Background: an optimization exercise with open tools, aiming at small area. Do not read the settings as production practice.
The RTL was checked by simulation tests, not by an equivalence proof against the original design.
The series may have gaps, and a smaller design here may also do less where the tests do not look. The clock port is modelled as an ideal driver; clocking choices that lean on that would not hold on a real chip.

==> design.v <==
module layer_1(
  input clk,
  input reset,
  input in_valid,
  input [7:0] pxl_in,
  output [8:0] pool_out,
  output out_valid
);
  reg [7:0] pd;
  reg ivd;
  always @(posedge clk) begin
    pd <= pxl_in;
    ivd <= in_valid;
  end
  reg [1023:0] ch;
  always @(posedge clk)
    if (ivd) ch <= {ch[1015:0], pd};
  reg [4:0] row, col;
  always @(posedge clk or posedge reset)
    if (reset) begin
      row <= 5'd0; col <= 5'd0;
    end else if (in_valid) begin
      col <= col + 5'd1;
      if (col == 5'd31) row <= row + 5'd1;
    end
  reg v0, v1, vo;
  reg xo0, yo0, xo1, yo1;
  always @(posedge clk or posedge reset)
    if (reset) begin
      v0 <= 1'b0; v1 <= 1'b0; vo <= 1'b0;
    end else begin
      v0 <= in_valid && row >= 5'd4 && col >= 5'd4;
      v1 <= v0;
      vo <= v1 && xo1 && yo1;
    end
  always @(posedge clk) begin
    xo0 <= col[0]; yo0 <= row[0];
    xo1 <= xo0; yo1 <= yo0;
  end
  reg [14:0] a1;
  reg [16:0] a2, a3;
  reg [17:0] a4;
  reg [3:0] nzh;
  wire nz_col = (|ch[1023:1016]) | (|ch[767:760]) | (|ch[511:504]) | (|ch[255:248]) | (|pd[7:0]);
  wire nz = (|nzh) | (|ch[767:760]) | (|ch[511:504]) | (|ch[255:248]);
  wire n1 = ch[1016] ^ ch[760];
  wire n2 = ch[1016] & ch[760];
  wire n3s, n3c;
  fadd un3 (ch[1017], ch[761], n2, n3s, n3c);
  wire n4s, n4c;
  fadd un4 (ch[1018], ch[762], n3c, n4s, n4c);
  wire n5s, n5c;
  fadd un5 (ch[1019], ch[763], n4c, n5s, n5c);
  wire n6s, n6c;
  fadd un6 (ch[1020], ch[764], n5c, n6s, n6c);
  wire n7s, n7c;
  fadd un7 (ch[1021], ch[765], n6c, n7s, n7c);
  wire n8s, n8c;
  fadd un8 (ch[1022], ch[766], n7c, n8s, n8c);
  wire n9s, n9c;
  fadd un9 (ch[1023], ch[767], n8c, n9s, n9c);
  wire n10 = ch[504] ^ ch[248];
  wire n11 = ch[504] & ch[248];
  wire n12s, n12c;
  fadd un12 (ch[505], ch[249], pd[1], n12s, n12c);
  wire n13s, n13c;
  fadd un13 (ch[506], ch[250], pd[2], n13s, n13c);
  wire n14s, n14c;
  fadd un14 (ch[507], ch[251], pd[3], n14s, n14c);
  wire n15s, n15c;
  fadd un15 (ch[508], ch[252], pd[4], n15s, n15c);
  wire n16s, n16c;
  fadd un16 (ch[509], ch[253], pd[5], n16s, n16c);
  wire n17s, n17c;
  fadd un17 (ch[510], ch[254], pd[6], n17s, n17c);
  wire n18s, n18c;
  fadd un18 (ch[511], ch[255], pd[7], n18s, n18c);
  wire n19 = n10 ^ pd[0];
  wire n20 = n10 & pd[0];
  wire n21s, n21c;
  fadd un21 (n11, n12s, n20, n21s, n21c);
  wire n22s, n22c;
  fadd un22 (n12c, n13s, n21c, n22s, n22c);
  wire n23s, n23c;
  fadd un23 (n13c, n14s, n22c, n23s, n23c);
  wire n24s, n24c;
  fadd un24 (n14c, n15s, n23c, n24s, n24c);
  wire n25s, n25c;
  fadd un25 (n15c, n16s, n24c, n25s, n25c);
  wire n26s, n26c;
  fadd un26 (n16c, n17s, n25c, n26s, n26c);
  wire n27s, n27c;
  fadd un27 (n17c, n18s, n26c, n27s, n27c);
  wire n28 = n18c ^ n27c;
  wire n29 = n18c & n27c;
  wire n30 = ~ch[760];
  wire n31 = ~ch[761];
  wire n32 = ~ch[762];
  wire n33 = ~ch[763];
  wire n34 = ~ch[764];
  wire n35 = ~ch[765];
  wire n36 = ~ch[766];
  wire n37 = ~ch[767];
  wire n38 = ~ch[504];
  wire n39 = ~ch[505];
  wire n40 = ~ch[506];
  wire n41 = ~ch[507];
  wire n42 = ~ch[508];
  wire n43 = ~ch[509];
  wire n44 = ~ch[510];
  wire n45 = ~ch[511];
  wire n46s, n46c;
  fadd un46 (ch[1018], ch[1016], n31, n46s, n46c);
  wire n47s, n47c;
  fadd un47 (ch[1019], ch[1017], n32, n47s, n47c);
  wire n48 = n19 ^ pd[4];
  wire n49 = n19 & pd[4];
  wire n50s, n50c;
  fadd un50 (ch[1020], ch[1018], n33, n50s, n50c);
  wire n51s, n51c;
  fadd un51 (n21s, pd[5], pd[3], n51s, n51c);
  wire n52s, n52c;
  fadd un52 (ch[1021], ch[1019], n34, n52s, n52c);
  wire n53s, n53c;
  fadd un53 (ch[760], n22s, pd[6], n53s, n53c);
  wire n54 = pd[4] ^ n44;
  wire n55 = pd[4] & n44;
  wire n56s, n56c;
  fadd un56 (ch[1022], ch[1020], n35, n56s, n56c);
  wire n57s, n57c;
  fadd un57 (ch[761], n23s, pd[7], n57s, n57c);
  wire n58s, n58c;
  fadd un58 (pd[5], n45, n43, n58s, n58c);
  wire n59s, n59c;
  fadd un59 (ch[1023], ch[1021], n36, n59s, n59c);
  wire n60s, n60c;
  fadd un60 (ch[762], n24s, pd[6], n60s, n60c);
  wire n61s, n61c;
  fadd un61 (ch[1022], n37, ch[763], n61s, n61c);
  wire n62s, n62c;
  fadd un62 (n25s, pd[7], n45, n62s, n62c);
  wire n63s, n63c;
  fadd un63 (ch[1017], n30, pd[2], n63s, n63c);
  wire n64s, n64c;
  fadd un64 (n46s, pd[3], pd[1], n64s, n64c);
  wire n65s, n65c;
  fadd un65 (n46c, n47s, n48, n65s, n65c);
  wire n66s, n66c;
  fadd un66 (pd[2], n42, n40, n66s, n66c);
  wire n67s, n67c;
  fadd un67 (n47c, n49, n50s, n67s, n67c);
  wire n68s, n68c;
  fadd un68 (n51s, n43, n41, n68s, n68c);
  wire n69s, n69c;
  fadd un69 (n50c, n51c, n52s, n69s, n69c);
  wire n70s, n70c;
  fadd un70 (n53s, n54, n42, n70s, n70c);
  wire n71s, n71c;
  fadd un71 (n52c, n53c, n55, n71s, n71c);
  wire n72s, n72c;
  fadd un72 (n56s, n57s, n58s, n72s, n72c);
  wire n73s, n73c;
  fadd un73 (n56c, n57c, n58c, n73s, n73c);
  wire n74s, n74c;
  fadd un74 (n59s, n60s, ~n44, n74s, n74c);
  wire n75s, n75c;
  fadd un75 (n59c, n60c, n44, n75s, n75c);
  wire n76 = ~(n61s ^ n62s);
  wire n77 = n61s | n62s;
  wire n78s, n78c;
  fadd un78 (n61c, n62c, ch[1023], n78s, n78c);
  wire n79 = ~(ch[764] ^ n26s);
  wire n80 = ch[764] | n26s;
  wire n81 = n63s ^ pd[0];
  wire n82 = n63s & pd[0];
  wire n83s, n83c;
  fadd un83 (n63c, n64s, n39, n83s, n83c);
  wire n84s, n84c;
  fadd un84 (n64c, n41, n65s, n84s, n84c);
  wire n85s, n85c;
  fadd un85 (n65c, n66c, n67s, n85s, n85c);
  wire n86s, n86c;
  fadd un86 (n67c, n68c, n69s, n86s, n86c);
  wire n87s, n87c;
  fadd un87 (n69c, n70c, n71s, n87s, n87c);
  wire n88s, n88c;
  fadd un88 (n71c, n72c, n73s, n88s, n88c);
  wire n89s, n89c;
  fadd un89 (n73c, n74c, n75s, n89s, n89c);
  wire n90s, n90c;
  fadd un90 (n75c, n77, n78s, n90s, n90c);
  wire n91s, n91c;
  fadd un91 (n78c, n80, ch[765], n91s, n91c);
  wire n92s, n92c;
  fadd un92 (ch[1016], pd[1], n39, n92s, n92c);
  wire n93s, n93c;
  fadd un93 (n81, n40, n38, n93s, n93c);
  wire n94s, n94c;
  fadd un94 (n82, n83s, ~n41, n94s, n94c);
  wire n95s, n95c;
  fadd un95 (n83c, n84s, n66s, n95s, n95c);
  wire n96s, n96c;
  fadd un96 (n84c, n85s, n68s, n96s, n96c);
  wire n97s, n97c;
  fadd un97 (n85c, n86s, n70s, n97s, n97c);
  wire n98s, n98c;
  fadd un98 (n86c, n87s, n72s, n98s, n98c);
  wire n99s, n99c;
  fadd un99 (n87c, n88s, n74s, n99s, n99c);
  wire n100s, n100c;
  fadd un100 (n88c, n89s, n76, n100s, n100c);
  wire n101s, n101c;
  fadd un101 (n89c, n90s, n79, n101s, n101c);
  wire n102s, n102c;
  fadd un102 (n90c, n91s, n27s, n102s, n102c);
  wire n103s, n103c;
  fadd un103 (n91c, n28, ~ch[766], n103s, n103c);
  wire n104s, n104c;
  fadd un104 (ch[766], n29, ~ch[767], n104s, n104c);
  wire n105 = ~(pd[0] ^ n38);
  wire n106 = ~pd[0] & n38;
  wire n107s, n107c;
  fadd un107 (pd[0], n92s, n106, n107s, n107c);
  wire n108s, n108c;
  fadd un108 (n92c, n93s, n107c, n108s, n108c);
  wire n109s, n109c;
  fadd un109 (n93c, n94s, n108c, n109s, n109c);
  wire n110s, n110c;
  fadd un110 (n94c, n95s, n109c, n110s, n110c);
  wire n111s, n111c;
  fadd un111 (n95c, n96s, n110c, n111s, n111c);
  wire n112s, n112c;
  fadd un112 (n96c, n97s, n111c, n112s, n112c);
  wire n113s, n113c;
  fadd un113 (n97c, n98s, n112c, n113s, n113c);
  wire n114s, n114c;
  fadd un114 (n98c, n99s, n113c, n114s, n114c);
  wire n115s, n115c;
  fadd un115 (n99c, n100s, n114c, n115s, n115c);
  wire n116s, n116c;
  fadd un116 (n100c, n101s, n115c, n116s, n116c);
  wire n117s, n117c;
  fadd un117 (n101c, n102s, n116c, n117s, n117c);
  wire n118s, n118c;
  fadd un118 (n102c, n103s, n117c, n118s, n118c);
  wire n119s, n119c;
  fadd un119 (n103c, n104s, n118c, n119s, n119c);
  wire n120 = n104c ^ ch[767] ^ n119c;
  wire [14:0] base = {n120, n119s, n118s, n117s, n116s, n115s, n114s, n113s, n112s, n111s, n110s, n109s, n108s, n107s, n105};
  wire n121 = n4s ^ n1;
  wire n122 = n4s & n1;
  wire n123s, n123c;
  fadd un123 (n5s, n3s, n24s, n123s, n123c);
  wire n124s, n124c;
  fadd un124 (n6s, n4s, n25s, n124s, n124c);
  wire n125s, n125c;
  fadd un125 (n7s, n5s, n26s, n125s, n125c);
  wire n126s, n126c;
  fadd un126 (n8s, n6s, n27s, n126s, n126c);
  wire n127s, n127c;
  fadd un127 (n9s, n7s, n28, n127s, n127c);
  wire n128s, n128c;
  fadd un128 (n9c, n8s, n29, n128s, n128c);
  wire n129 = n1 ^ n21s;
  wire n130 = n1 & n21s;
  wire n131s, n131c;
  fadd un131 (n3s, n22s, n130, n131s, n131c);
  wire n132s, n132c;
  fadd un132 (n121, n23s, n131c, n132s, n132c);
  wire n133s, n133c;
  fadd un133 (n122, n123s, n132c, n133s, n133c);
  wire n134s, n134c;
  fadd un134 (n123c, n124s, n133c, n134s, n134c);
  wire n135s, n135c;
  fadd un135 (n124c, n125s, n134c, n135s, n135c);
  wire n136s, n136c;
  fadd un136 (n125c, n126s, n135c, n136s, n136c);
  wire n137s, n137c;
  fadd un137 (n126c, n127s, n136c, n137s, n137c);
  wire n138s, n138c;
  fadd un138 (n127c, n128s, n137c, n138s, n138c);
  wire n139s, n139c;
  fadd un139 (n128c, n9s, n138c, n139s, n139c);
  wire n140 = n9c ^ n139c;
  wire n141 = n9c & n139c;
  wire [12:0] dsum = {n141, n140, n139s, n138s, n137s, n136s, n135s, n134s, n133s, n132s, n131s, n129, n19};
  wire n142 = dsum[1] ^ dsum[0];
  wire n143 = dsum[1] & dsum[0];
  wire n144s, n144c;
  fadd un144 (dsum[2], dsum[1], n143, n144s, n144c);
  wire n145s, n145c;
  fadd un145 (dsum[3], dsum[2], n144c, n145s, n145c);
  wire n146s, n146c;
  fadd un146 (dsum[4], dsum[3], n145c, n146s, n146c);
  wire n147s, n147c;
  fadd un147 (dsum[5], dsum[4], n146c, n147s, n147c);
  wire n148s, n148c;
  fadd un148 (dsum[6], dsum[5], n147c, n148s, n148c);
  wire n149s, n149c;
  fadd un149 (dsum[7], dsum[6], n148c, n149s, n149c);
  wire n150s, n150c;
  fadd un150 (dsum[8], dsum[7], n149c, n150s, n150c);
  wire n151s, n151c;
  fadd un151 (dsum[9], dsum[8], n150c, n151s, n151c);
  wire n152s, n152c;
  fadd un152 (dsum[10], dsum[9], n151c, n152s, n152c);
  wire n153s, n153c;
  fadd un153 (dsum[11], dsum[10], n152c, n153s, n153c);
  wire n154s, n154c;
  fadd un154 (dsum[12], dsum[11], n153c, n154s, n154c);
  wire n155 = dsum[12] ^ n154c;
  wire n156 = dsum[12] & n154c;
  wire [14:0] d3 = {n156, n155, n154s, n153s, n152s, n151s, n150s, n149s, n148s, n147s, n146s, n145s, n144s, n142, dsum[0]};
  wire n157 = a1[0] ^ base[0];
  wire n158 = a1[0] & base[0];
  wire n159s, n159c;
  fadd un159 (a1[1], base[1], dsum[1], n159s, n159c);
  wire n160s, n160c;
  fadd un160 (a1[2], base[2], dsum[2], n160s, n160c);
  wire n161s, n161c;
  fadd un161 (a1[3], base[3], dsum[3], n161s, n161c);
  wire n162s, n162c;
  fadd un162 (a1[4], base[4], dsum[4], n162s, n162c);
  wire n163s, n163c;
  fadd un163 (a1[5], base[5], dsum[5], n163s, n163c);
  wire n164s, n164c;
  fadd un164 (a1[6], base[6], dsum[6], n164s, n164c);
  wire n165s, n165c;
  fadd un165 (a1[7], base[7], dsum[7], n165s, n165c);
  wire n166s, n166c;
  fadd un166 (a1[8], base[8], dsum[8], n166s, n166c);
  wire n167s, n167c;
  fadd un167 (a1[9], base[9], dsum[9], n167s, n167c);
  wire n168s, n168c;
  fadd un168 (a1[10], base[10], dsum[10], n168s, n168c);
  wire n169s, n169c;
  fadd un169 (a1[11], base[11], dsum[11], n169s, n169c);
  wire n170s, n170c;
  fadd un170 (a1[12], base[12], dsum[12], n170s, n170c);
  wire n171 = a1[13] ^ base[13];
  wire n172 = a1[13] & base[13];
  wire n173 = a1[14] ^ base[14];
  wire n174 = ~(a1[14] | base[14]);
  wire n175 = n157 ^ dsum[0];
  wire n176 = n157 & dsum[0];
  wire n177s, n177c;
  fadd un177 (n158, n159s, n176, n177s, n177c);
  wire n178s, n178c;
  fadd un178 (n159c, n160s, n177c, n178s, n178c);
  wire n179s, n179c;
  fadd un179 (n160c, n161s, n178c, n179s, n179c);
  wire n180s, n180c;
  fadd un180 (n161c, n162s, n179c, n180s, n180c);
  wire n181s, n181c;
  fadd un181 (n162c, n163s, n180c, n181s, n181c);
  wire n182s, n182c;
  fadd un182 (n163c, n164s, n181c, n182s, n182c);
  wire n183s, n183c;
  fadd un183 (n164c, n165s, n182c, n183s, n183c);
  wire n184s, n184c;
  fadd un184 (n165c, n166s, n183c, n184s, n184c);
  wire n185s, n185c;
  fadd un185 (n166c, n167s, n184c, n185s, n185c);
  wire n186s, n186c;
  fadd un186 (n167c, n168s, n185c, n186s, n186c);
  wire n187s, n187c;
  fadd un187 (n168c, n169s, n186c, n187s, n187c);
  wire n188s, n188c;
  fadd un188 (n169c, n170s, n187c, n188s, n188c);
  wire n189s, n189c;
  fadd un189 (n170c, n171, n188c, n189s, n189c);
  wire n190s, n190c;
  fadd un190 (n172, n173, n189c, n190s, n190c);
  wire n191 = n174 ^ n190c;
  wire n192 = n174 & n190c;
  wire n193 = a2[1] ^ base[1];
  wire n194 = a2[1] & base[1];
  wire n195s, n195c;
  fadd un195 (a2[2], base[2], dsum[1], n195s, n195c);
  wire n196s, n196c;
  fadd un196 (a2[3], base[3], dsum[2], n196s, n196c);
  wire n197s, n197c;
  fadd un197 (a2[4], base[4], dsum[3], n197s, n197c);
  wire n198s, n198c;
  fadd un198 (a2[5], base[5], dsum[4], n198s, n198c);
  wire n199s, n199c;
  fadd un199 (a2[6], base[6], dsum[5], n199s, n199c);
  wire n200s, n200c;
  fadd un200 (a2[7], base[7], dsum[6], n200s, n200c);
  wire n201s, n201c;
  fadd un201 (a2[8], base[8], dsum[7], n201s, n201c);
  wire n202s, n202c;
  fadd un202 (a2[9], base[9], dsum[8], n202s, n202c);
  wire n203s, n203c;
  fadd un203 (a2[10], base[10], dsum[9], n203s, n203c);
  wire n204s, n204c;
  fadd un204 (a2[11], base[11], dsum[10], n204s, n204c);
  wire n205s, n205c;
  fadd un205 (a2[12], base[12], dsum[11], n205s, n205c);
  wire n206s, n206c;
  fadd un206 (a2[13], base[13], dsum[12], n206s, n206c);
  wire n207 = ~(a2[14] ^ base[14]);
  wire n208 = a2[14] & ~base[14];
  wire n209 = a2[0] ^ base[0];
  wire n210 = a2[0] & base[0];
  wire n211s, n211c;
  fadd un211 (n193, dsum[0], n210, n211s, n211c);
  wire n212s, n212c;
  fadd un212 (n194, n195s, n211c, n212s, n212c);
  wire n213s, n213c;
  fadd un213 (n195c, n196s, n212c, n213s, n213c);
  wire n214s, n214c;
  fadd un214 (n196c, n197s, n213c, n214s, n214c);
  wire n215s, n215c;
  fadd un215 (n197c, n198s, n214c, n215s, n215c);
  wire n216s, n216c;
  fadd un216 (n198c, n199s, n215c, n216s, n216c);
  wire n217s, n217c;
  fadd un217 (n199c, n200s, n216c, n217s, n217c);
  wire n218s, n218c;
  fadd un218 (n200c, n201s, n217c, n218s, n218c);
  wire n219s, n219c;
  fadd un219 (n201c, n202s, n218c, n219s, n219c);
  wire n220s, n220c;
  fadd un220 (n202c, n203s, n219c, n220s, n220c);
  wire n221s, n221c;
  fadd un221 (n203c, n204s, n220c, n221s, n221c);
  wire n222s, n222c;
  fadd un222 (n204c, n205s, n221c, n222s, n222c);
  wire n223s, n223c;
  fadd un223 (n205c, n206s, n222c, n223s, n223c);
  wire n224s, n224c;
  fadd un224 (n206c, n207, n223c, n224s, n224c);
  wire n225s, n225c;
  fadd un225 (n208, a2[15], n224c, n225s, n225c);
  wire n226 = a2[16] ^ n225c;
  wire n227 = a3[0] ^ base[0];
  wire n228 = a3[0] & base[0];
  wire n229s, n229c;
  fadd un229 (a3[1], base[1], d3[1], n229s, n229c);
  wire n230s, n230c;
  fadd un230 (a3[2], base[2], d3[2], n230s, n230c);
  wire n231s, n231c;
  fadd un231 (a3[3], base[3], d3[3], n231s, n231c);
  wire n232s, n232c;
  fadd un232 (a3[4], base[4], d3[4], n232s, n232c);
  wire n233s, n233c;
  fadd un233 (a3[5], base[5], d3[5], n233s, n233c);
  wire n234s, n234c;
  fadd un234 (a3[6], base[6], d3[6], n234s, n234c);
  wire n235s, n235c;
  fadd un235 (a3[7], base[7], d3[7], n235s, n235c);
  wire n236s, n236c;
  fadd un236 (a3[8], base[8], d3[8], n236s, n236c);
  wire n237s, n237c;
  fadd un237 (a3[9], base[9], d3[9], n237s, n237c);
  wire n238s, n238c;
  fadd un238 (a3[10], base[10], d3[10], n238s, n238c);
  wire n239s, n239c;
  fadd un239 (a3[11], base[11], d3[11], n239s, n239c);
  wire n240s, n240c;
  fadd un240 (a3[12], base[12], d3[12], n240s, n240c);
  wire n241s, n241c;
  fadd un241 (a3[13], base[13], d3[13], n241s, n241c);
  wire n242s, n242c;
  fadd un242 (a3[14], d3[14], ~base[14], n242s, n242c);
  wire n243 = n227 ^ d3[0];
  wire n244 = n227 & d3[0];
  wire n245s, n245c;
  fadd un245 (n228, n229s, n244, n245s, n245c);
  wire n246s, n246c;
  fadd un246 (n229c, n230s, n245c, n246s, n246c);
  wire n247s, n247c;
  fadd un247 (n230c, n231s, n246c, n247s, n247c);
  wire n248s, n248c;
  fadd un248 (n231c, n232s, n247c, n248s, n248c);
  wire n249s, n249c;
  fadd un249 (n232c, n233s, n248c, n249s, n249c);
  wire n250s, n250c;
  fadd un250 (n233c, n234s, n249c, n250s, n250c);
  wire n251s, n251c;
  fadd un251 (n234c, n235s, n250c, n251s, n251c);
  wire n252s, n252c;
  fadd un252 (n235c, n236s, n251c, n252s, n252c);
  wire n253s, n253c;
  fadd un253 (n236c, n237s, n252c, n253s, n253c);
  wire n254s, n254c;
  fadd un254 (n237c, n238s, n253c, n254s, n254c);
  wire n255s, n255c;
  fadd un255 (n238c, n239s, n254c, n255s, n255c);
  wire n256s, n256c;
  fadd un256 (n239c, n240s, n255c, n256s, n256c);
  wire n257s, n257c;
  fadd un257 (n240c, n241s, n256c, n257s, n257c);
  wire n258s, n258c;
  fadd un258 (n241c, n242s, n257c, n258s, n258c);
  wire n259s, n259c;
  fadd un259 (n242c, a3[15], n258c, n259s, n259c);
  wire n260 = a3[16] ^ n259c;
  wire n261 = a3[16] & n259c;
  wire n262 = a4[5] ^ base[5];
  wire n263 = a4[5] & base[5];
  wire n264s, n264c;
  fadd un264 (a4[6], base[6], dsum[4], n264s, n264c);
  wire n265s, n265c;
  fadd un265 (a4[7], base[7], dsum[5], n265s, n265c);
  wire n266 = n36 ^ n34;
  wire n267 = n36 & n34;
  wire n268s, n268c;
  fadd un268 (a4[8], base[8], dsum[6], n268s, n268c);
  wire n269 = n37 ^ n35;
  wire n270 = n37 & n35;
  wire n271s, n271c;
  fadd un271 (a4[9], base[9], dsum[7], n271s, n271c);
  wire n272s, n272c;
  fadd un272 (a4[10], base[10], dsum[8], n272s, n272c);
  wire n273 = a4[11] ^ base[11];
  wire n274 = a4[11] & base[11];
  wire n275s, n275c;
  fadd un275 (a4[3], base[3], dsum[1], n275s, n275c);
  wire n276s, n276c;
  fadd un276 (base[4], dsum[2], n33, n276s, n276c);
  wire n277 = n31 ^ n30;
  wire n278 = n31 & n30;
  wire n279s, n279c;
  fadd un279 (a4[4], n262, dsum[3], n279s, n279c);
  wire n280s, n280c;
  fadd un280 (n34, n32, n31, n280s, n280c);
  wire n281s, n281c;
  fadd un281 (n263, n264s, n33, n281s, n281c);
  wire n282s, n282c;
  fadd un282 (n32, n30, ~n35, n282s, n282c);
  wire n283s, n283c;
  fadd un283 (n264c, n35, n265s, n283s, n283c);
  wire n284s, n284c;
  fadd un284 (n266, n33, n31, n284s, n284c);
  wire n285s, n285c;
  fadd un285 (n265c, n267, n268s, n285s, n285c);
  wire n286s, n286c;
  fadd un286 (n269, n34, n32, n286s, n286c);
  wire n287s, n287c;
  fadd un287 (n268c, n270, n271s, n287s, n287c);
  wire n288s, n288c;
  fadd un288 (n35, n33, ~n36, n288s, n288c);
  wire n289s, n289c;
  fadd un289 (n271c, n36, n272s, n289s, n289c);
  wire n290s, n290c;
  fadd un290 (n36, n34, ~n37, n290s, n290c);
  wire n291s, n291c;
  fadd un291 (n272c, n37, n273, n291s, n291c);
  wire n292s, n292c;
  fadd un292 (dsum[9], n37, n35, n292s, n292c);
  wire n293s, n293c;
  fadd un293 (n274, a4[12], base[12], n293s, n293c);
  wire n294 = dsum[10] ^ n36;
  wire n295 = dsum[10] & n36;
  wire n296s, n296c;
  fadd un296 (a4[13], base[13], dsum[11], n296s, n296c);
  wire n297 = a4[14] ^ dsum[12];
  wire n298 = a4[14] & dsum[12];
  wire n299 = a4[1] ^ base[1];
  wire n300 = a4[1] & base[1];
  wire n301s, n301c;
  fadd un301 (a4[2], base[2], dsum[0], n301s, n301c);
  wire n302s, n302c;
  fadd un302 (n275s, n32, n30, n302s, n302c);
  wire n303s, n303c;
  fadd un303 (n275c, n276s, n277, n303s, n303c);
  wire n304s, n304c;
  fadd un304 (n276c, n278, n279s, n304s, n304c);
  wire n305s, n305c;
  fadd un305 (n279c, n280c, n281s, n305s, n305c);
  wire n306s, n306c;
  fadd un306 (n281c, n282c, n283s, n306s, n306c);
  wire n307s, n307c;
  fadd un307 (n283c, n284c, n285s, n307s, n307c);
  wire n308s, n308c;
  fadd un308 (n285c, n286c, n287s, n308s, n308c);
  wire n309s, n309c;
  fadd un309 (n287c, n288c, n289s, n309s, n309c);
  wire n310s, n310c;
  fadd un310 (n289c, n290c, n291s, n310s, n310c);
  wire n311s, n311c;
  fadd un311 (n291c, n292c, n293s, n311s, n311c);
  wire n312s, n312c;
  fadd un312 (n293c, n295, n296s, n312s, n312c);
  wire n313s, n313c;
  fadd un313 (n296c, n37, n297, n313s, n313c);
  wire n314 = a4[0] ^ nz;
  wire n315 = ~(a4[0] | nz);
  wire n316s, n316c;
  fadd un316 (a4[0], n299, n30, n316s, n316c);
  wire n317s, n317c;
  fadd un317 (n300, n301s, n31, n317s, n317c);
  wire n318 = ~(n301c ^ n302s);
  wire n319 = n301c | n302s;
  wire n320s, n320c;
  fadd un320 (n302c, n303s, ~a4[4], n320s, n320c);
  wire n321s, n321c;
  fadd un321 (n303c, n304s, n280s, n321s, n321c);
  wire n322s, n322c;
  fadd un322 (n304c, n305s, n282s, n322s, n322c);
  wire n323s, n323c;
  fadd un323 (n305c, n306s, n284s, n323s, n323c);
  wire n324s, n324c;
  fadd un324 (n306c, n307s, n286s, n324s, n324c);
  wire n325s, n325c;
  fadd un325 (n307c, n308s, n288s, n325s, n325c);
  wire n326s, n326c;
  fadd un326 (n308c, n309s, n290s, n326s, n326c);
  wire n327s, n327c;
  fadd un327 (n309c, n310s, n292s, n327s, n327c);
  wire n328s, n328c;
  fadd un328 (n310c, n311s, n294, n328s, n328c);
  wire n329s, n329c;
  fadd un329 (n311c, n312s, ~n37, n329s, n329c);
  wire n330s, n330c;
  fadd un330 (n312c, n313s, ~base[14], n330s, n330c);
  wire n331s, n331c;
  fadd un331 (n313c, a4[15], ~n298, n331s, n331c);
  wire n332 = ~(n298 ^ a4[16]);
  wire n333 = n298 | a4[16];
  wire n334 = n314 ^ base[0];
  wire n335 = n314 & base[0];
  wire n336s, n336c;
  fadd un336 (n315, n316s, n335, n336s, n336c);
  wire n337s, n337c;
  fadd un337 (n316c, n317s, n336c, n337s, n337c);
  wire n338s, n338c;
  fadd un338 (n317c, n318, n337c, n338s, n338c);
  wire n339s, n339c;
  fadd un339 (n319, n320s, n338c, n339s, n339c);
  wire n340s, n340c;
  fadd un340 (n320c, n321s, n339c, n340s, n340c);
  wire n341s, n341c;
  fadd un341 (n321c, n322s, n340c, n341s, n341c);
  wire n342s, n342c;
  fadd un342 (n322c, n323s, n341c, n342s, n342c);
  wire n343s, n343c;
  fadd un343 (n323c, n324s, n342c, n343s, n343c);
  wire n344s, n344c;
  fadd un344 (n324c, n325s, n343c, n344s, n344c);
  wire n345s, n345c;
  fadd un345 (n325c, n326s, n344c, n345s, n345c);
  wire n346s, n346c;
  fadd un346 (n326c, n327s, n345c, n346s, n346c);
  wire n347s, n347c;
  fadd un347 (n327c, n328s, n346c, n347s, n347c);
  wire n348s, n348c;
  fadd un348 (n328c, n329s, n347c, n348s, n348c);
  wire n349s, n349c;
  fadd un349 (n329c, n330s, n348c, n349s, n349c);
  wire n350s, n350c;
  fadd un350 (n330c, n331s, n349c, n350s, n350c);
  wire n351s, n351c;
  fadd un351 (n331c, n332, n350c, n351s, n351c);
  wire n352 = n333 ^ a4[17] ^ n351c;
  wire [14:0] a1_n = {base[14], base[13], base[12], base[11], base[10], base[9], base[8], base[7], base[6], base[5], base[4], base[3], base[2], base[1], base[0]};
  wire [16:0] a2_n = {n192, n191, n190s, n189s, n188s, n187s, n186s, n185s, n184s, n183s, n182s, n181s, n180s, n179s, n178s, n177s, n175};
  wire [16:0] a3_n = {n226, n225s, n224s, n223s, n222s, n221s, n220s, n219s, n218s, n217s, n216s, n215s, n214s, n213s, n212s, n211s, n209};
  wire [17:0] a4_n = {n261, n260, n259s, n258s, n257s, n256s, n255s, n254s, n253s, n252s, n251s, n250s, n249s, n248s, n247s, n246s, n245s, n243};
  wire [17:0] a_sum = {n352, n351s, n350s, n349s, n348s, n347s, n346s, n345s, n344s, n343s, n342s, n341s, n340s, n339s, n338s, n337s, n336s, n334};
  wire n353 = ~a_r[15];
  wire n354 = ~a_r[16];
  wire n355 = ~a_r[12];
  wire n356 = ~a_r[13];
  wire n357 = ~a_r[14];
  wire n358 = ~a_r[10];
  wire n359 = ~a_r[11];
  wire n360 = n353 ^ n355;
  wire n361 = n353 & n355;
  wire n362s, n362c;
  fadd un362 (n354, n356, n359, n362s, n362c);
  wire n363s, n363c;
  fadd un363 (n357, n355, a_r[7], n363s, n363c);
  wire n364 = a_r[4] ^ a_r[2];
  wire n365 = a_r[4] & a_r[2];
  wire n366s, n366c;
  fadd un366 (a_r[17], n356, a_r[8], n366s, n366c);
  wire n367s, n367c;
  fadd un367 (a_r[5], a_r[3], ~n353, n367s, n367c);
  wire n368s, n368c;
  fadd un368 (n353, n357, a_r[9], n368s, n368c);
  wire n369s, n369c;
  fadd un369 (a_r[6], a_r[4], ~n354, n369s, n369c);
  wire n370s, n370c;
  fadd un370 (n354, n353, a_r[10], n370s, n370c);
  wire n371s, n371c;
  fadd un371 (a_r[7], a_r[5], ~a_r[17], n371s, n371c);
  wire n372s, n372c;
  fadd un372 (a_r[17], n354, a_r[11], n372s, n372c);
  wire n373 = a_r[8] ^ a_r[6];
  wire n374 = a_r[8] & a_r[6];
  wire n375s, n375c;
  fadd un375 (a_r[17], a_r[12], a_r[9], n375s, n375c);
  wire n376 = a_r[13] ^ a_r[10];
  wire n377 = a_r[13] & a_r[10];
  wire n378 = n360 ^ n358;
  wire n379 = n360 & n358;
  wire n380s, n380c;
  fadd un380 (n361, n362s, a_r[6], n380s, n380c);
  wire n381s, n381c;
  fadd un381 (n362c, n363s, n364, n381s, n381c);
  wire n382s, n382c;
  fadd un382 (n363c, n365, n366s, n382s, n382c);
  wire n383s, n383c;
  fadd un383 (n366c, n367c, n368s, n383s, n383c);
  wire n384s, n384c;
  fadd un384 (n368c, n369c, n370s, n384s, n384c);
  wire n385s, n385c;
  fadd un385 (n370c, n371c, n372s, n385s, n385c);
  wire n386s, n386c;
  fadd un386 (n372c, n374, n375s, n386s, n386c);
  wire n387s, n387c;
  fadd un387 (n375c, a_r[7], n376, n387s, n387c);
  wire n388s, n388c;
  fadd un388 (n377, a_r[11], a_r[9], n388s, n388c);
  wire n389s, n389c;
  fadd un389 (a_r[14], a_r[12], a_r[10], n389s, n389c);
  wire n390s, n390c;
  fadd un390 (a_r[15], a_r[13], a_r[11], n390s, n390c);
  wire n391s, n391c;
  fadd un391 (a_r[16], a_r[12], ~a_r[14], n391s, n391c);
  wire n392s, n392c;
  fadd un392 (a_r[14], a_r[15], a_r[13], n392s, n392c);
  wire n393 = n378 ^ a_r[5];
  wire n394 = n378 & a_r[5];
  wire n395s, n395c;
  fadd un395 (n379, n380s, a_r[3], n395s, n395c);
  wire n396s, n396c;
  fadd un396 (n380c, n381s, ~a_r[17], n396s, n396c);
  wire n397s, n397c;
  fadd un397 (n381c, n382s, n367s, n397s, n397c);
  wire n398s, n398c;
  fadd un398 (n382c, n383s, n369s, n398s, n398c);
  wire n399s, n399c;
  fadd un399 (n383c, n384s, n371s, n399s, n399c);
  wire n400s, n400c;
  fadd un400 (n384c, n385s, n373, n400s, n400c);
  wire n401s, n401c;
  fadd un401 (n385c, n386s, ~a_r[7], n401s, n401c);
  wire n402s, n402c;
  fadd un402 (n386c, n387s, a_r[8], n402s, n402c);
  wire n403s, n403c;
  fadd un403 (n387c, n388s, ~a_r[14], n403s, n403c);
  wire n404s, n404c;
  fadd un404 (n388c, n389s, ~a_r[15], n404s, n404c);
  wire n405s, n405c;
  fadd un405 (n389c, n390s, ~a_r[16], n405s, n405c);
  wire n406s, n406c;
  fadd un406 (n390c, n391s, ~a_r[17], n406s, n406c);
  wire n407 = ~(n391c ^ n392s);
  wire n408 = n391c | n392s;
  wire n409s, n409c;
  fadd un409 (n392c, a_r[14], ~a_r[16], n409s, n409c);
  wire n410s, n410c;
  fadd un410 (~a_r[16], a_r[15], a_r[17], n410s, n410c);
  wire n411 = n393 ^ a_r[2];
  wire n412 = n393 & a_r[2];
  wire n413s, n413c;
  fadd un413 (n394, n395s, n412, n413s, n413c);
  wire n414s, n414c;
  fadd un414 (n395c, n396s, n413c, n414s, n414c);
  wire n415s, n415c;
  fadd un415 (n396c, n397s, n414c, n415s, n415c);
  wire n416s, n416c;
  fadd un416 (n397c, n398s, n415c, n416s, n416c);
  wire n417s, n417c;
  fadd un417 (n398c, n399s, n416c, n417s, n417c);
  wire n418s, n418c;
  fadd un418 (n399c, n400s, n417c, n418s, n418c);
  wire n419s, n419c;
  fadd un419 (n400c, n401s, n418c, n419s, n419c);
  wire n420s, n420c;
  fadd un420 (n401c, n402s, n419c, n420s, n420c);
  wire n421s, n421c;
  fadd un421 (n402c, n403s, n420c, n421s, n421c);
  wire n422s, n422c;
  fadd un422 (n403c, n404s, n421c, n422s, n422c);
  wire n423s, n423c;
  fadd un423 (n404c, n405s, n422c, n423s, n423c);
  wire n424s, n424c;
  fadd un424 (n405c, n406s, n423c, n424s, n424c);
  wire n425s, n425c;
  fadd un425 (n406c, n407, n424c, n425s, n425c);
  wire n426s, n426c;
  fadd un426 (n408, n409s, n425c, n426s, n426c);
  wire n427 = n409c ^ n410s ^ n426c;
  wire [28:0] prod = {n427, n426s, n425s, n424s, n423s, n422s, n421s, n420s, n419s, n418s, n417s, n416s, n415s, n414s, n413s, n411, 1'b0, 1'b0, 1'b0, 1'b0, 1'b0, 1'b0, 1'b0, 1'b0, 1'b0, 1'b0, 1'b0, 1'b0, 1'b0};
  always @(posedge clk)
    if (ivd) begin
      a1 <= a1_n; a2 <= a2_n; a3 <= a3_n; a4 <= a4_n;
      nzh <= {nzh[2:0], nz_col};
    end
  reg [17:0] a_r;
  always @(posedge clk)
    a_r <= a_sum;
  wire [8:0] c9 = {~prod[28], prod[27], prod[26], prod[25], prod[24], prod[23], prod[22], prod[21], prod[20]};
  reg [7:0] hm;
  reg [111:0] pb;
  wire [7:0] other = xo1 ? hm : (yo1 ? pb[111:104] : 8'd0);
  wire [7:0] res = (c9[8] || c9[7:0] < other) ? other : c9[7:0];
  always @(posedge clk) begin
    if (v1 && !xo1) hm <= res;
    if (v1 && xo1) pb <= {pb[103:0], res};
  end
  assign pool_out = {1'b0, pb[7:0]};
  assign out_valid = vo;
endmodule
module fadd(input a, input b, input c, output s, output co);
  assign s = a ^ b ^ c;
  assign co = (a & b) | (a & c) | (b & c);
endmodule
==> flow/run.sh <==
#!/bin/bash
# The standard layout, with two changes: clock tree synthesis adds no dummy
# loads, and the port buffers are the smallest buffer.
set -euo pipefail
export CTS_ARGS="-sink_clustering_enable -repair_clock_nets -sink_clustering_size 33 -sink_clustering_max_diameter 100 -dont_use_dummy_load"
export BUFFER_PORTS_ARGS="-buffer_cell sky130_fd_sc_hd__buf_1"
bash ./standard.sh > standard.log 2>&1
==> standard.sh <==
#!/bin/bash
# synth_recipe.tcl (not shown) runs the flow's synth.tcl, then flattens the netlist and writes it again
# the make line also repeats each setting of config.mk as NAME=value (left out here)
make -C /OpenROAD-flow-scripts/flow DESIGN_CONFIG=/design/flow/config.mk WORK_HOME=/design/flow/orfs CLKGATE_MAP_FILE= SYNTH_SCRIPT=/design/flow/synth_recipe.tcl "${@:-finish}"
==> config.mk <==
export PLATFORM = sky130hd
export DESIGN_NAME = layer_1
export DESIGN_NICKNAME = layer_1
export VERILOG_FILES = /design/flow/design.v
export SDC_FILE = /design/flow/constraint.sdc
export NUM_CORES = 4
export LEC_CHECK = 0
export CAP_MARGIN = 20
export CORE_MARGIN = 2
export CORE_UTILIZATION = 40
export CTS_CLUSTER_DIAMETER = 100
export CTS_CLUSTER_SIZE = 30
export SLEW_MARGIN = 20
export SYNTH_HIERARCHICAL = 1
export SYNTH_MINIMUM_KEEP_SIZE = 0
==> constraint.sdc <==
create_clock -name core_clock -period 12.0 [get_ports {clk}]
set_input_delay 2.4000 -clock core_clock [delete_from_list [all_inputs] [get_ports {clk}]]
set_output_delay 2.4000 -clock core_clock [all_outputs]
set_load 0.01 [all_outputs]
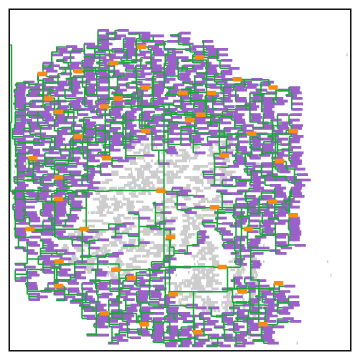
Fig. 1. Routed clock nets over the placement (run 1).
(1 px per um)
purple -> flip-flops  # count 1257
orange -> clock drivers  # count 46
green -> clock wires  # length 11900 um
flops lie = all over the die

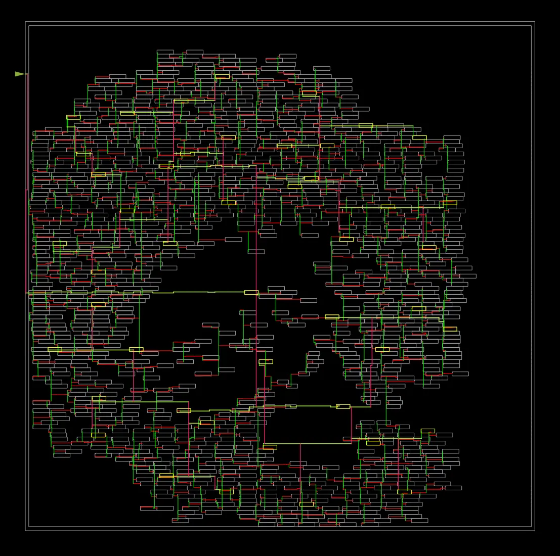
Fig. 2. Clock nets (run 1).
number of clock buffers in the layout: 46
number of buffers created by CTS: 46

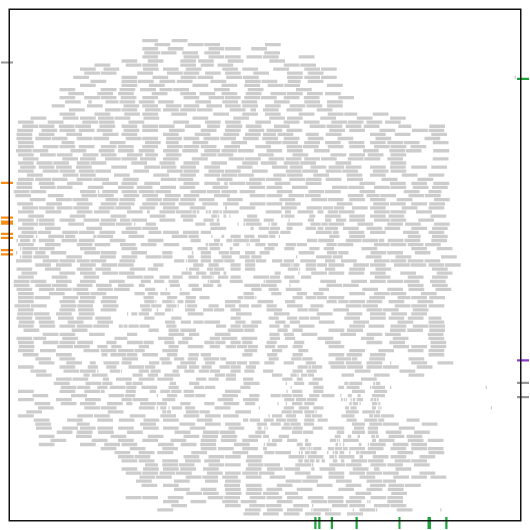
Fig. 3. Pin placement (run 1).
(1.5 px per um) Pins as bars across the die edge, other pins in gray.
purple -> `in_valid`  # pins 1, direction input, edge right
orange -> `pxl_in`  # pins 8, direction input, edge left
green -> `pool_out`  # pins 9, direction output, edge 8 bottom, 1 right
all pins by edge = 9 left, 8 bottom, 4 right
Die H: 340 um
horizontal die dimension: 340 um
count of input and output buffers: 19

## run 1: critical path, delay by kind of cell, from the launching register on
family	cells	cell delay [ps]
xor+xnor	2	290
flops	1	520
fa+ha+maj	23	10210
buf+inv	1	290
## run 1: flip-flops by register name, indices dropped and copies added (netlist names), 4 cells and up
name,count
pd,8
a4,18
nzh,4
col,5
row,5
pb,112
ch,1024
a3,17
a1,15
a2,17
hm,8
a_r,16
## run 1: modules after synthesis, one instance, submodules excluded
module,copies in the design,cells,cell area (sq um),flops+latches
layer_1,1,1467,39000,1257
fadd,308,1,20.0,0
## run 1: path summary, 6_finish.rpt
check / startpoint / endpoint / slack [ps] / depth (start not counted)
max in group asynchronous: reset / vo / 9860 / 2
min in group asynchronous: reset / row[0] / 1790 / 2
max: ch[761] / a_r[17] / 550 / 26
max reg2reg: ch[761] / a_r[17] / 550 / 26
min reg2reg: xo0 / xo1 / 340 / 0
min: xo0 / xo1 / 340 / 0
## run 1: Yosys cell counts (2+ instances only)
master / n / area (sq um)
sky130_fd_sc_hd__a22oi_1: 6 / 45.0
sky130_fd_sc_hd__nand3_1: 3 / 15.0
sky130_fd_sc_hd__xor2_1: 3 / 26.3
sky130_fd_sc_hd__nor4_1: 8 / 50.1
sky130_fd_sc_hd__inv_1: 60 / 225
sky130_fd_sc_hd__nor3_1: 3 / 15.0
sky130_fd_sc_hd__dfxtp_1: 29 / 581
sky130_fd_sc_hd__nand2_1: 6 / 22.5
sky130_fd_sc_hd__mux2i_1: 7 / 70.1
sky130_fd_sc_hd__nand4_1: 3 / 18.8
sky130_fd_sc_hd__nor2_1: 5 / 18.8
sky130_fd_sc_hd__dfrtp_1: 13 / 325
sky130_fd_sc_hd__buf_4: 9 / 67.6
sky130_fd_sc_hd__clkbuf_1: 2 / 7.51
sky130_fd_sc_hd__edfxtp_1: 1215 / 36500
sky130_fd_sc_hd__nor2b_1: 2 / 12.5
sky130_fd_sc_hd__o21ai_0: 3 / 15.0
sky130_fd_sc_hd__and3_1: 3 / 18.8
sky130_fd_sc_hd__and2_1: 3 / 18.8
sky130_fd_sc_hd__xnor2_1: 11 / 96.3
sky130_fd_sc_hd__mux2_2: 2 / 22.5
sky130_fd_sc_hd__fa_1: 308 / 6170
sky130_fd_sc_hd__ha_1: 56 / 701
## run 1: cell type report
type | instances | area, sq um
Antenna cell | 1 | 2.50
Clock buffer | 46 | 1150
Fill cell | 9398 | 63800
Inverter | 60 | 225
Multi-Input combinational cell | 447 | 7470
Sequential cell | 1257 | 37400
Tap cell | 1500 | 1880
Timing Repair Buffer | 32 | 225
## run 1: logic make-up (layout without fill, tap and decap cells)
family | count (synthesis) | count (layout) | share of synthesized area, %
XOR/XNOR | 14 | 14 | 0.272
AO/OA/AOI/OAI | 18 | 18 | 0.316
buffers and inverters | 71 | 138 | 0.665
AND/OR/NAND/NOR | 40 | 40 | 0.490
multiplexers | 10 | 10 | 0.238
adder cells (fa/ha/maj) | 364 | 364 | 15.2
flip-flops | 1257 | 1257 | 82.8
other | 1 | 2 | 0.00830
## run 1: layout by cell type (no fill, tap or decap), types with 5 or more instances in the layout
| cell type | synthesis | layout |
|---|---|---|
| sky130_fd_sc_hd__ha_1 | 56 | 56 |
| sky130_fd_sc_hd__mux2i_1 | 7 | 7 |
| sky130_fd_sc_hd__edfxtp_1 | 1215 | 1215 |
| sky130_fd_sc_hd__dfrtp_1 | 13 | 13 |
| sky130_fd_sc_hd__inv_1 | 60 | 60 |
| sky130_fd_sc_hd__dfxtp_1 | 29 | 28 |
| sky130_fd_sc_hd__nor4_1 | 8 | 8 |
| sky130_fd_sc_hd__buf_4 | 9 | 5 |
| sky130_fd_sc_hd__nor2_1 | 5 | 5 |
| sky130_fd_sc_hd__buf_6 | 0 | 5 |
| sky130_fd_sc_hd__xnor2_1 | 11 | 11 |
| sky130_fd_sc_hd__buf_1 | 0 | 19 |
| sky130_fd_sc_hd__nand2_1 | 6 | 6 |
| sky130_fd_sc_hd__fa_1 | 308 | 308 |
| sky130_fd_sc_hd__clkbuf_16 | 0 | 46 |
| sky130_fd_sc_hd__a22oi_1 | 6 | 6 |
==> summary.txt, run 1 <==
The peak clock frequency supported by timing came out at 87.3 MHz. Entering global routing, the biggest net connects 193 pins. The residual antenna-violating net count after detailed routing is 0.

TritonCTS built the clock tree. The number of enable-type register cells in the synthesized netlist is 1215. For met3 alone, demand over resource in global routing was 1.87%. The die area came out at 116000 sq um. The final count of negative-setup-slack endpoints is 0. Among all flip-flop cells after synthesis, the most frequent one is sky130_fd_sc_hd__edfxtp_1. The final critical delay including setup and external delays is 11450 ps.

In the finished design, the share of the clock period the worst path needs comes to 95.4%. The placed standard-cell area is 47200 sq um. STA classifies the critical path endpoint as a register. The post-synthesis net count is 2150.

The classification of the worst setup path is reg2reg. The iteration-0 DRC count of the detailed router is 1378. The cell count after placement is 3296. The number of clock sinks came out at 1257.

Setup repair after global routing left no endpoint under its margin. The share of flip-flops with an asynchronous set or reset after synthesis came out at 1.03%. The final core utilization came out at 43.1%. The vias after detailed routing came out at 15200.

The met3 wirelength from detailed routing is 2.24 mm. The CTS H-tree depth came out at 2. The data arrival time of the worst path came out at 11940 ps.

The worst path setup slack after routing came out at 551 ps. Of the cells placed in the final design, the portion with a size suffix greater than 1 is 3.58%. The data required time of the critical path is 12500 ps.

The mean instance size in the synthesized netlist is 25.4 sq um. The total of warnings raised by yosys came out at 7. The number of antenna violations at the first check in global routing is 4.

The total non-filler cell area in the finished layout is 48300 sq um. The number of buffers inserted by post-CTS setup repair is 0. The number of hold violations in the final report came out at 0. The flow ran to the end and the layout has no timing, DRC or antenna violations. In the final routed layout, each cell accounts on average for 17.3 um.

The clock tree skew after final layout came out at 74.0 ps. Global routing finished with a remaining overflow of 0. The core region is 112000 sq um. The minimum setup slack after placement is 491 ps. At the end of routability-driven placement, the weighted congestion stood at 0.786.

For this run, the slowest stage of the critical path takes 710 ps. The number of nets in the finished design is 2219. The met1 global-route usage is 16.2%. The layer with the highest usage is met1. The sum of net half-perimeters after detailed placement came out at 34.8 mm.

The cell sitting at the root of the clock tree is a sky130_fd_sc_hd__clkbuf_16. For the pin with the worst max-slew slack, the measured transition is 1050 ps. The layout overhead on the synthesized area is 7.06%. After clock tree synthesis, the clock-pin slew on the worst setup and hold paths is 120 ps.

The number of register bits inferred by synthesis came out at 1257. The DRC violation count after routing came out at 0.

For this run, the number of standard cells in the final layout without fillers is 3343. The via count of the first global-routing pass was 16100. For this configuration, the core starts out at a cell density of 40.2%. For this design, the CTS-stage hold fixing added 0 buffers. The largest fanout on the critical path is 5. For this run, the detailed router's first-pass iteration total came to 4. The unique cell type count in the Yosys netlist is 38. The number of gates given a new drive strength after cts came out at 0. The slowest stage of the critical path is the sky130_fd_sc_hd__fa_1 cell. The wire length on met1 is 28.9 mm. The global router's overall resource usage is 10.2%. Dividing the detail-routed via count by the number of cells gives 4.54. The met2 layer usage reported by global route came out at 14.7%. The synthesized netlist cell count is 1775. The sequential-to-total area share from yosys stat is 82.8%. The cell area after technology mapping is 45200 sq um. Wire segments on met2 add up to 25.8 mm in the final route. The worst hold slack across all endpoints came out at 342 ps. The clock latency on the worst-skew pair is 660 ps.

The routed wire length came out at 57.9 mm. For this design the top-level I/O count stands at 21. The worst hold-check path type is reg2reg. The total of max-cap violations is 0. The first-pass GRT wire length is 93.4 mm. In this run the deepest clock path goes through 3 buffers. The uppermost metal layer occupied by signal nets is met5. The row count came out at 123. In this run the tightest slew margin relative to its limit is 30.0%. The final sum of negative setup slack is 0 ps. The final number of max-transition violations came out at 0. The worst setup path is launched from a register. By instance count, the cell type seen most on the critical path is sky130_fd_sc_hd__fa_1.
Fig. 4: run 1, path with the least slack
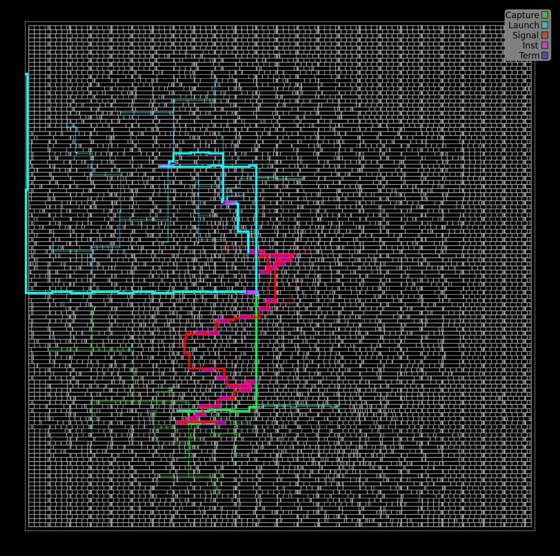

==> run 2: a larger rewrite; changed files in full <==
==> design.v <==
module layer_1(
  input clk,
  input reset,
  input in_valid,
  input [7:0] pxl_in,
  output [8:0] pool_out,
  output out_valid
);
  reg [7:0] pd;
  reg ivd;
  always @(posedge clk) begin
    pd <= pxl_in;
    ivd <= in_valid;
  end
  reg [1023:0] ch;
  always @(posedge clk)
    if (ivd) ch <= {ch[1015:0], pd};
  reg [4:0] row, col;
  always @(posedge clk or posedge reset)
    if (reset) begin
      row <= 5'd0; col <= 5'd0;
    end else if (in_valid) begin
      col <= col + 5'd1;
      if (col == 5'd31) row <= row + 5'd1;
    end
  reg v0, v1, vo;
  reg xo0, yo0, xo1, yo1;
  always @(posedge clk or posedge reset)
    if (reset) begin
      v0 <= 1'b0; v1 <= 1'b0; vo <= 1'b0;
    end else begin
      v0 <= in_valid && row >= 5'd4 && col >= 5'd4;
      v1 <= v0;
      vo <= v1 && xo1 && yo1;
    end
  always @(posedge clk) begin
    xo0 <= col[0]; yo0 <= row[0];
    xo1 <= xo0; yo1 <= yo0;
  end
  reg [14:0] a1;
  reg [16:0] a2, a3;
  reg [17:0] a4;
  reg [3:0] nzh;
  wire nz_col = (|ch[1023:1016]) | (|ch[767:760]) | (|ch[511:504]) | (|ch[255:248]) | (|pd[7:0]);
  wire nz = (|nzh) | (|ch[767:760]) | (|ch[511:504]) | (|ch[255:248]);
  wire n1 = ch[1016] ^ ch[760];
  wire n2 = ch[1016] & ch[760];
  wire n3s, n3c;
  fadd un3 (ch[1017], ch[761], n2, n3s, n3c);
  wire n4s, n4c;
  fadd un4 (ch[1018], ch[762], n3c, n4s, n4c);
  wire n5s, n5c;
  fadd un5 (ch[1019], ch[763], n4c, n5s, n5c);
  wire n6s, n6c;
  fadd un6 (ch[1020], ch[764], n5c, n6s, n6c);
  wire n7s, n7c;
  fadd un7 (ch[1021], ch[765], n6c, n7s, n7c);
  wire n8s, n8c;
  fadd un8 (ch[1022], ch[766], n7c, n8s, n8c);
  wire n9s, n9c;
  fadd un9 (ch[1023], ch[767], n8c, n9s, n9c);
  wire n10 = ch[504] ^ ch[248];
  wire n11 = ch[504] & ch[248];
  wire n12s, n12c;
  fadd un12 (ch[505], ch[249], pd[1], n12s, n12c);
  wire n13s, n13c;
  fadd un13 (ch[506], ch[250], pd[2], n13s, n13c);
  wire n14s, n14c;
  fadd un14 (ch[507], ch[251], pd[3], n14s, n14c);
  wire n15s, n15c;
  fadd un15 (ch[508], ch[252], pd[4], n15s, n15c);
  wire n16s, n16c;
  fadd un16 (ch[509], ch[253], pd[5], n16s, n16c);
  wire n17s, n17c;
  fadd un17 (ch[510], ch[254], pd[6], n17s, n17c);
  wire n18s, n18c;
  fadd un18 (ch[511], ch[255], pd[7], n18s, n18c);
  wire n19 = n10 ^ pd[0];
  wire n20 = n10 & pd[0];
  wire n21s, n21c;
  fadd un21 (n11, n12s, n20, n21s, n21c);
  wire n22s, n22c;
  fadd un22 (n12c, n13s, n21c, n22s, n22c);
  wire n23s, n23c;
  fadd un23 (n13c, n14s, n22c, n23s, n23c);
  wire n24s, n24c;
  fadd un24 (n14c, n15s, n23c, n24s, n24c);
  wire n25s, n25c;
  fadd un25 (n15c, n16s, n24c, n25s, n25c);
  wire n26s, n26c;
  fadd un26 (n16c, n17s, n25c, n26s, n26c);
  wire n27s, n27c;
  fadd un27 (n17c, n18s, n26c, n27s, n27c);
  wire n28 = n18c ^ n27c;
  wire n29 = n18c & n27c;
  wire n30 = ~ch[504];
  wire n31 = ~ch[505];
  wire n32 = ~ch[506];
  wire n33 = ~ch[507];
  wire n34 = ~ch[508];
  wire n35 = ~ch[509];
  wire n36 = ~ch[510];
  wire n37 = ~ch[511];
  wire n38 = pd[1] ^ n31;
  wire n39 = pd[1] & n31;
  wire n40 = pd[2] ^ n32;
  wire n41 = pd[2] & n32;
  wire n42 = pd[3] ^ n33;
  wire n43 = pd[3] & n33;
  wire n44 = pd[4] ^ n34;
  wire n45 = pd[4] & n34;
  wire n46 = pd[5] ^ n35;
  wire n47 = pd[5] & n35;
  wire n48 = pd[6] ^ n36;
  wire n49 = pd[6] & n36;
  wire n50 = pd[7] ^ n37;
  wire n51 = pd[7] & n37;
  wire n52 = ~(pd[0] ^ n30);
  wire n53 = ~pd[0] & n30;
  wire n54s, n54c;
  fadd un54 (pd[0], n38, n53, n54s, n54c);
  wire n55s, n55c;
  fadd un55 (n39, n40, n54c, n55s, n55c);
  wire n56s, n56c;
  fadd un56 (n41, n42, n55c, n56s, n56c);
  wire n57s, n57c;
  fadd un57 (n43, n44, n56c, n57s, n57c);
  wire n58s, n58c;
  fadd un58 (n45, n46, n57c, n58s, n58c);
  wire n59s, n59c;
  fadd un59 (n47, n48, n58c, n59s, n59c);
  wire n60s, n60c;
  fadd un60 (n49, n50, n59c, n60s, n60c);
  wire n61 = n51 ^ n60c;
  wire n62 = ~ch[760];
  wire n63 = ~ch[761];
  wire n64 = ~ch[762];
  wire n65 = ~ch[763];
  wire n66 = ~ch[764];
  wire n67 = ~ch[765];
  wire n68 = ~ch[766];
  wire n69 = ~ch[767];
  wire n70 = ch[1021] ^ ch[1019];
  wire n71 = ch[1021] & ch[1019];
  wire n72s, n72c;
  fadd un72 (ch[1022], ch[1020], n67, n72s, n72c);
  wire n73s, n73c;
  fadd un73 (ch[1023], ch[1021], n68, n73s, n73c);
  wire n74s, n74c;
  fadd un74 (ch[1022], n69, ch[763], n74s, n74c);
  wire n75s, n75c;
  fadd un75 (ch[1018], ch[1016], n63, n75s, n75c);
  wire n76s, n76c;
  fadd un76 (ch[1019], ch[1017], n64, n76s, n76c);
  wire n77 = n19 ^ n57s;
  wire n78 = n19 & n57s;
  wire n79s, n79c;
  fadd un79 (ch[1020], ch[1018], n65, n79s, n79c);
  wire n80s, n80c;
  fadd un80 (n21s, n58s, n56s, n80s, n80c);
  wire n81s, n81c;
  fadd un81 (n70, n66, ch[760], n81s, n81c);
  wire n82s, n82c;
  fadd un82 (n22s, n59s, n57s, n82s, n82c);
  wire n83s, n83c;
  fadd un83 (n71, n72s, ch[761], n83s, n83c);
  wire n84s, n84c;
  fadd un84 (n23s, n60s, n58s, n84s, n84c);
  wire n85s, n85c;
  fadd un85 (n72c, n73s, n24s, n85s, n85c);
  wire n86s, n86c;
  fadd un86 (n59s, n61, ~ch[762], n86s, n86c);
  wire n87s, n87c;
  fadd un87 (n73c, ch[762], n74s, n87s, n87c);
  wire n88 = ~(n25s ^ n60s);
  wire n89 = n25s | n60s;
  wire n90s, n90c;
  fadd un90 (n74c, ch[1023], ch[764], n90s, n90c);
  wire n91 = ~(n26s ^ n61);
  wire n92 = n26s | n61;
  wire n93 = n62 ^ n55s;
  wire n94 = n62 & n55s;
  wire n95s, n95c;
  fadd un95 (ch[1017], n75s, n56s, n95s, n95c);
  wire n96s, n96c;
  fadd un96 (n75c, n76s, n77, n96s, n96c);
  wire n97s, n97c;
  fadd un97 (n76c, n78, n79s, n97s, n97c);
  wire n98s, n98c;
  fadd un98 (n79c, n80c, n81s, n98s, n98c);
  wire n99s, n99c;
  fadd un99 (n81c, n82c, n83s, n99s, n99c);
  wire n100s, n100c;
  fadd un100 (n83c, n84c, n85s, n100s, n100c);
  wire n101s, n101c;
  fadd un101 (n85c, n86c, n87s, n101s, n101c);
  wire n102s, n102c;
  fadd un102 (n87c, n89, n90s, n102s, n102c);
  wire n103s, n103c;
  fadd un103 (n90c, n92, ch[765], n103s, n103c);
  wire n104 = n93 ^ n52;
  wire n105 = n93 & n52;
  wire n106s, n106c;
  fadd un106 (n94, n95s, n54s, n106s, n106c);
  wire n107s, n107c;
  fadd un107 (n95c, n96s, n55s, n107s, n107c);
  wire n108s, n108c;
  fadd un108 (n96c, n97s, n80s, n108s, n108c);
  wire n109s, n109c;
  fadd un109 (n97c, n98s, n82s, n109s, n109c);
  wire n110s, n110c;
  fadd un110 (n98c, n99s, n84s, n110s, n110c);
  wire n111s, n111c;
  fadd un111 (n99c, n100s, n86s, n111s, n111c);
  wire n112s, n112c;
  fadd un112 (n100c, n101s, n88, n112s, n112c);
  wire n113s, n113c;
  fadd un113 (n101c, n102s, n91, n113s, n113c);
  wire n114s, n114c;
  fadd un114 (n102c, n103s, n27s, n114s, n114c);
  wire n115s, n115c;
  fadd un115 (n103c, n28, ~ch[766], n115s, n115c);
  wire n116s, n116c;
  fadd un116 (ch[766], n29, ~ch[767], n116s, n116c);
  wire n117 = ch[1016] ^ n54s;
  wire n118 = ch[1016] & n54s;
  wire n119s, n119c;
  fadd un119 (n104, ~ch[1017], n118, n119s, n119c);
  wire n120s, n120c;
  fadd un120 (n105, n106s, n119c, n120s, n120c);
  wire n121s, n121c;
  fadd un121 (n106c, n107s, n120c, n121s, n121c);
  wire n122s, n122c;
  fadd un122 (n107c, n108s, n121c, n122s, n122c);
  wire n123s, n123c;
  fadd un123 (n108c, n109s, n122c, n123s, n123c);
  wire n124s, n124c;
  fadd un124 (n109c, n110s, n123c, n124s, n124c);
  wire n125s, n125c;
  fadd un125 (n110c, n111s, n124c, n125s, n125c);
  wire n126s, n126c;
  fadd un126 (n111c, n112s, n125c, n126s, n126c);
  wire n127s, n127c;
  fadd un127 (n112c, n113s, n126c, n127s, n127c);
  wire n128s, n128c;
  fadd un128 (n113c, n114s, n127c, n128s, n128c);
  wire n129s, n129c;
  fadd un129 (n114c, n115s, n128c, n129s, n129c);
  wire n130s, n130c;
  fadd un130 (n115c, n116s, n129c, n130s, n130c);
  wire n131 = n116c ^ ch[767] ^ n130c;
  wire [14:0] base = {n131, n130s, n129s, n128s, n127s, n126s, n125s, n124s, n123s, n122s, n121s, n120s, n119s, n117, n52};
  wire n132 = n4s ^ n1;
  wire n133 = n4s & n1;
  wire n134s, n134c;
  fadd un134 (n5s, n3s, n24s, n134s, n134c);
  wire n135s, n135c;
  fadd un135 (n6s, n4s, n25s, n135s, n135c);
  wire n136s, n136c;
  fadd un136 (n7s, n5s, n26s, n136s, n136c);
  wire n137s, n137c;
  fadd un137 (n8s, n6s, n27s, n137s, n137c);
  wire n138s, n138c;
  fadd un138 (n9s, n7s, n28, n138s, n138c);
  wire n139s, n139c;
  fadd un139 (n9c, n8s, n29, n139s, n139c);
  wire n140 = n1 ^ n21s;
  wire n141 = n1 & n21s;
  wire n142s, n142c;
  fadd un142 (n3s, n22s, n141, n142s, n142c);
  wire n143s, n143c;
  fadd un143 (n132, n23s, n142c, n143s, n143c);
  wire n144s, n144c;
  fadd un144 (n133, n134s, n143c, n144s, n144c);
  wire n145s, n145c;
  fadd un145 (n134c, n135s, n144c, n145s, n145c);
  wire n146s, n146c;
  fadd un146 (n135c, n136s, n145c, n146s, n146c);
  wire n147s, n147c;
  fadd un147 (n136c, n137s, n146c, n147s, n147c);
  wire n148s, n148c;
  fadd un148 (n137c, n138s, n147c, n148s, n148c);
  wire n149s, n149c;
  fadd un149 (n138c, n139s, n148c, n149s, n149c);
  wire n150s, n150c;
  fadd un150 (n139c, n9s, n149c, n150s, n150c);
  wire n151 = n9c ^ n150c;
  wire n152 = n9c & n150c;
  wire [12:0] dsum = {n152, n151, n150s, n149s, n148s, n147s, n146s, n145s, n144s, n143s, n142s, n140, n19};
  wire n153 = dsum[1] ^ dsum[0];
  wire n154 = dsum[1] & dsum[0];
  wire n155s, n155c;
  fadd un155 (dsum[2], dsum[1], n154, n155s, n155c);
  wire n156s, n156c;
  fadd un156 (dsum[3], dsum[2], n155c, n156s, n156c);
  wire n157s, n157c;
  fadd un157 (dsum[4], dsum[3], n156c, n157s, n157c);
  wire n158s, n158c;
  fadd un158 (dsum[5], dsum[4], n157c, n158s, n158c);
  wire n159s, n159c;
  fadd un159 (dsum[6], dsum[5], n158c, n159s, n159c);
  wire n160s, n160c;
  fadd un160 (dsum[7], dsum[6], n159c, n160s, n160c);
  wire n161s, n161c;
  fadd un161 (dsum[8], dsum[7], n160c, n161s, n161c);
  wire n162s, n162c;
  fadd un162 (dsum[9], dsum[8], n161c, n162s, n162c);
  wire n163s, n163c;
  fadd un163 (dsum[10], dsum[9], n162c, n163s, n163c);
  wire n164s, n164c;
  fadd un164 (dsum[11], dsum[10], n163c, n164s, n164c);
  wire n165s, n165c;
  fadd un165 (dsum[12], dsum[11], n164c, n165s, n165c);
  wire n166 = dsum[12] ^ n165c;
  wire n167 = dsum[12] & n165c;
  wire [14:0] d3 = {n167, n166, n165s, n164s, n163s, n162s, n161s, n160s, n159s, n158s, n157s, n156s, n155s, n153, dsum[0]};
  wire n168 = a1[0] ^ base[0];
  wire n169 = a1[0] & base[0];
  wire n170s, n170c;
  fadd un170 (a1[1], base[1], dsum[1], n170s, n170c);
  wire n171s, n171c;
  fadd un171 (a1[2], base[2], dsum[2], n171s, n171c);
  wire n172s, n172c;
  fadd un172 (a1[3], base[3], dsum[3], n172s, n172c);
  wire n173s, n173c;
  fadd un173 (a1[4], base[4], dsum[4], n173s, n173c);
  wire n174s, n174c;
  fadd un174 (a1[5], base[5], dsum[5], n174s, n174c);
  wire n175s, n175c;
  fadd un175 (a1[6], base[6], dsum[6], n175s, n175c);
  wire n176s, n176c;
  fadd un176 (a1[7], base[7], dsum[7], n176s, n176c);
  wire n177s, n177c;
  fadd un177 (a1[8], base[8], dsum[8], n177s, n177c);
  wire n178s, n178c;
  fadd un178 (a1[9], base[9], dsum[9], n178s, n178c);
  wire n179s, n179c;
  fadd un179 (a1[10], base[10], dsum[10], n179s, n179c);
  wire n180s, n180c;
  fadd un180 (a1[11], base[11], dsum[11], n180s, n180c);
  wire n181s, n181c;
  fadd un181 (a1[12], base[12], dsum[12], n181s, n181c);
  wire n182 = a1[13] ^ base[13];
  wire n183 = a1[13] & base[13];
  wire n184 = a1[14] ^ base[14];
  wire n185 = ~(a1[14] | base[14]);
  wire n186 = n168 ^ dsum[0];
  wire n187 = n168 & dsum[0];
  wire n188s, n188c;
  fadd un188 (n169, n170s, n187, n188s, n188c);
  wire n189s, n189c;
  fadd un189 (n170c, n171s, n188c, n189s, n189c);
  wire n190s, n190c;
  fadd un190 (n171c, n172s, n189c, n190s, n190c);
  wire n191s, n191c;
  fadd un191 (n172c, n173s, n190c, n191s, n191c);
  wire n192s, n192c;
  fadd un192 (n173c, n174s, n191c, n192s, n192c);
  wire n193s, n193c;
  fadd un193 (n174c, n175s, n192c, n193s, n193c);
  wire n194s, n194c;
  fadd un194 (n175c, n176s, n193c, n194s, n194c);
  wire n195s, n195c;
  fadd un195 (n176c, n177s, n194c, n195s, n195c);
  wire n196s, n196c;
  fadd un196 (n177c, n178s, n195c, n196s, n196c);
  wire n197s, n197c;
  fadd un197 (n178c, n179s, n196c, n197s, n197c);
  wire n198s, n198c;
  fadd un198 (n179c, n180s, n197c, n198s, n198c);
  wire n199s, n199c;
  fadd un199 (n180c, n181s, n198c, n199s, n199c);
  wire n200s, n200c;
  fadd un200 (n181c, n182, n199c, n200s, n200c);
  wire n201s, n201c;
  fadd un201 (n183, n184, n200c, n201s, n201c);
  wire n202 = n185 ^ n201c;
  wire n203 = n185 & n201c;
  wire n204 = a2[1] ^ base[1];
  wire n205 = a2[1] & base[1];
  wire n206s, n206c;
  fadd un206 (a2[2], base[2], dsum[1], n206s, n206c);
  wire n207s, n207c;
  fadd un207 (a2[3], base[3], dsum[2], n207s, n207c);
  wire n208s, n208c;
  fadd un208 (a2[4], base[4], dsum[3], n208s, n208c);
  wire n209s, n209c;
  fadd un209 (a2[5], base[5], dsum[4], n209s, n209c);
  wire n210s, n210c;
  fadd un210 (a2[6], base[6], dsum[5], n210s, n210c);
  wire n211s, n211c;
  fadd un211 (a2[7], base[7], dsum[6], n211s, n211c);
  wire n212s, n212c;
  fadd un212 (a2[8], base[8], dsum[7], n212s, n212c);
  wire n213s, n213c;
  fadd un213 (a2[9], base[9], dsum[8], n213s, n213c);
  wire n214s, n214c;
  fadd un214 (a2[10], base[10], dsum[9], n214s, n214c);
  wire n215s, n215c;
  fadd un215 (a2[11], base[11], dsum[10], n215s, n215c);
  wire n216s, n216c;
  fadd un216 (a2[12], base[12], dsum[11], n216s, n216c);
  wire n217s, n217c;
  fadd un217 (a2[13], base[13], dsum[12], n217s, n217c);
  wire n218 = ~(a2[14] ^ base[14]);
  wire n219 = a2[14] & ~base[14];
  wire n220 = a2[0] ^ base[0];
  wire n221 = a2[0] & base[0];
  wire n222s, n222c;
  fadd un222 (n204, dsum[0], n221, n222s, n222c);
  wire n223s, n223c;
  fadd un223 (n205, n206s, n222c, n223s, n223c);
  wire n224s, n224c;
  fadd un224 (n206c, n207s, n223c, n224s, n224c);
  wire n225s, n225c;
  fadd un225 (n207c, n208s, n224c, n225s, n225c);
  wire n226s, n226c;
  fadd un226 (n208c, n209s, n225c, n226s, n226c);
  wire n227s, n227c;
  fadd un227 (n209c, n210s, n226c, n227s, n227c);
  wire n228s, n228c;
  fadd un228 (n210c, n211s, n227c, n228s, n228c);
  wire n229s, n229c;
  fadd un229 (n211c, n212s, n228c, n229s, n229c);
  wire n230s, n230c;
  fadd un230 (n212c, n213s, n229c, n230s, n230c);
  wire n231s, n231c;
  fadd un231 (n213c, n214s, n230c, n231s, n231c);
  wire n232s, n232c;
  fadd un232 (n214c, n215s, n231c, n232s, n232c);
  wire n233s, n233c;
  fadd un233 (n215c, n216s, n232c, n233s, n233c);
  wire n234s, n234c;
  fadd un234 (n216c, n217s, n233c, n234s, n234c);
  wire n235s, n235c;
  fadd un235 (n217c, n218, n234c, n235s, n235c);
  wire n236s, n236c;
  fadd un236 (n219, a2[15], n235c, n236s, n236c);
  wire n237 = a2[16] ^ n236c;
  wire n238 = a3[0] ^ base[0];
  wire n239 = a3[0] & base[0];
  wire n240s, n240c;
  fadd un240 (a3[1], base[1], d3[1], n240s, n240c);
  wire n241s, n241c;
  fadd un241 (a3[2], base[2], d3[2], n241s, n241c);
  wire n242s, n242c;
  fadd un242 (a3[3], base[3], d3[3], n242s, n242c);
  wire n243s, n243c;
  fadd un243 (a3[4], base[4], d3[4], n243s, n243c);
  wire n244s, n244c;
  fadd un244 (a3[5], base[5], d3[5], n244s, n244c);
  wire n245s, n245c;
  fadd un245 (a3[6], base[6], d3[6], n245s, n245c);
  wire n246s, n246c;
  fadd un246 (a3[7], base[7], d3[7], n246s, n246c);
  wire n247s, n247c;
  fadd un247 (a3[8], base[8], d3[8], n247s, n247c);
  wire n248s, n248c;
  fadd un248 (a3[9], base[9], d3[9], n248s, n248c);
  wire n249s, n249c;
  fadd un249 (a3[10], base[10], d3[10], n249s, n249c);
  wire n250s, n250c;
  fadd un250 (a3[11], base[11], d3[11], n250s, n250c);
  wire n251s, n251c;
  fadd un251 (a3[12], base[12], d3[12], n251s, n251c);
  wire n252s, n252c;
  fadd un252 (a3[13], base[13], d3[13], n252s, n252c);
  wire n253s, n253c;
  fadd un253 (a3[14], d3[14], ~base[14], n253s, n253c);
  wire n254 = n238 ^ d3[0];
  wire n255 = n238 & d3[0];
  wire n256s, n256c;
  fadd un256 (n239, n240s, n255, n256s, n256c);
  wire n257s, n257c;
  fadd un257 (n240c, n241s, n256c, n257s, n257c);
  wire n258s, n258c;
  fadd un258 (n241c, n242s, n257c, n258s, n258c);
  wire n259s, n259c;
  fadd un259 (n242c, n243s, n258c, n259s, n259c);
  wire n260s, n260c;
  fadd un260 (n243c, n244s, n259c, n260s, n260c);
  wire n261s, n261c;
  fadd un261 (n244c, n245s, n260c, n261s, n261c);
  wire n262s, n262c;
  fadd un262 (n245c, n246s, n261c, n262s, n262c);
  wire n263s, n263c;
  fadd un263 (n246c, n247s, n262c, n263s, n263c);
  wire n264s, n264c;
  fadd un264 (n247c, n248s, n263c, n264s, n264c);
  wire n265s, n265c;
  fadd un265 (n248c, n249s, n264c, n265s, n265c);
  wire n266s, n266c;
  fadd un266 (n249c, n250s, n265c, n266s, n266c);
  wire n267s, n267c;
  fadd un267 (n250c, n251s, n266c, n267s, n267c);
  wire n268s, n268c;
  fadd un268 (n251c, n252s, n267c, n268s, n268c);
  wire n269s, n269c;
  fadd un269 (n252c, n253s, n268c, n269s, n269c);
  wire n270s, n270c;
  fadd un270 (n253c, a3[15], n269c, n270s, n270c);
  wire n271 = a3[16] ^ n270c;
  wire n272 = a3[16] & n270c;
  wire n273 = a4[5] ^ base[5];
  wire n274 = a4[5] & base[5];
  wire n275s, n275c;
  fadd un275 (a4[6], base[6], dsum[4], n275s, n275c);
  wire n276s, n276c;
  fadd un276 (a4[7], base[7], dsum[5], n276s, n276c);
  wire n277 = n68 ^ n66;
  wire n278 = n68 & n66;
  wire n279s, n279c;
  fadd un279 (a4[8], base[8], dsum[6], n279s, n279c);
  wire n280 = n69 ^ n67;
  wire n281 = n69 & n67;
  wire n282s, n282c;
  fadd un282 (a4[9], base[9], dsum[7], n282s, n282c);
  wire n283s, n283c;
  fadd un283 (a4[10], base[10], dsum[8], n283s, n283c);
  wire n284 = a4[11] ^ base[11];
  wire n285 = a4[11] & base[11];
  wire n286s, n286c;
  fadd un286 (a4[3], base[3], dsum[1], n286s, n286c);
  wire n287s, n287c;
  fadd un287 (base[4], dsum[2], n65, n287s, n287c);
  wire n288 = n63 ^ n62;
  wire n289 = n63 & n62;
  wire n290s, n290c;
  fadd un290 (a4[4], n273, dsum[3], n290s, n290c);
  wire n291s, n291c;
  fadd un291 (n66, n64, n63, n291s, n291c);
  wire n292s, n292c;
  fadd un292 (n274, n275s, n65, n292s, n292c);
  wire n293s, n293c;
  fadd un293 (n64, n62, ~n67, n293s, n293c);
  wire n294s, n294c;
  fadd un294 (n275c, n67, n276s, n294s, n294c);
  wire n295s, n295c;
  fadd un295 (n277, n65, n63, n295s, n295c);
  wire n296s, n296c;
  fadd un296 (n276c, n278, n279s, n296s, n296c);
  wire n297s, n297c;
  fadd un297 (n280, n66, n64, n297s, n297c);
  wire n298s, n298c;
  fadd un298 (n279c, n281, n282s, n298s, n298c);
  wire n299s, n299c;
  fadd un299 (n67, n65, ~n68, n299s, n299c);
  wire n300s, n300c;
  fadd un300 (n282c, n68, n283s, n300s, n300c);
  wire n301s, n301c;
  fadd un301 (n68, n66, ~n69, n301s, n301c);
  wire n302s, n302c;
  fadd un302 (n283c, n69, n284, n302s, n302c);
  wire n303s, n303c;
  fadd un303 (dsum[9], n69, n67, n303s, n303c);
  wire n304s, n304c;
  fadd un304 (n285, a4[12], base[12], n304s, n304c);
  wire n305 = dsum[10] ^ n68;
  wire n306 = dsum[10] & n68;
  wire n307s, n307c;
  fadd un307 (a4[13], base[13], dsum[11], n307s, n307c);
  wire n308 = a4[14] ^ dsum[12];
  wire n309 = a4[14] & dsum[12];
  wire n310 = a4[1] ^ base[1];
  wire n311 = a4[1] & base[1];
  wire n312s, n312c;
  fadd un312 (a4[2], base[2], dsum[0], n312s, n312c);
  wire n313s, n313c;
  fadd un313 (n286s, n64, n62, n313s, n313c);
  wire n314s, n314c;
  fadd un314 (n286c, n287s, n288, n314s, n314c);
  wire n315s, n315c;
  fadd un315 (n287c, n289, n290s, n315s, n315c);
  wire n316s, n316c;
  fadd un316 (n290c, n291c, n292s, n316s, n316c);
  wire n317s, n317c;
  fadd un317 (n292c, n293c, n294s, n317s, n317c);
  wire n318s, n318c;
  fadd un318 (n294c, n295c, n296s, n318s, n318c);
  wire n319s, n319c;
  fadd un319 (n296c, n297c, n298s, n319s, n319c);
  wire n320s, n320c;
  fadd un320 (n298c, n299c, n300s, n320s, n320c);
  wire n321s, n321c;
  fadd un321 (n300c, n301c, n302s, n321s, n321c);
  wire n322s, n322c;
  fadd un322 (n302c, n303c, n304s, n322s, n322c);
  wire n323s, n323c;
  fadd un323 (n304c, n306, n307s, n323s, n323c);
  wire n324s, n324c;
  fadd un324 (n307c, n69, n308, n324s, n324c);
  wire n325 = a4[0] ^ nz;
  wire n326 = ~(a4[0] | nz);
  wire n327s, n327c;
  fadd un327 (a4[0], n310, n62, n327s, n327c);
  wire n328s, n328c;
  fadd un328 (n311, n312s, n63, n328s, n328c);
  wire n329 = ~(n312c ^ n313s);
  wire n330 = n312c | n313s;
  wire n331s, n331c;
  fadd un331 (n313c, n314s, ~a4[4], n331s, n331c);
  wire n332s, n332c;
  fadd un332 (n314c, n315s, n291s, n332s, n332c);
  wire n333s, n333c;
  fadd un333 (n315c, n316s, n293s, n333s, n333c);
  wire n334s, n334c;
  fadd un334 (n316c, n317s, n295s, n334s, n334c);
  wire n335s, n335c;
  fadd un335 (n317c, n318s, n297s, n335s, n335c);
  wire n336s, n336c;
  fadd un336 (n318c, n319s, n299s, n336s, n336c);
  wire n337s, n337c;
  fadd un337 (n319c, n320s, n301s, n337s, n337c);
  wire n338s, n338c;
  fadd un338 (n320c, n321s, n303s, n338s, n338c);
  wire n339s, n339c;
  fadd un339 (n321c, n322s, n305, n339s, n339c);
  wire n340s, n340c;
  fadd un340 (n322c, n323s, ~n69, n340s, n340c);
  wire n341s, n341c;
  fadd un341 (n323c, n324s, ~base[14], n341s, n341c);
  wire n342s, n342c;
  fadd un342 (n324c, a4[15], ~n309, n342s, n342c);
  wire n343 = ~(n309 ^ a4[16]);
  wire n344 = n309 | a4[16];
  wire n345 = n325 ^ base[0];
  wire n346 = n325 & base[0];
  wire n347s, n347c;
  fadd un347 (n326, n327s, n346, n347s, n347c);
  wire n348s, n348c;
  fadd un348 (n327c, n328s, n347c, n348s, n348c);
  wire n349s, n349c;
  fadd un349 (n328c, n329, n348c, n349s, n349c);
  wire n350s, n350c;
  fadd un350 (n330, n331s, n349c, n350s, n350c);
  wire n351s, n351c;
  fadd un351 (n331c, n332s, n350c, n351s, n351c);
  wire n352s, n352c;
  fadd un352 (n332c, n333s, n351c, n352s, n352c);
  wire n353s, n353c;
  fadd un353 (n333c, n334s, n352c, n353s, n353c);
  wire n354s, n354c;
  fadd un354 (n334c, n335s, n353c, n354s, n354c);
  wire n355s, n355c;
  fadd un355 (n335c, n336s, n354c, n355s, n355c);
  wire n356s, n356c;
  fadd un356 (n336c, n337s, n355c, n356s, n356c);
  wire n357s, n357c;
  fadd un357 (n337c, n338s, n356c, n357s, n357c);
  wire n358s, n358c;
  fadd un358 (n338c, n339s, n357c, n358s, n358c);
  wire n359s, n359c;
  fadd un359 (n339c, n340s, n358c, n359s, n359c);
  wire n360s, n360c;
  fadd un360 (n340c, n341s, n359c, n360s, n360c);
  wire n361s, n361c;
  fadd un361 (n341c, n342s, n360c, n361s, n361c);
  wire n362s, n362c;
  fadd un362 (n342c, n343, n361c, n362s, n362c);
  wire n363 = n344 ^ a4[17] ^ n362c;
  wire [14:0] a1_n = {base[14], base[13], base[12], base[11], base[10], base[9], base[8], base[7], base[6], base[5], base[4], base[3], base[2], base[1], base[0]};
  wire [16:0] a2_n = {n203, n202, n201s, n200s, n199s, n198s, n197s, n196s, n195s, n194s, n193s, n192s, n191s, n190s, n189s, n188s, n186};
  wire [16:0] a3_n = {n237, n236s, n235s, n234s, n233s, n232s, n231s, n230s, n229s, n228s, n227s, n226s, n225s, n224s, n223s, n222s, n220};
  wire [17:0] a4_n = {n272, n271, n270s, n269s, n268s, n267s, n266s, n265s, n264s, n263s, n262s, n261s, n260s, n259s, n258s, n257s, n256s, n254};
  wire [17:0] a_sum = {n363, n362s, n361s, n360s, n359s, n358s, n357s, n356s, n355s, n354s, n353s, n352s, n351s, n350s, n349s, n348s, n347s, n345};
  wire n364 = ~a_r[15];
  wire n365 = ~a_r[16];
  wire n366 = ~a_r[12];
  wire n367 = ~a_r[13];
  wire n368 = ~a_r[14];
  wire n369 = ~a_r[10];
  wire n370 = ~a_r[11];
  wire n371 = n364 ^ n366;
  wire n372 = n364 & n366;
  wire n373s, n373c;
  fadd un373 (n365, n367, n370, n373s, n373c);
  wire n374s, n374c;
  fadd un374 (n368, n366, a_r[7], n374s, n374c);
  wire n375 = a_r[4] ^ a_r[2];
  wire n376 = a_r[4] & a_r[2];
  wire n377s, n377c;
  fadd un377 (a_r[17], n367, a_r[8], n377s, n377c);
  wire n378s, n378c;
  fadd un378 (a_r[5], a_r[3], ~n364, n378s, n378c);
  wire n379s, n379c;
  fadd un379 (n364, n368, a_r[9], n379s, n379c);
  wire n380s, n380c;
  fadd un380 (a_r[6], a_r[4], ~n365, n380s, n380c);
  wire n381s, n381c;
  fadd un381 (n365, n364, a_r[10], n381s, n381c);
  wire n382s, n382c;
  fadd un382 (a_r[7], a_r[5], ~a_r[17], n382s, n382c);
  wire n383s, n383c;
  fadd un383 (a_r[17], n365, a_r[11], n383s, n383c);
  wire n384 = a_r[8] ^ a_r[6];
  wire n385 = a_r[8] & a_r[6];
  wire n386s, n386c;
  fadd un386 (a_r[17], a_r[12], a_r[9], n386s, n386c);
  wire n387 = a_r[13] ^ a_r[10];
  wire n388 = a_r[13] & a_r[10];
  wire n389 = n371 ^ n369;
  wire n390 = n371 & n369;
  wire n391s, n391c;
  fadd un391 (n372, n373s, a_r[6], n391s, n391c);
  wire n392s, n392c;
  fadd un392 (n373c, n374s, n375, n392s, n392c);
  wire n393s, n393c;
  fadd un393 (n374c, n376, n377s, n393s, n393c);
  wire n394s, n394c;
  fadd un394 (n377c, n378c, n379s, n394s, n394c);
  wire n395s, n395c;
  fadd un395 (n379c, n380c, n381s, n395s, n395c);
  wire n396s, n396c;
  fadd un396 (n381c, n382c, n383s, n396s, n396c);
  wire n397s, n397c;
  fadd un397 (n383c, n385, n386s, n397s, n397c);
  wire n398s, n398c;
  fadd un398 (n386c, a_r[7], n387, n398s, n398c);
  wire n399s, n399c;
  fadd un399 (n388, a_r[11], a_r[9], n399s, n399c);
  wire n400s, n400c;
  fadd un400 (a_r[14], a_r[12], a_r[10], n400s, n400c);
  wire n401s, n401c;
  fadd un401 (a_r[15], a_r[13], a_r[11], n401s, n401c);
  wire n402s, n402c;
  fadd un402 (a_r[16], a_r[12], ~a_r[14], n402s, n402c);
  wire n403s, n403c;
  fadd un403 (a_r[14], a_r[15], a_r[13], n403s, n403c);
  wire n404 = n389 ^ a_r[5];
  wire n405 = n389 & a_r[5];
  wire n406s, n406c;
  fadd un406 (n390, n391s, a_r[3], n406s, n406c);
  wire n407s, n407c;
  fadd un407 (n391c, n392s, ~a_r[17], n407s, n407c);
  wire n408s, n408c;
  fadd un408 (n392c, n393s, n378s, n408s, n408c);
  wire n409s, n409c;
  fadd un409 (n393c, n394s, n380s, n409s, n409c);
  wire n410s, n410c;
  fadd un410 (n394c, n395s, n382s, n410s, n410c);
  wire n411s, n411c;
  fadd un411 (n395c, n396s, n384, n411s, n411c);
  wire n412s, n412c;
  fadd un412 (n396c, n397s, ~a_r[7], n412s, n412c);
  wire n413s, n413c;
  fadd un413 (n397c, n398s, a_r[8], n413s, n413c);
  wire n414s, n414c;
  fadd un414 (n398c, n399s, ~a_r[14], n414s, n414c);
  wire n415s, n415c;
  fadd un415 (n399c, n400s, ~a_r[15], n415s, n415c);
  wire n416s, n416c;
  fadd un416 (n400c, n401s, ~a_r[16], n416s, n416c);
  wire n417s, n417c;
  fadd un417 (n401c, n402s, ~a_r[17], n417s, n417c);
  wire n418 = ~(n402c ^ n403s);
  wire n419 = n402c | n403s;
  wire n420s, n420c;
  fadd un420 (n403c, a_r[14], ~a_r[16], n420s, n420c);
  wire n421s, n421c;
  fadd un421 (~a_r[16], a_r[15], a_r[17], n421s, n421c);
  wire n422 = n404 ^ a_r[2];
  wire n423 = n404 & a_r[2];
  wire n424s, n424c;
  fadd un424 (n405, n406s, n423, n424s, n424c);
  wire n425s, n425c;
  fadd un425 (n406c, n407s, n424c, n425s, n425c);
  wire n426s, n426c;
  fadd un426 (n407c, n408s, n425c, n426s, n426c);
  wire n427s, n427c;
  fadd un427 (n408c, n409s, n426c, n427s, n427c);
  wire n428s, n428c;
  fadd un428 (n409c, n410s, n427c, n428s, n428c);
  wire n429s, n429c;
  fadd un429 (n410c, n411s, n428c, n429s, n429c);
  wire n430s, n430c;
  fadd un430 (n411c, n412s, n429c, n430s, n430c);
  wire n431s, n431c;
  fadd un431 (n412c, n413s, n430c, n431s, n431c);
  wire n432s, n432c;
  fadd un432 (n413c, n414s, n431c, n432s, n432c);
  wire n433s, n433c;
  fadd un433 (n414c, n415s, n432c, n433s, n433c);
  wire n434s, n434c;
  fadd un434 (n415c, n416s, n433c, n434s, n434c);
  wire n435s, n435c;
  fadd un435 (n416c, n417s, n434c, n435s, n435c);
  wire n436s, n436c;
  fadd un436 (n417c, n418, n435c, n436s, n436c);
  wire n437s, n437c;
  fadd un437 (n419, n420s, n436c, n437s, n437c);
  wire n438 = n420c ^ n421s ^ n437c;
  wire [28:0] prod = {n438, n437s, n436s, n435s, n434s, n433s, n432s, n431s, n430s, n429s, n428s, n427s, n426s, n425s, n424s, n422, 1'b0, 1'b0, 1'b0, 1'b0, 1'b0, 1'b0, 1'b0, 1'b0, 1'b0, 1'b0, 1'b0, 1'b0, 1'b0};
  always @(posedge clk)
    if (ivd) begin
      a1 <= a1_n; a2 <= a2_n; a3 <= a3_n; a4 <= a4_n;
      nzh <= {nzh[2:0], nz_col};
    end
  reg [17:0] a_r;
  always @(posedge clk)
    a_r <= a_sum;
  wire [8:0] c9 = {~prod[28], prod[27], prod[26], prod[25], prod[24], prod[23], prod[22], prod[21], prod[20]};
  reg [7:0] hm;
  reg [111:0] pb;
  wire [7:0] other = xo1 ? hm : (yo1 ? pb[111:104] : 8'd0);
  wire [7:0] res = (c9[8] || c9[7:0] < other) ? other : c9[7:0];
  always @(posedge clk) begin
    if (v1 && !xo1) hm <= res;
    if (v1 && xo1) pb <= {pb[103:0], res};
  end
  assign pool_out = {1'b0, pb[7:0]};
  assign out_valid = vo;
endmodule
module fadd(input a, input b, input c, output s, output co);
  assign s = a ^ b ^ c;
  assign co = (a & b) | (a & c) | (b & c);
endmodule
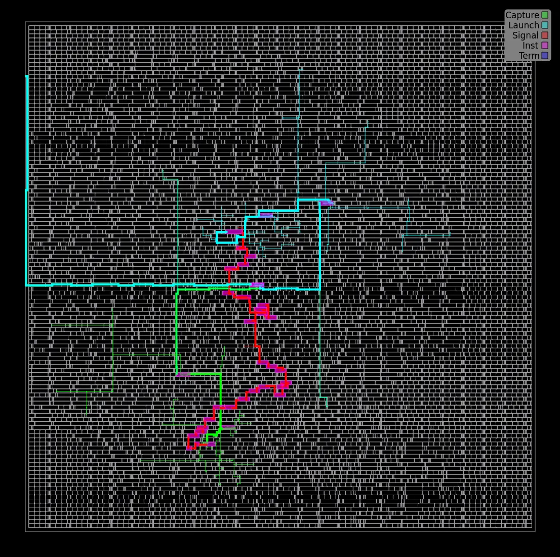
Fig. 5. Path with the least slack (run 2).
post-layout instance count excluding filler cells: 3355
post-layout util: 43.2%

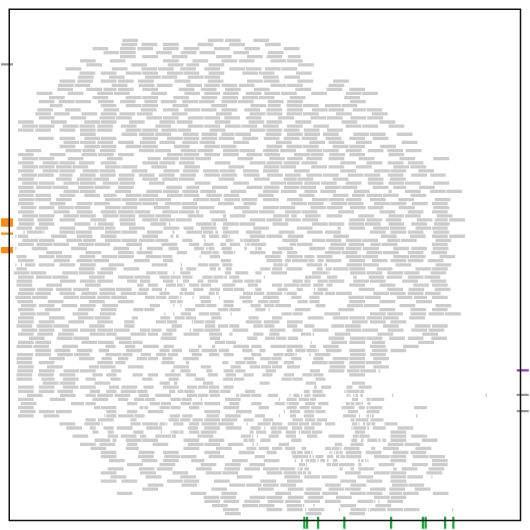
Fig. 6. Pin placement (run 2).
(1.5 px per um) Pins as bars across the die edge, other pins in gray.
green -> `pool_out`  # pins 9, direction output, edge bottom
orange -> `pxl_in`  # pins 8, direction input, edge left
purple -> `in_valid`  # pins 1, direction input, edge right
horizontal die dimension: 340 um
Die H: 340 um

==> run 2 against run 1 <==
Net effect: global-route usage barely moved; count of clock-buffer cells in the layout rose by 1; worst hold slack got worse by 2.5 ps; critical path type unchanged.
==> summary.txt, run 2 <==
The last weighted congestion value of the routability-driven placer came out at 0.765 (was 0.786). The cell taking the most area after synthesis is sky130_fd_sc_hd__edfxtp_1 (unchanged). The die area came out at 116000 sq um (about the same). The critical path's most frequent cell is sky130_fd_sc_hd__fa_1 (unchanged). The sum of net half-perimeters after detailed placement is 34.6 mm (was 34.8 mm). The DRC violation count after routing is 0 (unchanged). The category of the worst setup path launch point was a register (unchanged).

The peak clock frequency supported by timing came out at 86.1 MHz (was 87.3 MHz). The total of max-cap violations is 0 (unchanged). The data arrival time of the worst path came to 12130 ps (was 11940 ps). The clock latency on the worst-skew pair was 670 ps (was 660 ps). The cell count after placement is 3305 (was 3296). Leading cell types by count after synthesis: 1215 x sky130_fd_sc_hd__edfxtp_1, 300 x sky130_fd_sc_hd__fa_1, 65 x sky130_fd_sc_hd__ha_1 (was 1215 x sky130_fd_sc_hd__edfxtp_1, 308 x sky130_fd_sc_hd__fa_1, 60 x sky130_fd_sc_hd__inv_1). The deepest clock path buffer count came to 3 (unchanged).

The via-per-instance ratio is 4.53 (was 4.54). The number of register bits inferred by synthesis came out at 1257 (unchanged). The master cell of the clock root buffer is sky130_fd_sc_hd__clkbuf_16 (unchanged).

The number of nets in the finished design came out at 2232 (was 2219). The mean instance size in the synthesized netlist is 25.4 sq um (about the same). Outcome: complete, no violations (unchanged).

The worst hold-check path type is reg2reg (unchanged). The aggregate global routing overflow came out at 0 (unchanged). The peak per-stage delay on the critical path is 580 ps (was 710 ps). The global router's overall resource usage was 10.2% (about the same). The pin count of the biggest net entering global routing came out at 234 (was 193). The setup slack of the worst register-to-register path is 390 ps (was 550 ps). The total of warnings raised by yosys is 7 (unchanged). The data required time of the critical path came out at 12520 ps (was 12500 ps). The first-pass GRT wire length is 92.8 mm (was 93.4 mm). The cell with the largest stage delay on the worst path is sky130_fd_sc_hd__fa_1 (unchanged). The number of stages on the worst hold path is 0 (unchanged). Leading registers by flop count: ch (1024), pb (112), a4 (18) (unchanged). The final number of max-transition violations came out at 0 (unchanged). The number of buffers inserted by hold repair at cts came out at 0 (unchanged).

The number of antenna violations at the first check in global routing came out at 5 (was 4). The reg-to-reg critical path startpoint is ch[505] (was ch[761]). The I/O pin total is 21 (unchanged).

The number of clock sinks came out at 1257 (unchanged). The capturing point of the worst reg2reg path was a_r[17] (unchanged). The final worst-path cycle share came to 96.8% (was 95.4%).

The endpoint class of the critical path is a register (unchanged). The core area is 112000 sq um (unchanged). The commonest non-fill, non-tap cell in the layout is sky130_fd_sc_hd__edfxtp_1 (unchanged). The classification of the worst setup path was reg2reg (unchanged).

The synthesized netlist cell count was 1779 (was 1775). The number of hold violations in the final report is 0 (unchanged).

The total clock buffers created by CTS was 47 (was 46). The via count of the first global-routing pass came out at 15900 (was 16100). The initial core utilization is 40.2% (about the same). The post-synthesis net count is 2155 (was 2150). The CTS H-tree depth is 2 (unchanged). The iteration-0 DRC count of the detailed router came out at 1300 (was 1378).

The worst relative slew slack came to 30.1% (was 30.0%). The number of enable-type register cells in the synthesized netlist came out at 1215 (unchanged). The slew at the pin with the worst max-slew slack is 1050 ps (about the same). The clock edge transition at the registers on the reported setup and hold paths came out at 120 ps (about the same).

The cell area after technology mapping was 45100 sq um (was 45200 sq um). The largest fanout on the critical path came out at 2 (was 5). The most common cell in the netlist is sky130_fd_sc_hd__edfxtp_1 (unchanged). The fraction of post-synthesis cell area in the top cell type by area is 80.9% (was 80.8%). Synth area leaders: sky130_fd_sc_hd__edfxtp_1 81%, sky130_fd_sc_hd__fa_1 13%, sky130_fd_sc_hd__ha_1 1.8% (was sky130_fd_sc_hd__edfxtp_1 81%, sky130_fd_sc_hd__fa_1 14%, sky130_fd_sc_hd__ha_1 1.6%). Most frequent cells in the layout: 1215 x sky130_fd_sc_hd__edfxtp_1, 298 x sky130_fd_sc_hd__fa_1, 64 x sky130_fd_sc_hd__ha_1, 62 x sky130_fd_sc_hd__inv_1, 47 x sky130_fd_sc_hd__clkbuf_16 (was 1215 x sky130_fd_sc_hd__edfxtp_1, 308 x sky130_fd_sc_hd__fa_1, 60 x sky130_fd_sc_hd__inv_1, 56 x sky130_fd_sc_hd__ha_1, 46 x sky130_fd_sc_hd__clkbuf_16). The residual antenna-violating net count after detailed routing came out at 0 (unchanged).

The prevailing post-synth register cell is sky130_fd_sc_hd__edfxtp_1 (unchanged). The number of flip-flops in the largest register is 1024 (unchanged). The average wire length per cell after detail routing came out at 17.2 um (was 17.3 um). The fraction of final layout cells with drive strength greater than 1 is 4.21% (was 3.58%). The final count of negative-setup-slack endpoints came out at 0 (unchanged). The clock tree skew after final layout is 108 ps (was 74.0 ps).

The register with the most flip-flops is ch (unchanged). The row count is 123 (unchanged). The share of flip-flops with an asynchronous set or reset after synthesis came out at 1.03% (unchanged). The worst hold endpoint is yo1 (was xo1). The routed wire length came out at 57.8 mm (was 57.9 mm). The layout overhead on the synthesized area is 7.29% (was 7.06%). The TritonCTS clock tree is built (unchanged). The final critical delay including setup and external delays came out at 11610 ps (was 11450 ps). The start point of the worst hold path is yo0 (was xo0). The count of input and output buffers is 19 (unchanged). The cell depth of the worst flop-to-flop path came out at 29 (was 26).

The sequential-to-total area share from yosys stat came out at 82.9% (was 82.8%). The vias after detailed routing was 15200 (about the same). The unique cell type count in the Yosys netlist came out at 38 (unchanged). The number of search-and-repair iterations in the first detailed-routing pass is 4 (unchanged).
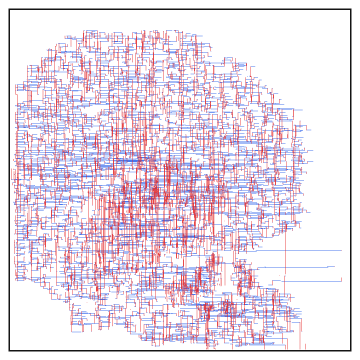
Fig. 7. Routed metal, one color a layer (run 2).
(1 px per um) Two of the layers only.
blue -> metal 1  # wire length 29.3 mm
red -> metal 2  # wire length 25.6 mm

[run 2: cells by family (layout without fill, tap and decap cells)]
family | Yosys count | count (layout) | synth area share [%]
other | 1 | 2 | 0.00831
DFF | 1257 | 1257 | 82.9
muxes | 10 | 10 | 0.238
xor gates and xnor gates | 15 | 15 | 0.291
AOI/OAI and AO/OA | 18 | 18 | 0.316
adders and majority gates | 365 | 365 | 15.1
and+or+nand+nor | 40 | 40 | 0.491
buffers and inverters | 73 | 148 | 0.682
[run 2: layer usage]
layer,track usage [%],wire [um],up-vias
met5,0,12,-
met4,2.73,1110,2
met3,1.54,1750,66
met2,14.5,25600,120
met1,16.4,29300,8220
li1,-,-,6804
[run 2: timing repair]
| item | CTS | global route |
|---|---|---|
| endpoints found under the setup margin | 0 | 1 |
| buffers inserted | 0 | 1 |
| resized for setup | 0 | 4 |
[run 2: per-module statistics from Yosys (local to each module, per instance)]
module   cells inside  area [sq um]  flops+latches  times used
fadd                1          20.0              0         300
layer_1          1479         39100           1257           1
[run 2: worst max path at each step]
stage	from	endpoint	slack [ps]	depth (start not counted)
after floorplan	ch[505]	a_r[17]	430	29
after detailed placement	ch[505]	a_r[17]	220	29
after CTS	ch[505]	a_r[17]	160	29
final	ch[505]	a_r[17]	390	29
after global routing	ch[505]	a_r[17]	-30	29
after global placement	ch[505]	a_r[17]	270	29
[run 2: final cells by class]
type                       instances  area, sq um
clock buffer                      47         1180
fill                            9380        63800
inverter                          62          233
antenna                            1         2.50
multi-input combinational        449         7450
timing repair buffer              39          283
tap                             1500         1880
sequential                      1257        37400
[run 2: stage by stage]
stage | area, sq um | setup TNS [ps] | setup slack [ps] | utilization, % | hold WS, ps
finish | 48400 | 0 | 389 | 43.2 | 340
global route | 48400 | -26.2 | -26.2 | 43.1 | 350
CTS | 48400 | 0 | 162 | 43.1 | 343
detailed placement | 47200 | 0 | 219 | 42.1 | 315
global placement | 47200 | 0 | 270 | 42.1 | 315
floorplan | 45100 | 0 | 434 | - | 310
[run 2: critical path: cells and delay by family, from the launching register on]
| kind | cells | cell delay [ps] |
|---|---|---|
| XOR/XNOR | 2 | 300 |
| adder cells (fa/ha/maj) | 26 | 10720 |
| buffers and inverters | 1 | 70 |
| flip-flops | 1 | 410 |
Fig. 8: run 2, clock nets
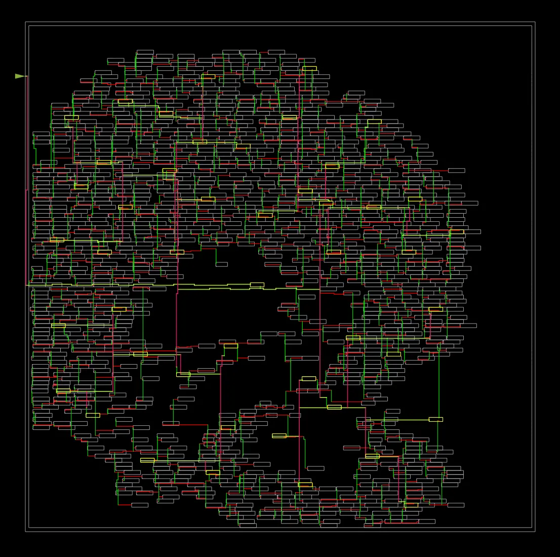

--- run 3: outline of the changes from run 2 ---
design.v: 816 -> 791 lines; modules unchanged: 1
  layer_1: edited, 812 -> 787 lines
==> flow/run.sh (replaced) <==
#!/bin/bash
# The standard layout, with two changes: clock tree synthesis adds no dummy
# loads, and the port buffers are the smallest buffer.
set -euo pipefail
export CTS_ARGS="-sink_clustering_enable -repair_clock_nets -sink_clustering_size 30 -sink_clustering_max_diameter 100 -dont_use_dummy_load"
export BUFFER_PORTS_ARGS="-buffer_cell sky130_fd_sc_hd__buf_1"
bash ./standard.sh > standard.log 2>&1
--- a/config.mk
+++ b/config.mk
@@ -11,4 +11,5 @@
 export CTS_CLUSTER_DIAMETER = 100
 export CTS_CLUSTER_SIZE = 30
+export GPL_TIMING_DRIVEN = 0
 export SLEW_MARGIN = 20
 export SYNTH_HIERARCHICAL = 1
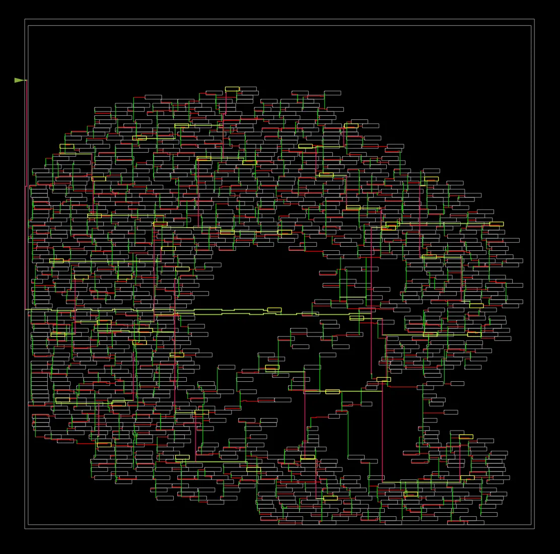
Fig. 9. Clock nets (run 3).
number of sinks handled by clock tree synthesis: 1257
number of clock buffers in the layout: 49
number of buffers created by CTS: 49
clock skew: 66.4 ps

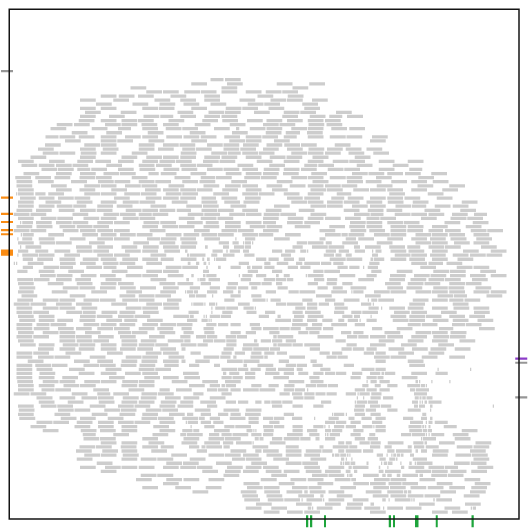
Fig. 10. Pin placement (run 3).
(1.5 px per um) Pins as bars across the die edge, other pins in gray.
green -> `pool_out`  # pins 9, direction output, edge bottom
purple -> `in_valid`  # pins 1, direction input, edge right
orange -> `pxl_in`  # pins 8, direction input, edge left

==> run 3 against run 2 <==
Net effect: flip-flop and latch count stayed put; critical path type unchanged; final area is 0.53% higher; via count is 0.34% higher; critical endpoint unchanged; first-iteration DRC count is 5.9% lower; still clean on timing, DRC and antenna; clock skew is 41 ps lower.
==> summary.txt, run 3 <==
The DRC violation count after routing came to 0 (unchanged). Synth area leaders: sky130_fd_sc_hd__edfxtp_1 81%, sky130_fd_sc_hd__fa_1 13%, sky130_fd_sc_hd__ha_1 1.8% (unchanged). The number of hold violations in the final report is 0 (unchanged). The iteration-0 DRC count of the detailed router is 1223 (was 1300). The residual antenna-violating net count after detailed routing is 0 (unchanged). The slew at the pin with the worst max-slew slack is 841 ps (was 1050 ps). The average wire length per cell after detail routing is 16.8 um (was 17.2 um). The sequential-to-total area share from yosys stat was 83.4% (was 82.9%). The deepest clock path buffer count came out at 3 (unchanged). The final sum of negative setup slack is 0 ps (unchanged).

The row count came out at 122 (was 123). The simple-gate share of the synthesized area was 0.496% (was 0.491%). The clock latency on the worst-skew pair was 650 ps (was 670 ps). The die area came to 115000 sq um (was 116000 sq um). The largest fanout on the critical path came out at 2 (unchanged). The cell with the largest stage delay on the worst path was sky130_fd_sc_hd__fa_2 (was sky130_fd_sc_hd__fa_1). The master cell of the clock root buffer is sky130_fd_sc_hd__clkbuf_16 (unchanged). The category of the worst setup path launch point is a register (unchanged). The clock edge transition at the registers on the reported setup and hold paths is 110 ps (was 120 ps). The cell taking the most area after synthesis is sky130_fd_sc_hd__edfxtp_1 (unchanged). The number of fill cells in the layout was 9265 (was 9380). The mean instance size in the synthesized netlist came out at 25.4 sq um (about the same).

The cell area after technology mapping is 44900 sq um (was 45100 sq um). The count of input and output buffers is 19 (unchanged). The I/O pin total came out at 21 (unchanged). The most common cell in the netlist is sky130_fd_sc_hd__edfxtp_1 (unchanged). The number of flip-flops in the largest register is 1024 (unchanged). The number of antenna violations at the first check in global routing came to 4 (was 5). The worst relative slew slack came to 43.8% (was 30.1%). The largest family of logic cells by synthesized area is adder cells (unchanged). The unique cell type count in the Yosys netlist is 37 (was 38). The worst hold-check path type is reg2reg (unchanged). The final number of max-transition violations is 0 (unchanged). The setup slack of the worst register-to-register path came out at 300 ps (was 390 ps). The number of buffers inserted by hold repair at cts is 0 (unchanged). The via-per-instance ratio is 4.55 (was 4.53). The synthesized netlist cell count is 1766 (was 1779). The number of enable-type register cells in the synthesized netlist came out at 1215 (unchanged).

The fraction of final layout cells with drive strength greater than 1 came out at 5.68% (was 4.21%). The layout overhead on the synthesized area is 8.50% (was 7.29%). The die width is 339 um (was 340 um).

The pin count of the biggest net entering global routing is 68 (was 234). The final core utilization came out at 43.9% (was 43.2%). The number of nets in the finished design was 2229 (was 2232). The commonest non-fill, non-tap cell in the layout is sky130_fd_sc_hd__edfxtp_1 (unchanged).

The CTS H-tree depth is 2 (unchanged). The cell count after placement came out at 3293 (was 3305). Leading registers by flop count: ch (1024), pb (112), a4 (18) (unchanged).

The share of flip-flops with an asynchronous set or reset after synthesis came to 1.03% (unchanged). Most frequent cells in the layout: 1215 x sky130_fd_sc_hd__edfxtp_1, 279 x sky130_fd_sc_hd__fa_1, 63 x sky130_fd_sc_hd__ha_1, 62 x sky130_fd_sc_hd__inv_1, 49 x sky130_fd_sc_hd__clkbuf_16 (was 1215 x sky130_fd_sc_hd__edfxtp_1, 298 x sky130_fd_sc_hd__fa_1, 64 x sky130_fd_sc_hd__ha_1, 62 x sky130_fd_sc_hd__inv_1, 47 x sky130_fd_sc_hd__clkbuf_16). The first-pass GRT wire length came out at 91.4 mm (was 92.8 mm). The TritonCTS clock tree is built (unchanged). The data required time of the critical path came out at 12530 ps (was 12520 ps). The sequential cell area was 37400 sq um (about the same).

The total of max-cap violations came to 0 (unchanged). The number of register bits inferred by synthesis is 1257 (unchanged). The final count of negative-setup-slack endpoints came out at 0 (unchanged).

The initial core utilization came out at 40.4% (was 40.2%). The adder-cell share of the synthesized area was 14.6% (was 15.1%). Leading cell types by count after synthesis: 1215 x sky130_fd_sc_hd__edfxtp_1, 288 x sky130_fd_sc_hd__fa_1, 63 x sky130_fd_sc_hd__ha_1 (was 1215 x sky130_fd_sc_hd__edfxtp_1, 300 x sky130_fd_sc_hd__fa_1, 65 x sky130_fd_sc_hd__ha_1).

The die height came out at 339 um (was 340 um). The endpoint class of the critical path was a register (unchanged). The area of combinational cells with multiple inputs is 7180 sq um (was 7450 sq um). The xor and xnor area share after synthesis is 0.293% (was 0.291%). The sum of net half-perimeters after detailed placement was 35.0 mm (was 34.6 mm). The via count of the first global-routing pass came to 16100 (was 15900). The data arrival time of the worst path is 12220 ps (was 12130 ps). The global router's overall resource usage is 9.94% (was 10.2%). The number of cells in the finished layout apart from fillers was 3354 (was 3355). The classification of the worst setup path is reg2reg (unchanged).

The register with the most flip-flops is ch (unchanged). The last weighted congestion value of the routability-driven placer is 0.762 (was 0.765). The share of the synthesized area in compound gates (AO/OA/AOI/OAI) came to 0.329% (was 0.316%). The minimum setup slack after placement is -273 ps (was 219 ps). The number of search-and-repair iterations in the first detailed-routing pass is 4 (unchanged). The critical path's most frequent cell is sky130_fd_sc_hd__fa_1 (unchanged). The final worst-path cycle share came out at 97.5% (was 96.8%). Setup repair after global routing left no endpoint under its margin.

The prevailing post-synth register cell is sky130_fd_sc_hd__edfxtp_1 (unchanged). The mux contribution to synthesized area came to 0.215% (was 0.238%). The worst path setup slack after routing came out at 304 ps (was 389 ps). Outcome: complete, no violations (unchanged). The aggregate global routing overflow is 0 (unchanged).

The peak per-stage delay on the critical path is 590 ps (was 580 ps). The post-synthesis net count came out at 2128 (was 2155). The fraction of post-synthesis cell area in the top cell type by area is 81.3% (was 80.9%). The peak clock frequency supported by timing came out at 85.5 MHz (was 86.1 MHz).

The core area is 111000 sq um (was 112000 sq um). The final critical delay including setup and external delays is 11700 ps (was 11610 ps). The total of warnings raised by yosys is 7 (unchanged).
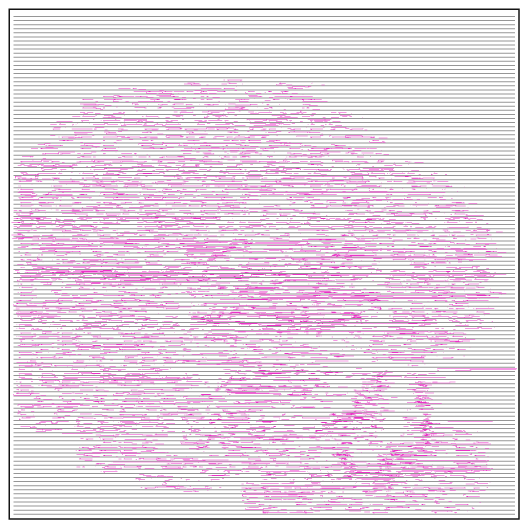
Fig. 11. Met1 routing (run 3).
(1.5 px per um) Supply wires on this layer in gray.
nets with wire on the layer = 2131
share of all routed wire = 50%
total via count after detailed routing: 15300
Total Routed Length: 56.3 mm
met1 usage: 15.7%

-- run 3: cell types whose count changed in the layout (fill, tap and decap cells not counted), moves of 2 or more --
cell | previous run | this run
sky130_fd_sc_hd__buf_4 | 15 | 20
sky130_fd_sc_hd__nand4_1 | 3 | 5
sky130_fd_sc_hd__nand3_1 | 3 | 0
sky130_fd_sc_hd__fa_2 | 2 | 9
sky130_fd_sc_hd__buf_16 | 1 | 18
sky130_fd_sc_hd__clkbuf_16 | 47 | 49
sky130_fd_sc_hd__clkbuf_1 | 0 | 3
sky130_fd_sc_hd__fa_1 | 298 | 279
-- run 3: cells by family after synthesis --
group	after synthesis
other	1
and+or+nand+nor	40
adders and majority gates	351
xor gates and xnor gates	15
AOI/OAI and AO/OA	19
DFF	1257
buffers and inverters	74
muxes	9
-- run 3: critical path: cells and delay by family (launching register included) --
kind,cells,cell delay (ps)
fa+ha+maj,26,10740
buf+inv,1,80
xor+xnor,2,280
flops,1,470
-- run 3: timing repair --
item	4_1_cts	5_1_grt
setup buffers	3	8
pin swaps	2	7
setup endpoints to repair	2	1
gates resized for setup	8	3
-- run 3: worst paths after layout --
kind | start | to | cells past startpoint
worst max-delay path | ch[505] | a_r[17] | 29
worst min-delay path | xo0 | xo1 | 0
min in group asynchronous | reset | v0 | 2
max in group asynchronous | reset | vo | 2
worst max register to register | ch[505] | a_r[17] | 29
worst min register to register | xo0 | xo1 | 0
-- run 3: Yosys stat by module (local to each module, per instance) --
module / copies in the design / cells inside / cell area (sq um) / flops+latches
fadd: 287 / 1 / 20.0 / 0
layer_1: 1 / 1479 / 39100 / 1257
-- run 3: metal layers --
metal	GRT usage, %	vias to the layer above	routed length [um]
li1	-	6822	-
met1	15.7	8232	28400
met2	14.4	148	24900
met3	1.59	62	1940
met4	2.49	0	1080
met5	0	-	0
-- run 3: cell type report --
type                            instances  area share [%]
Sequential cell                      1257            76.8
Multi-Input combinational cell        435            14.8
Tap cell                             1488            3.83
Clock buffer                           49            2.52
Timing Repair Buffer                   50            1.42
Inverter                               62           0.478
Buffer                                 12           0.162
Antenna cell                            1         0.00514
-- run 3: metrics by stage --
step	instance area, sq um	hold WS [ps]
floorplan	44900	310
global placement	46800	324
detailed placement	47300	315
CTS	48600	343
global route	48700	350
finish	48700	344
Fig. 12: run 3, path with the least slack
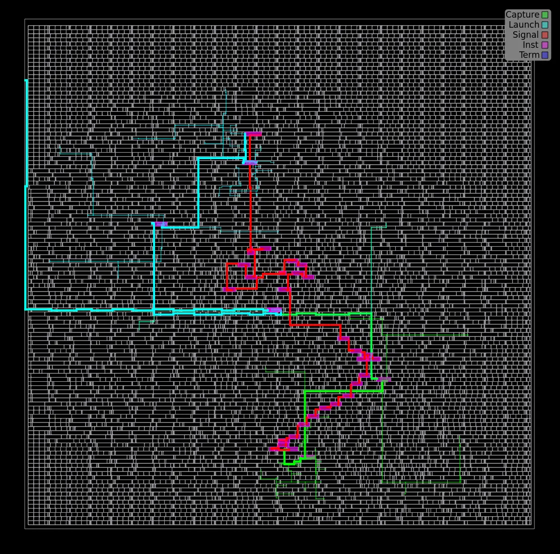

==> run 3 -> run 4 <==
--- a/config.mk
+++ b/config.mk
@@ -10,7 +10,6 @@
 export CORE_UTILIZATION = 40
 export CTS_CLUSTER_DIAMETER = 100
 export CTS_CLUSTER_SIZE = 30
-export GPL_TIMING_DRIVEN = 0
 export SLEW_MARGIN = 20
 export SYNTH_HIERARCHICAL = 1
 export SYNTH_MINIMUM_KEEP_SIZE = 0
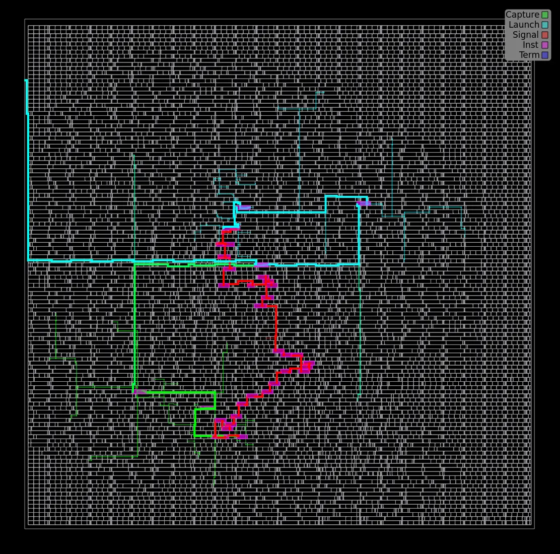
Fig. 13. Path with the least slack (run 4).
worst-case setup margin in the final layout: 335 ps
minimum clock period: 11670 ps

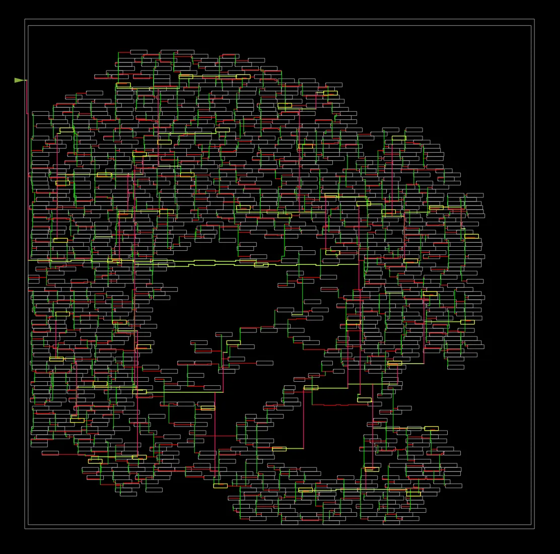
Fig. 14. Clock nets (run 4).
sequential cell count: 1257

==> run 4 against run 3 <==
Net effect: via count about the same; final cell count decreased by 0.66%; utilization decreased by 0.44 points; non-clock buffer count fell by 23; count of clock-buffer cells in the layout is 2 higher.
==> summary.txt, run 4 <==
The synthesized netlist cell count is 1766 (unchanged). The number of nets in the finished design came out at 2208 (was 2229). The largest fanout on the critical path is 2 (unchanged).

The adder-cell share of the synthesized area came out at 14.6% (unchanged). The commonest non-fill, non-tap cell in the layout is sky130_fd_sc_hd__edfxtp_1 (unchanged). The worst relative slew slack is 20.4% (was 43.8%).

The number of buffer and inverter stages on the critical path is 1 (unchanged). The simple-gate share of the synthesized area came out at 0.496% (unchanged). The fraction of final layout cells with drive strength greater than 1 is 4.45% (was 5.68%). The data arrival time of the worst path came to 12190 ps (was 12220 ps).

The vias after detailed routing came to 15300 (about the same). The first-pass GRT wire length is 92.9 mm (was 91.4 mm). The register with the most flip-flops is ch (unchanged).

The data required time of the critical path is 12520 ps (was 12530 ps). Leading cell types by count after synthesis: 1215 x sky130_fd_sc_hd__edfxtp_1, 288 x sky130_fd_sc_hd__fa_1, 63 x sky130_fd_sc_hd__ha_1 (unchanged). The peak per-stage delay on the critical path came to 590 ps (about the same). The DRC violation count after routing is 0 (unchanged). Outcome: complete, no violations (unchanged).

The final sum of negative setup slack came out at 0 ps (unchanged). The post-synthesis net count came out at 2128 (unchanged). The final number of max-transition violations is 0 (unchanged).

The number of flip-flops in the largest register came out at 1024 (unchanged). The endpoint class of the critical path is a register (unchanged). The final worst-path cycle share came out at 97.2% (was 97.5%). The category of the worst setup path launch point is a register (unchanged).

The iteration-0 DRC count of the detailed router was 1325 (was 1223). Synth area leaders: sky130_fd_sc_hd__edfxtp_1 81%, sky130_fd_sc_hd__fa_1 13%, sky130_fd_sc_hd__ha_1 1.8% (unchanged). The total of max-cap violations came out at 0 (unchanged). The cell area after technology mapping came to 44900 sq um (unchanged).

The diode insertion count for antenna repair is 0 (was 1). The last weighted congestion value of the routability-driven placer came to 0.753 (was 0.762). The largest family of logic cells by synthesized area is adder cells (unchanged). The global router's overall resource usage came out at 10.2% (was 9.94%). The sequential-to-total area share from yosys stat came out at 83.4% (unchanged). The count of input and output buffers came out at 19 (unchanged).

The residual antenna-violating net count after detailed routing came to 0 (unchanged). The TritonCTS clock tree is built (unchanged). The critical path's most frequent cell was sky130_fd_sc_hd__fa_1 (unchanged).

The xor and xnor area share after synthesis is 0.293% (unchanged). The mean instance size in the synthesized netlist is 25.4 sq um (unchanged). Leading registers by flop count: ch (1024), pb (112), a4 (18) (unchanged).

The total of warnings raised by yosys came to 7 (unchanged). The most common cell in the netlist is sky130_fd_sc_hd__edfxtp_1 (unchanged). The number of hold violations in the final report came out at 0 (unchanged). The worst hold-check path type is reg2reg (unchanged). The number of search-and-repair iterations in the first detailed-routing pass is 5 (was 4). The die height came out at 339 um (unchanged). The deepest clock path buffer count came out at 3 (unchanged). The CTS H-tree depth is 2 (unchanged). The number of enable-type register cells in the synthesized netlist is 1215 (unchanged). The share of flip-flops with an asynchronous set or reset after synthesis is 1.03% (unchanged).

The via count of the first global-routing pass is 16000 (was 16100). The master cell of the clock root buffer is sky130_fd_sc_hd__clkbuf_16 (unchanged).

The cell type group with the largest total delay on the critical path is adder cells (unchanged). The number of antenna violations at the first check in global routing came out at 3 (was 4). The layout overhead on the synthesized area is 7.42% (was 8.50%). The share of the synthesized area in compound gates (AO/OA/AOI/OAI) was 0.329% (unchanged).

The routed wire length came to 57.6 mm (was 56.3 mm). The die width came out at 339 um (unchanged). The row count is 122 (unchanged).

The slew at the pin with the worst max-slew slack is 1190 ps (was 841 ps). Most frequent cells in the layout: 1215 x sky130_fd_sc_hd__edfxtp_1, 283 x sky130_fd_sc_hd__fa_1, 63 x sky130_fd_sc_hd__ha_1, 62 x sky130_fd_sc_hd__inv_1, 51 x sky130_fd_sc_hd__clkbuf_16 (was 1215 x sky130_fd_sc_hd__edfxtp_1, 279 x sky130_fd_sc_hd__fa_1, 63 x sky130_fd_sc_hd__ha_1, 62 x sky130_fd_sc_hd__inv_1, 49 x sky130_fd_sc_hd__clkbuf_16). The final count of negative-setup-slack endpoints is 0 (unchanged). The prevailing post-synth register cell is sky130_fd_sc_hd__edfxtp_1 (unchanged). The total clock buffers created by CTS is 51 (was 49).

The pin count of the biggest net entering global routing came out at 201 (was 68). The number of clock sinks is 1257 (unchanged). The number of register bits inferred by synthesis came out at 1257 (unchanged). The initial core utilization came to 40.4% (unchanged). The die area was 115000 sq um (unchanged). The peak clock frequency supported by timing was 85.7 MHz (was 85.5 MHz).

The number of buffers inserted by hold repair at cts came out at 0 (unchanged). The via-per-instance ratio came to 4.58 (was 4.55). The number of fill cells in the layout came out at 9267 (was 9265). The classification of the worst setup path is reg2reg (unchanged).

RSZ-0062 raised after global routing: no (unchanged). The fraction of post-synthesis cell area in the top cell type by area was 81.3% (unchanged). The sum of net half-perimeters after detailed placement was 34.4 mm (was 35.0 mm). The core area is 111000 sq um (unchanged). The cell taking the most area after synthesis is sky130_fd_sc_hd__edfxtp_1 (unchanged). The aggregate global routing overflow came to 0 (unchanged). The average wire length per cell after detail routing came out at 17.3 um (was 16.8 um).

The clock edge transition at the registers on the reported setup and hold paths is 110 ps (about the same). The cell with the largest stage delay on the worst path is sky130_fd_sc_hd__fa_2 (unchanged). The worst hold slack across all endpoints came out at 332 ps (was 344 ps). The clock latency on the worst-skew pair came out at 660 ps (was 650 ps).

The clock tree skew after final layout is 60.0 ps (was 66.4 ps). The mux contribution to synthesized area came out at 0.215% (unchanged). The I/O pin total came out at 21 (unchanged).

The unique cell type count in the Yosys netlist is 37 (unchanged).
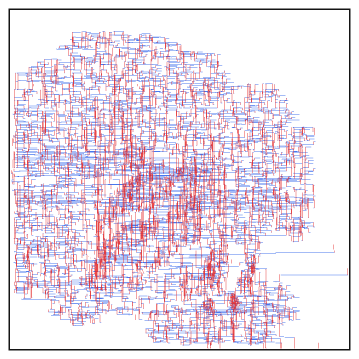
Fig. 15. Routed metal, one color a layer (run 4).
(1 px per um) Two of the layers only.
red -> metal 2  # wire length 25.3 mm
blue -> metal 1  # wire length 29.0 mm

-- run 4: cell counts after synthesis --
Identical to the previous run, type by type.
-- run 4: final cells by class --
cell class	count	area [sq um]	share of cell area (%)
well taps	1488	1860	3.86
inverters	62	233	0.483
repair buffers	39	250	0.519
clock buffers	51	1280	2.65
flip-flops and latches	1257	37400	77.6
multi-input cells	435	7170	14.9
-- run 4: repair_timing --
item                       in CTS  in global routing
setup buffers                   0                  1
setup endpoints to repair       0                  1
resized for setup               0                  5
hold endpoints to repair        0                  0
-- run 4: per-stage QoR --
step	utilization (%)	setup WS, ps	instance area, sq um	cells
6_report	43.4	335	48200	3332
5_1_grt	43.4	20.7	48200	3332
4_1_cts	43.4	187	48200	3331
3_5_place_dp	42.2	254	46900	3280
3_3_place_gp	42.2	249	46900	3280
2_1_floorplan	-	476	44900	1766
-- run 4: metal layers --
layer,global-route usage (%),vias to the layer above,wire length (um),share of wire (%)
met3,1.61,78,1910,3.3
met5,0,-,30,0.052
met4,2.99,4,1340,2.3
met1,16.2,8260,29000,50
li1,-,6774,-,-
met2,14.5,138,25300,44
-- run 4: final timing paths --
check | start | cells past startpoint | to | slack (ps)
max | ch[505] | 29 | a_r[17] | 330
min | xo0 | 0 | xo1 | 330
max reg2reg | ch[505] | 29 | a_r[17] | 330
min reg2reg | xo0 | 0 | xo1 | 330
max in group asynchronous | reset | 2 | col[4] | 9830
min in group asynchronous | reset | 2 | row[2] | 1780
-- run 4: cells by family (layout without fill, tap and decap cells) --
logic type                 count (synthesis)  in the layout
and+or+nand+nor                           40             40
buffers and inverters                     74            152
adders and majority gates                351            351
xor gates and xnor gates                  15             15
DFF                                     1257           1257
other                                      1              1
muxes                                      9              9
AOI/OAI and AO/OA                         19             19
-- run 4: per-module statistics from Yosys (local to each module, per instance) --
| module | cells | flops+latches | area (sq um) |
|---|---|---|---|
| layer_1 | 1479 | 1257 | 39100 |
| fadd | 1 | 0 | 20.0 |

==> layout pictures side by side <==
Routed clock nets over the placement.
(1 px per um)
image #1
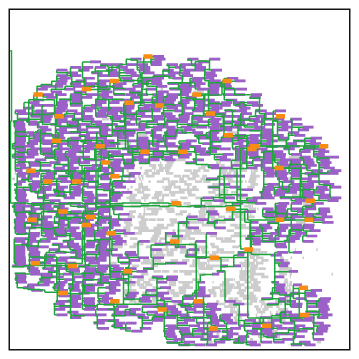
image #2
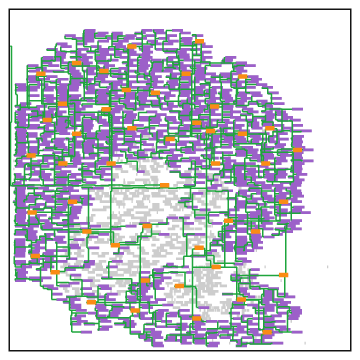
- image #2 = run 2
- image #1 = run 3

Key to image #1:
green -> clock wires  # length 12200 um
orange -> clock drivers  # count 49
purple -> flip-flops  # count 1257
routed clock nets = 50
flops lie = all over the die

-- static timing again, ports no longer ideal --
No port has a modelled driver above. Below, the same layouts with a new extraction and two added sets of constraints. Step 1 sets driving cells, clkbuf_16 on the clock port and buf_2 on the other inputs (assumed; they add their load-dependent delay and slew). Step 2, shift: input delay + t, output delay - t, t = (earliest + latest rising clock arrival at the registers) / 2. This alone moves slack from input paths to output paths. a / b / c = ideal ports / drivers / drivers and shift; a / b = the first two.
run | shift t [ns] | setup WS [ns] | hold WS [ns]
run 1 | 0.683 | 0.551 / 0.551 / 0.551 | 0.342 / 0.342 / 0.342
run 2 | 0.679 | 0.389 / 0.389 / 0.389 | 0.340 / 0.340 / 0.340
run 3 | 0.680 | 0.304 / 0.304 / 0.304 | 0.344 / 0.344 / 0.344
run 4 | 0.689 | 0.335 / 0.335 / 0.335 | 0.332 / 0.332 / 0.332
After both steps setup and hold are still met in every run listed.
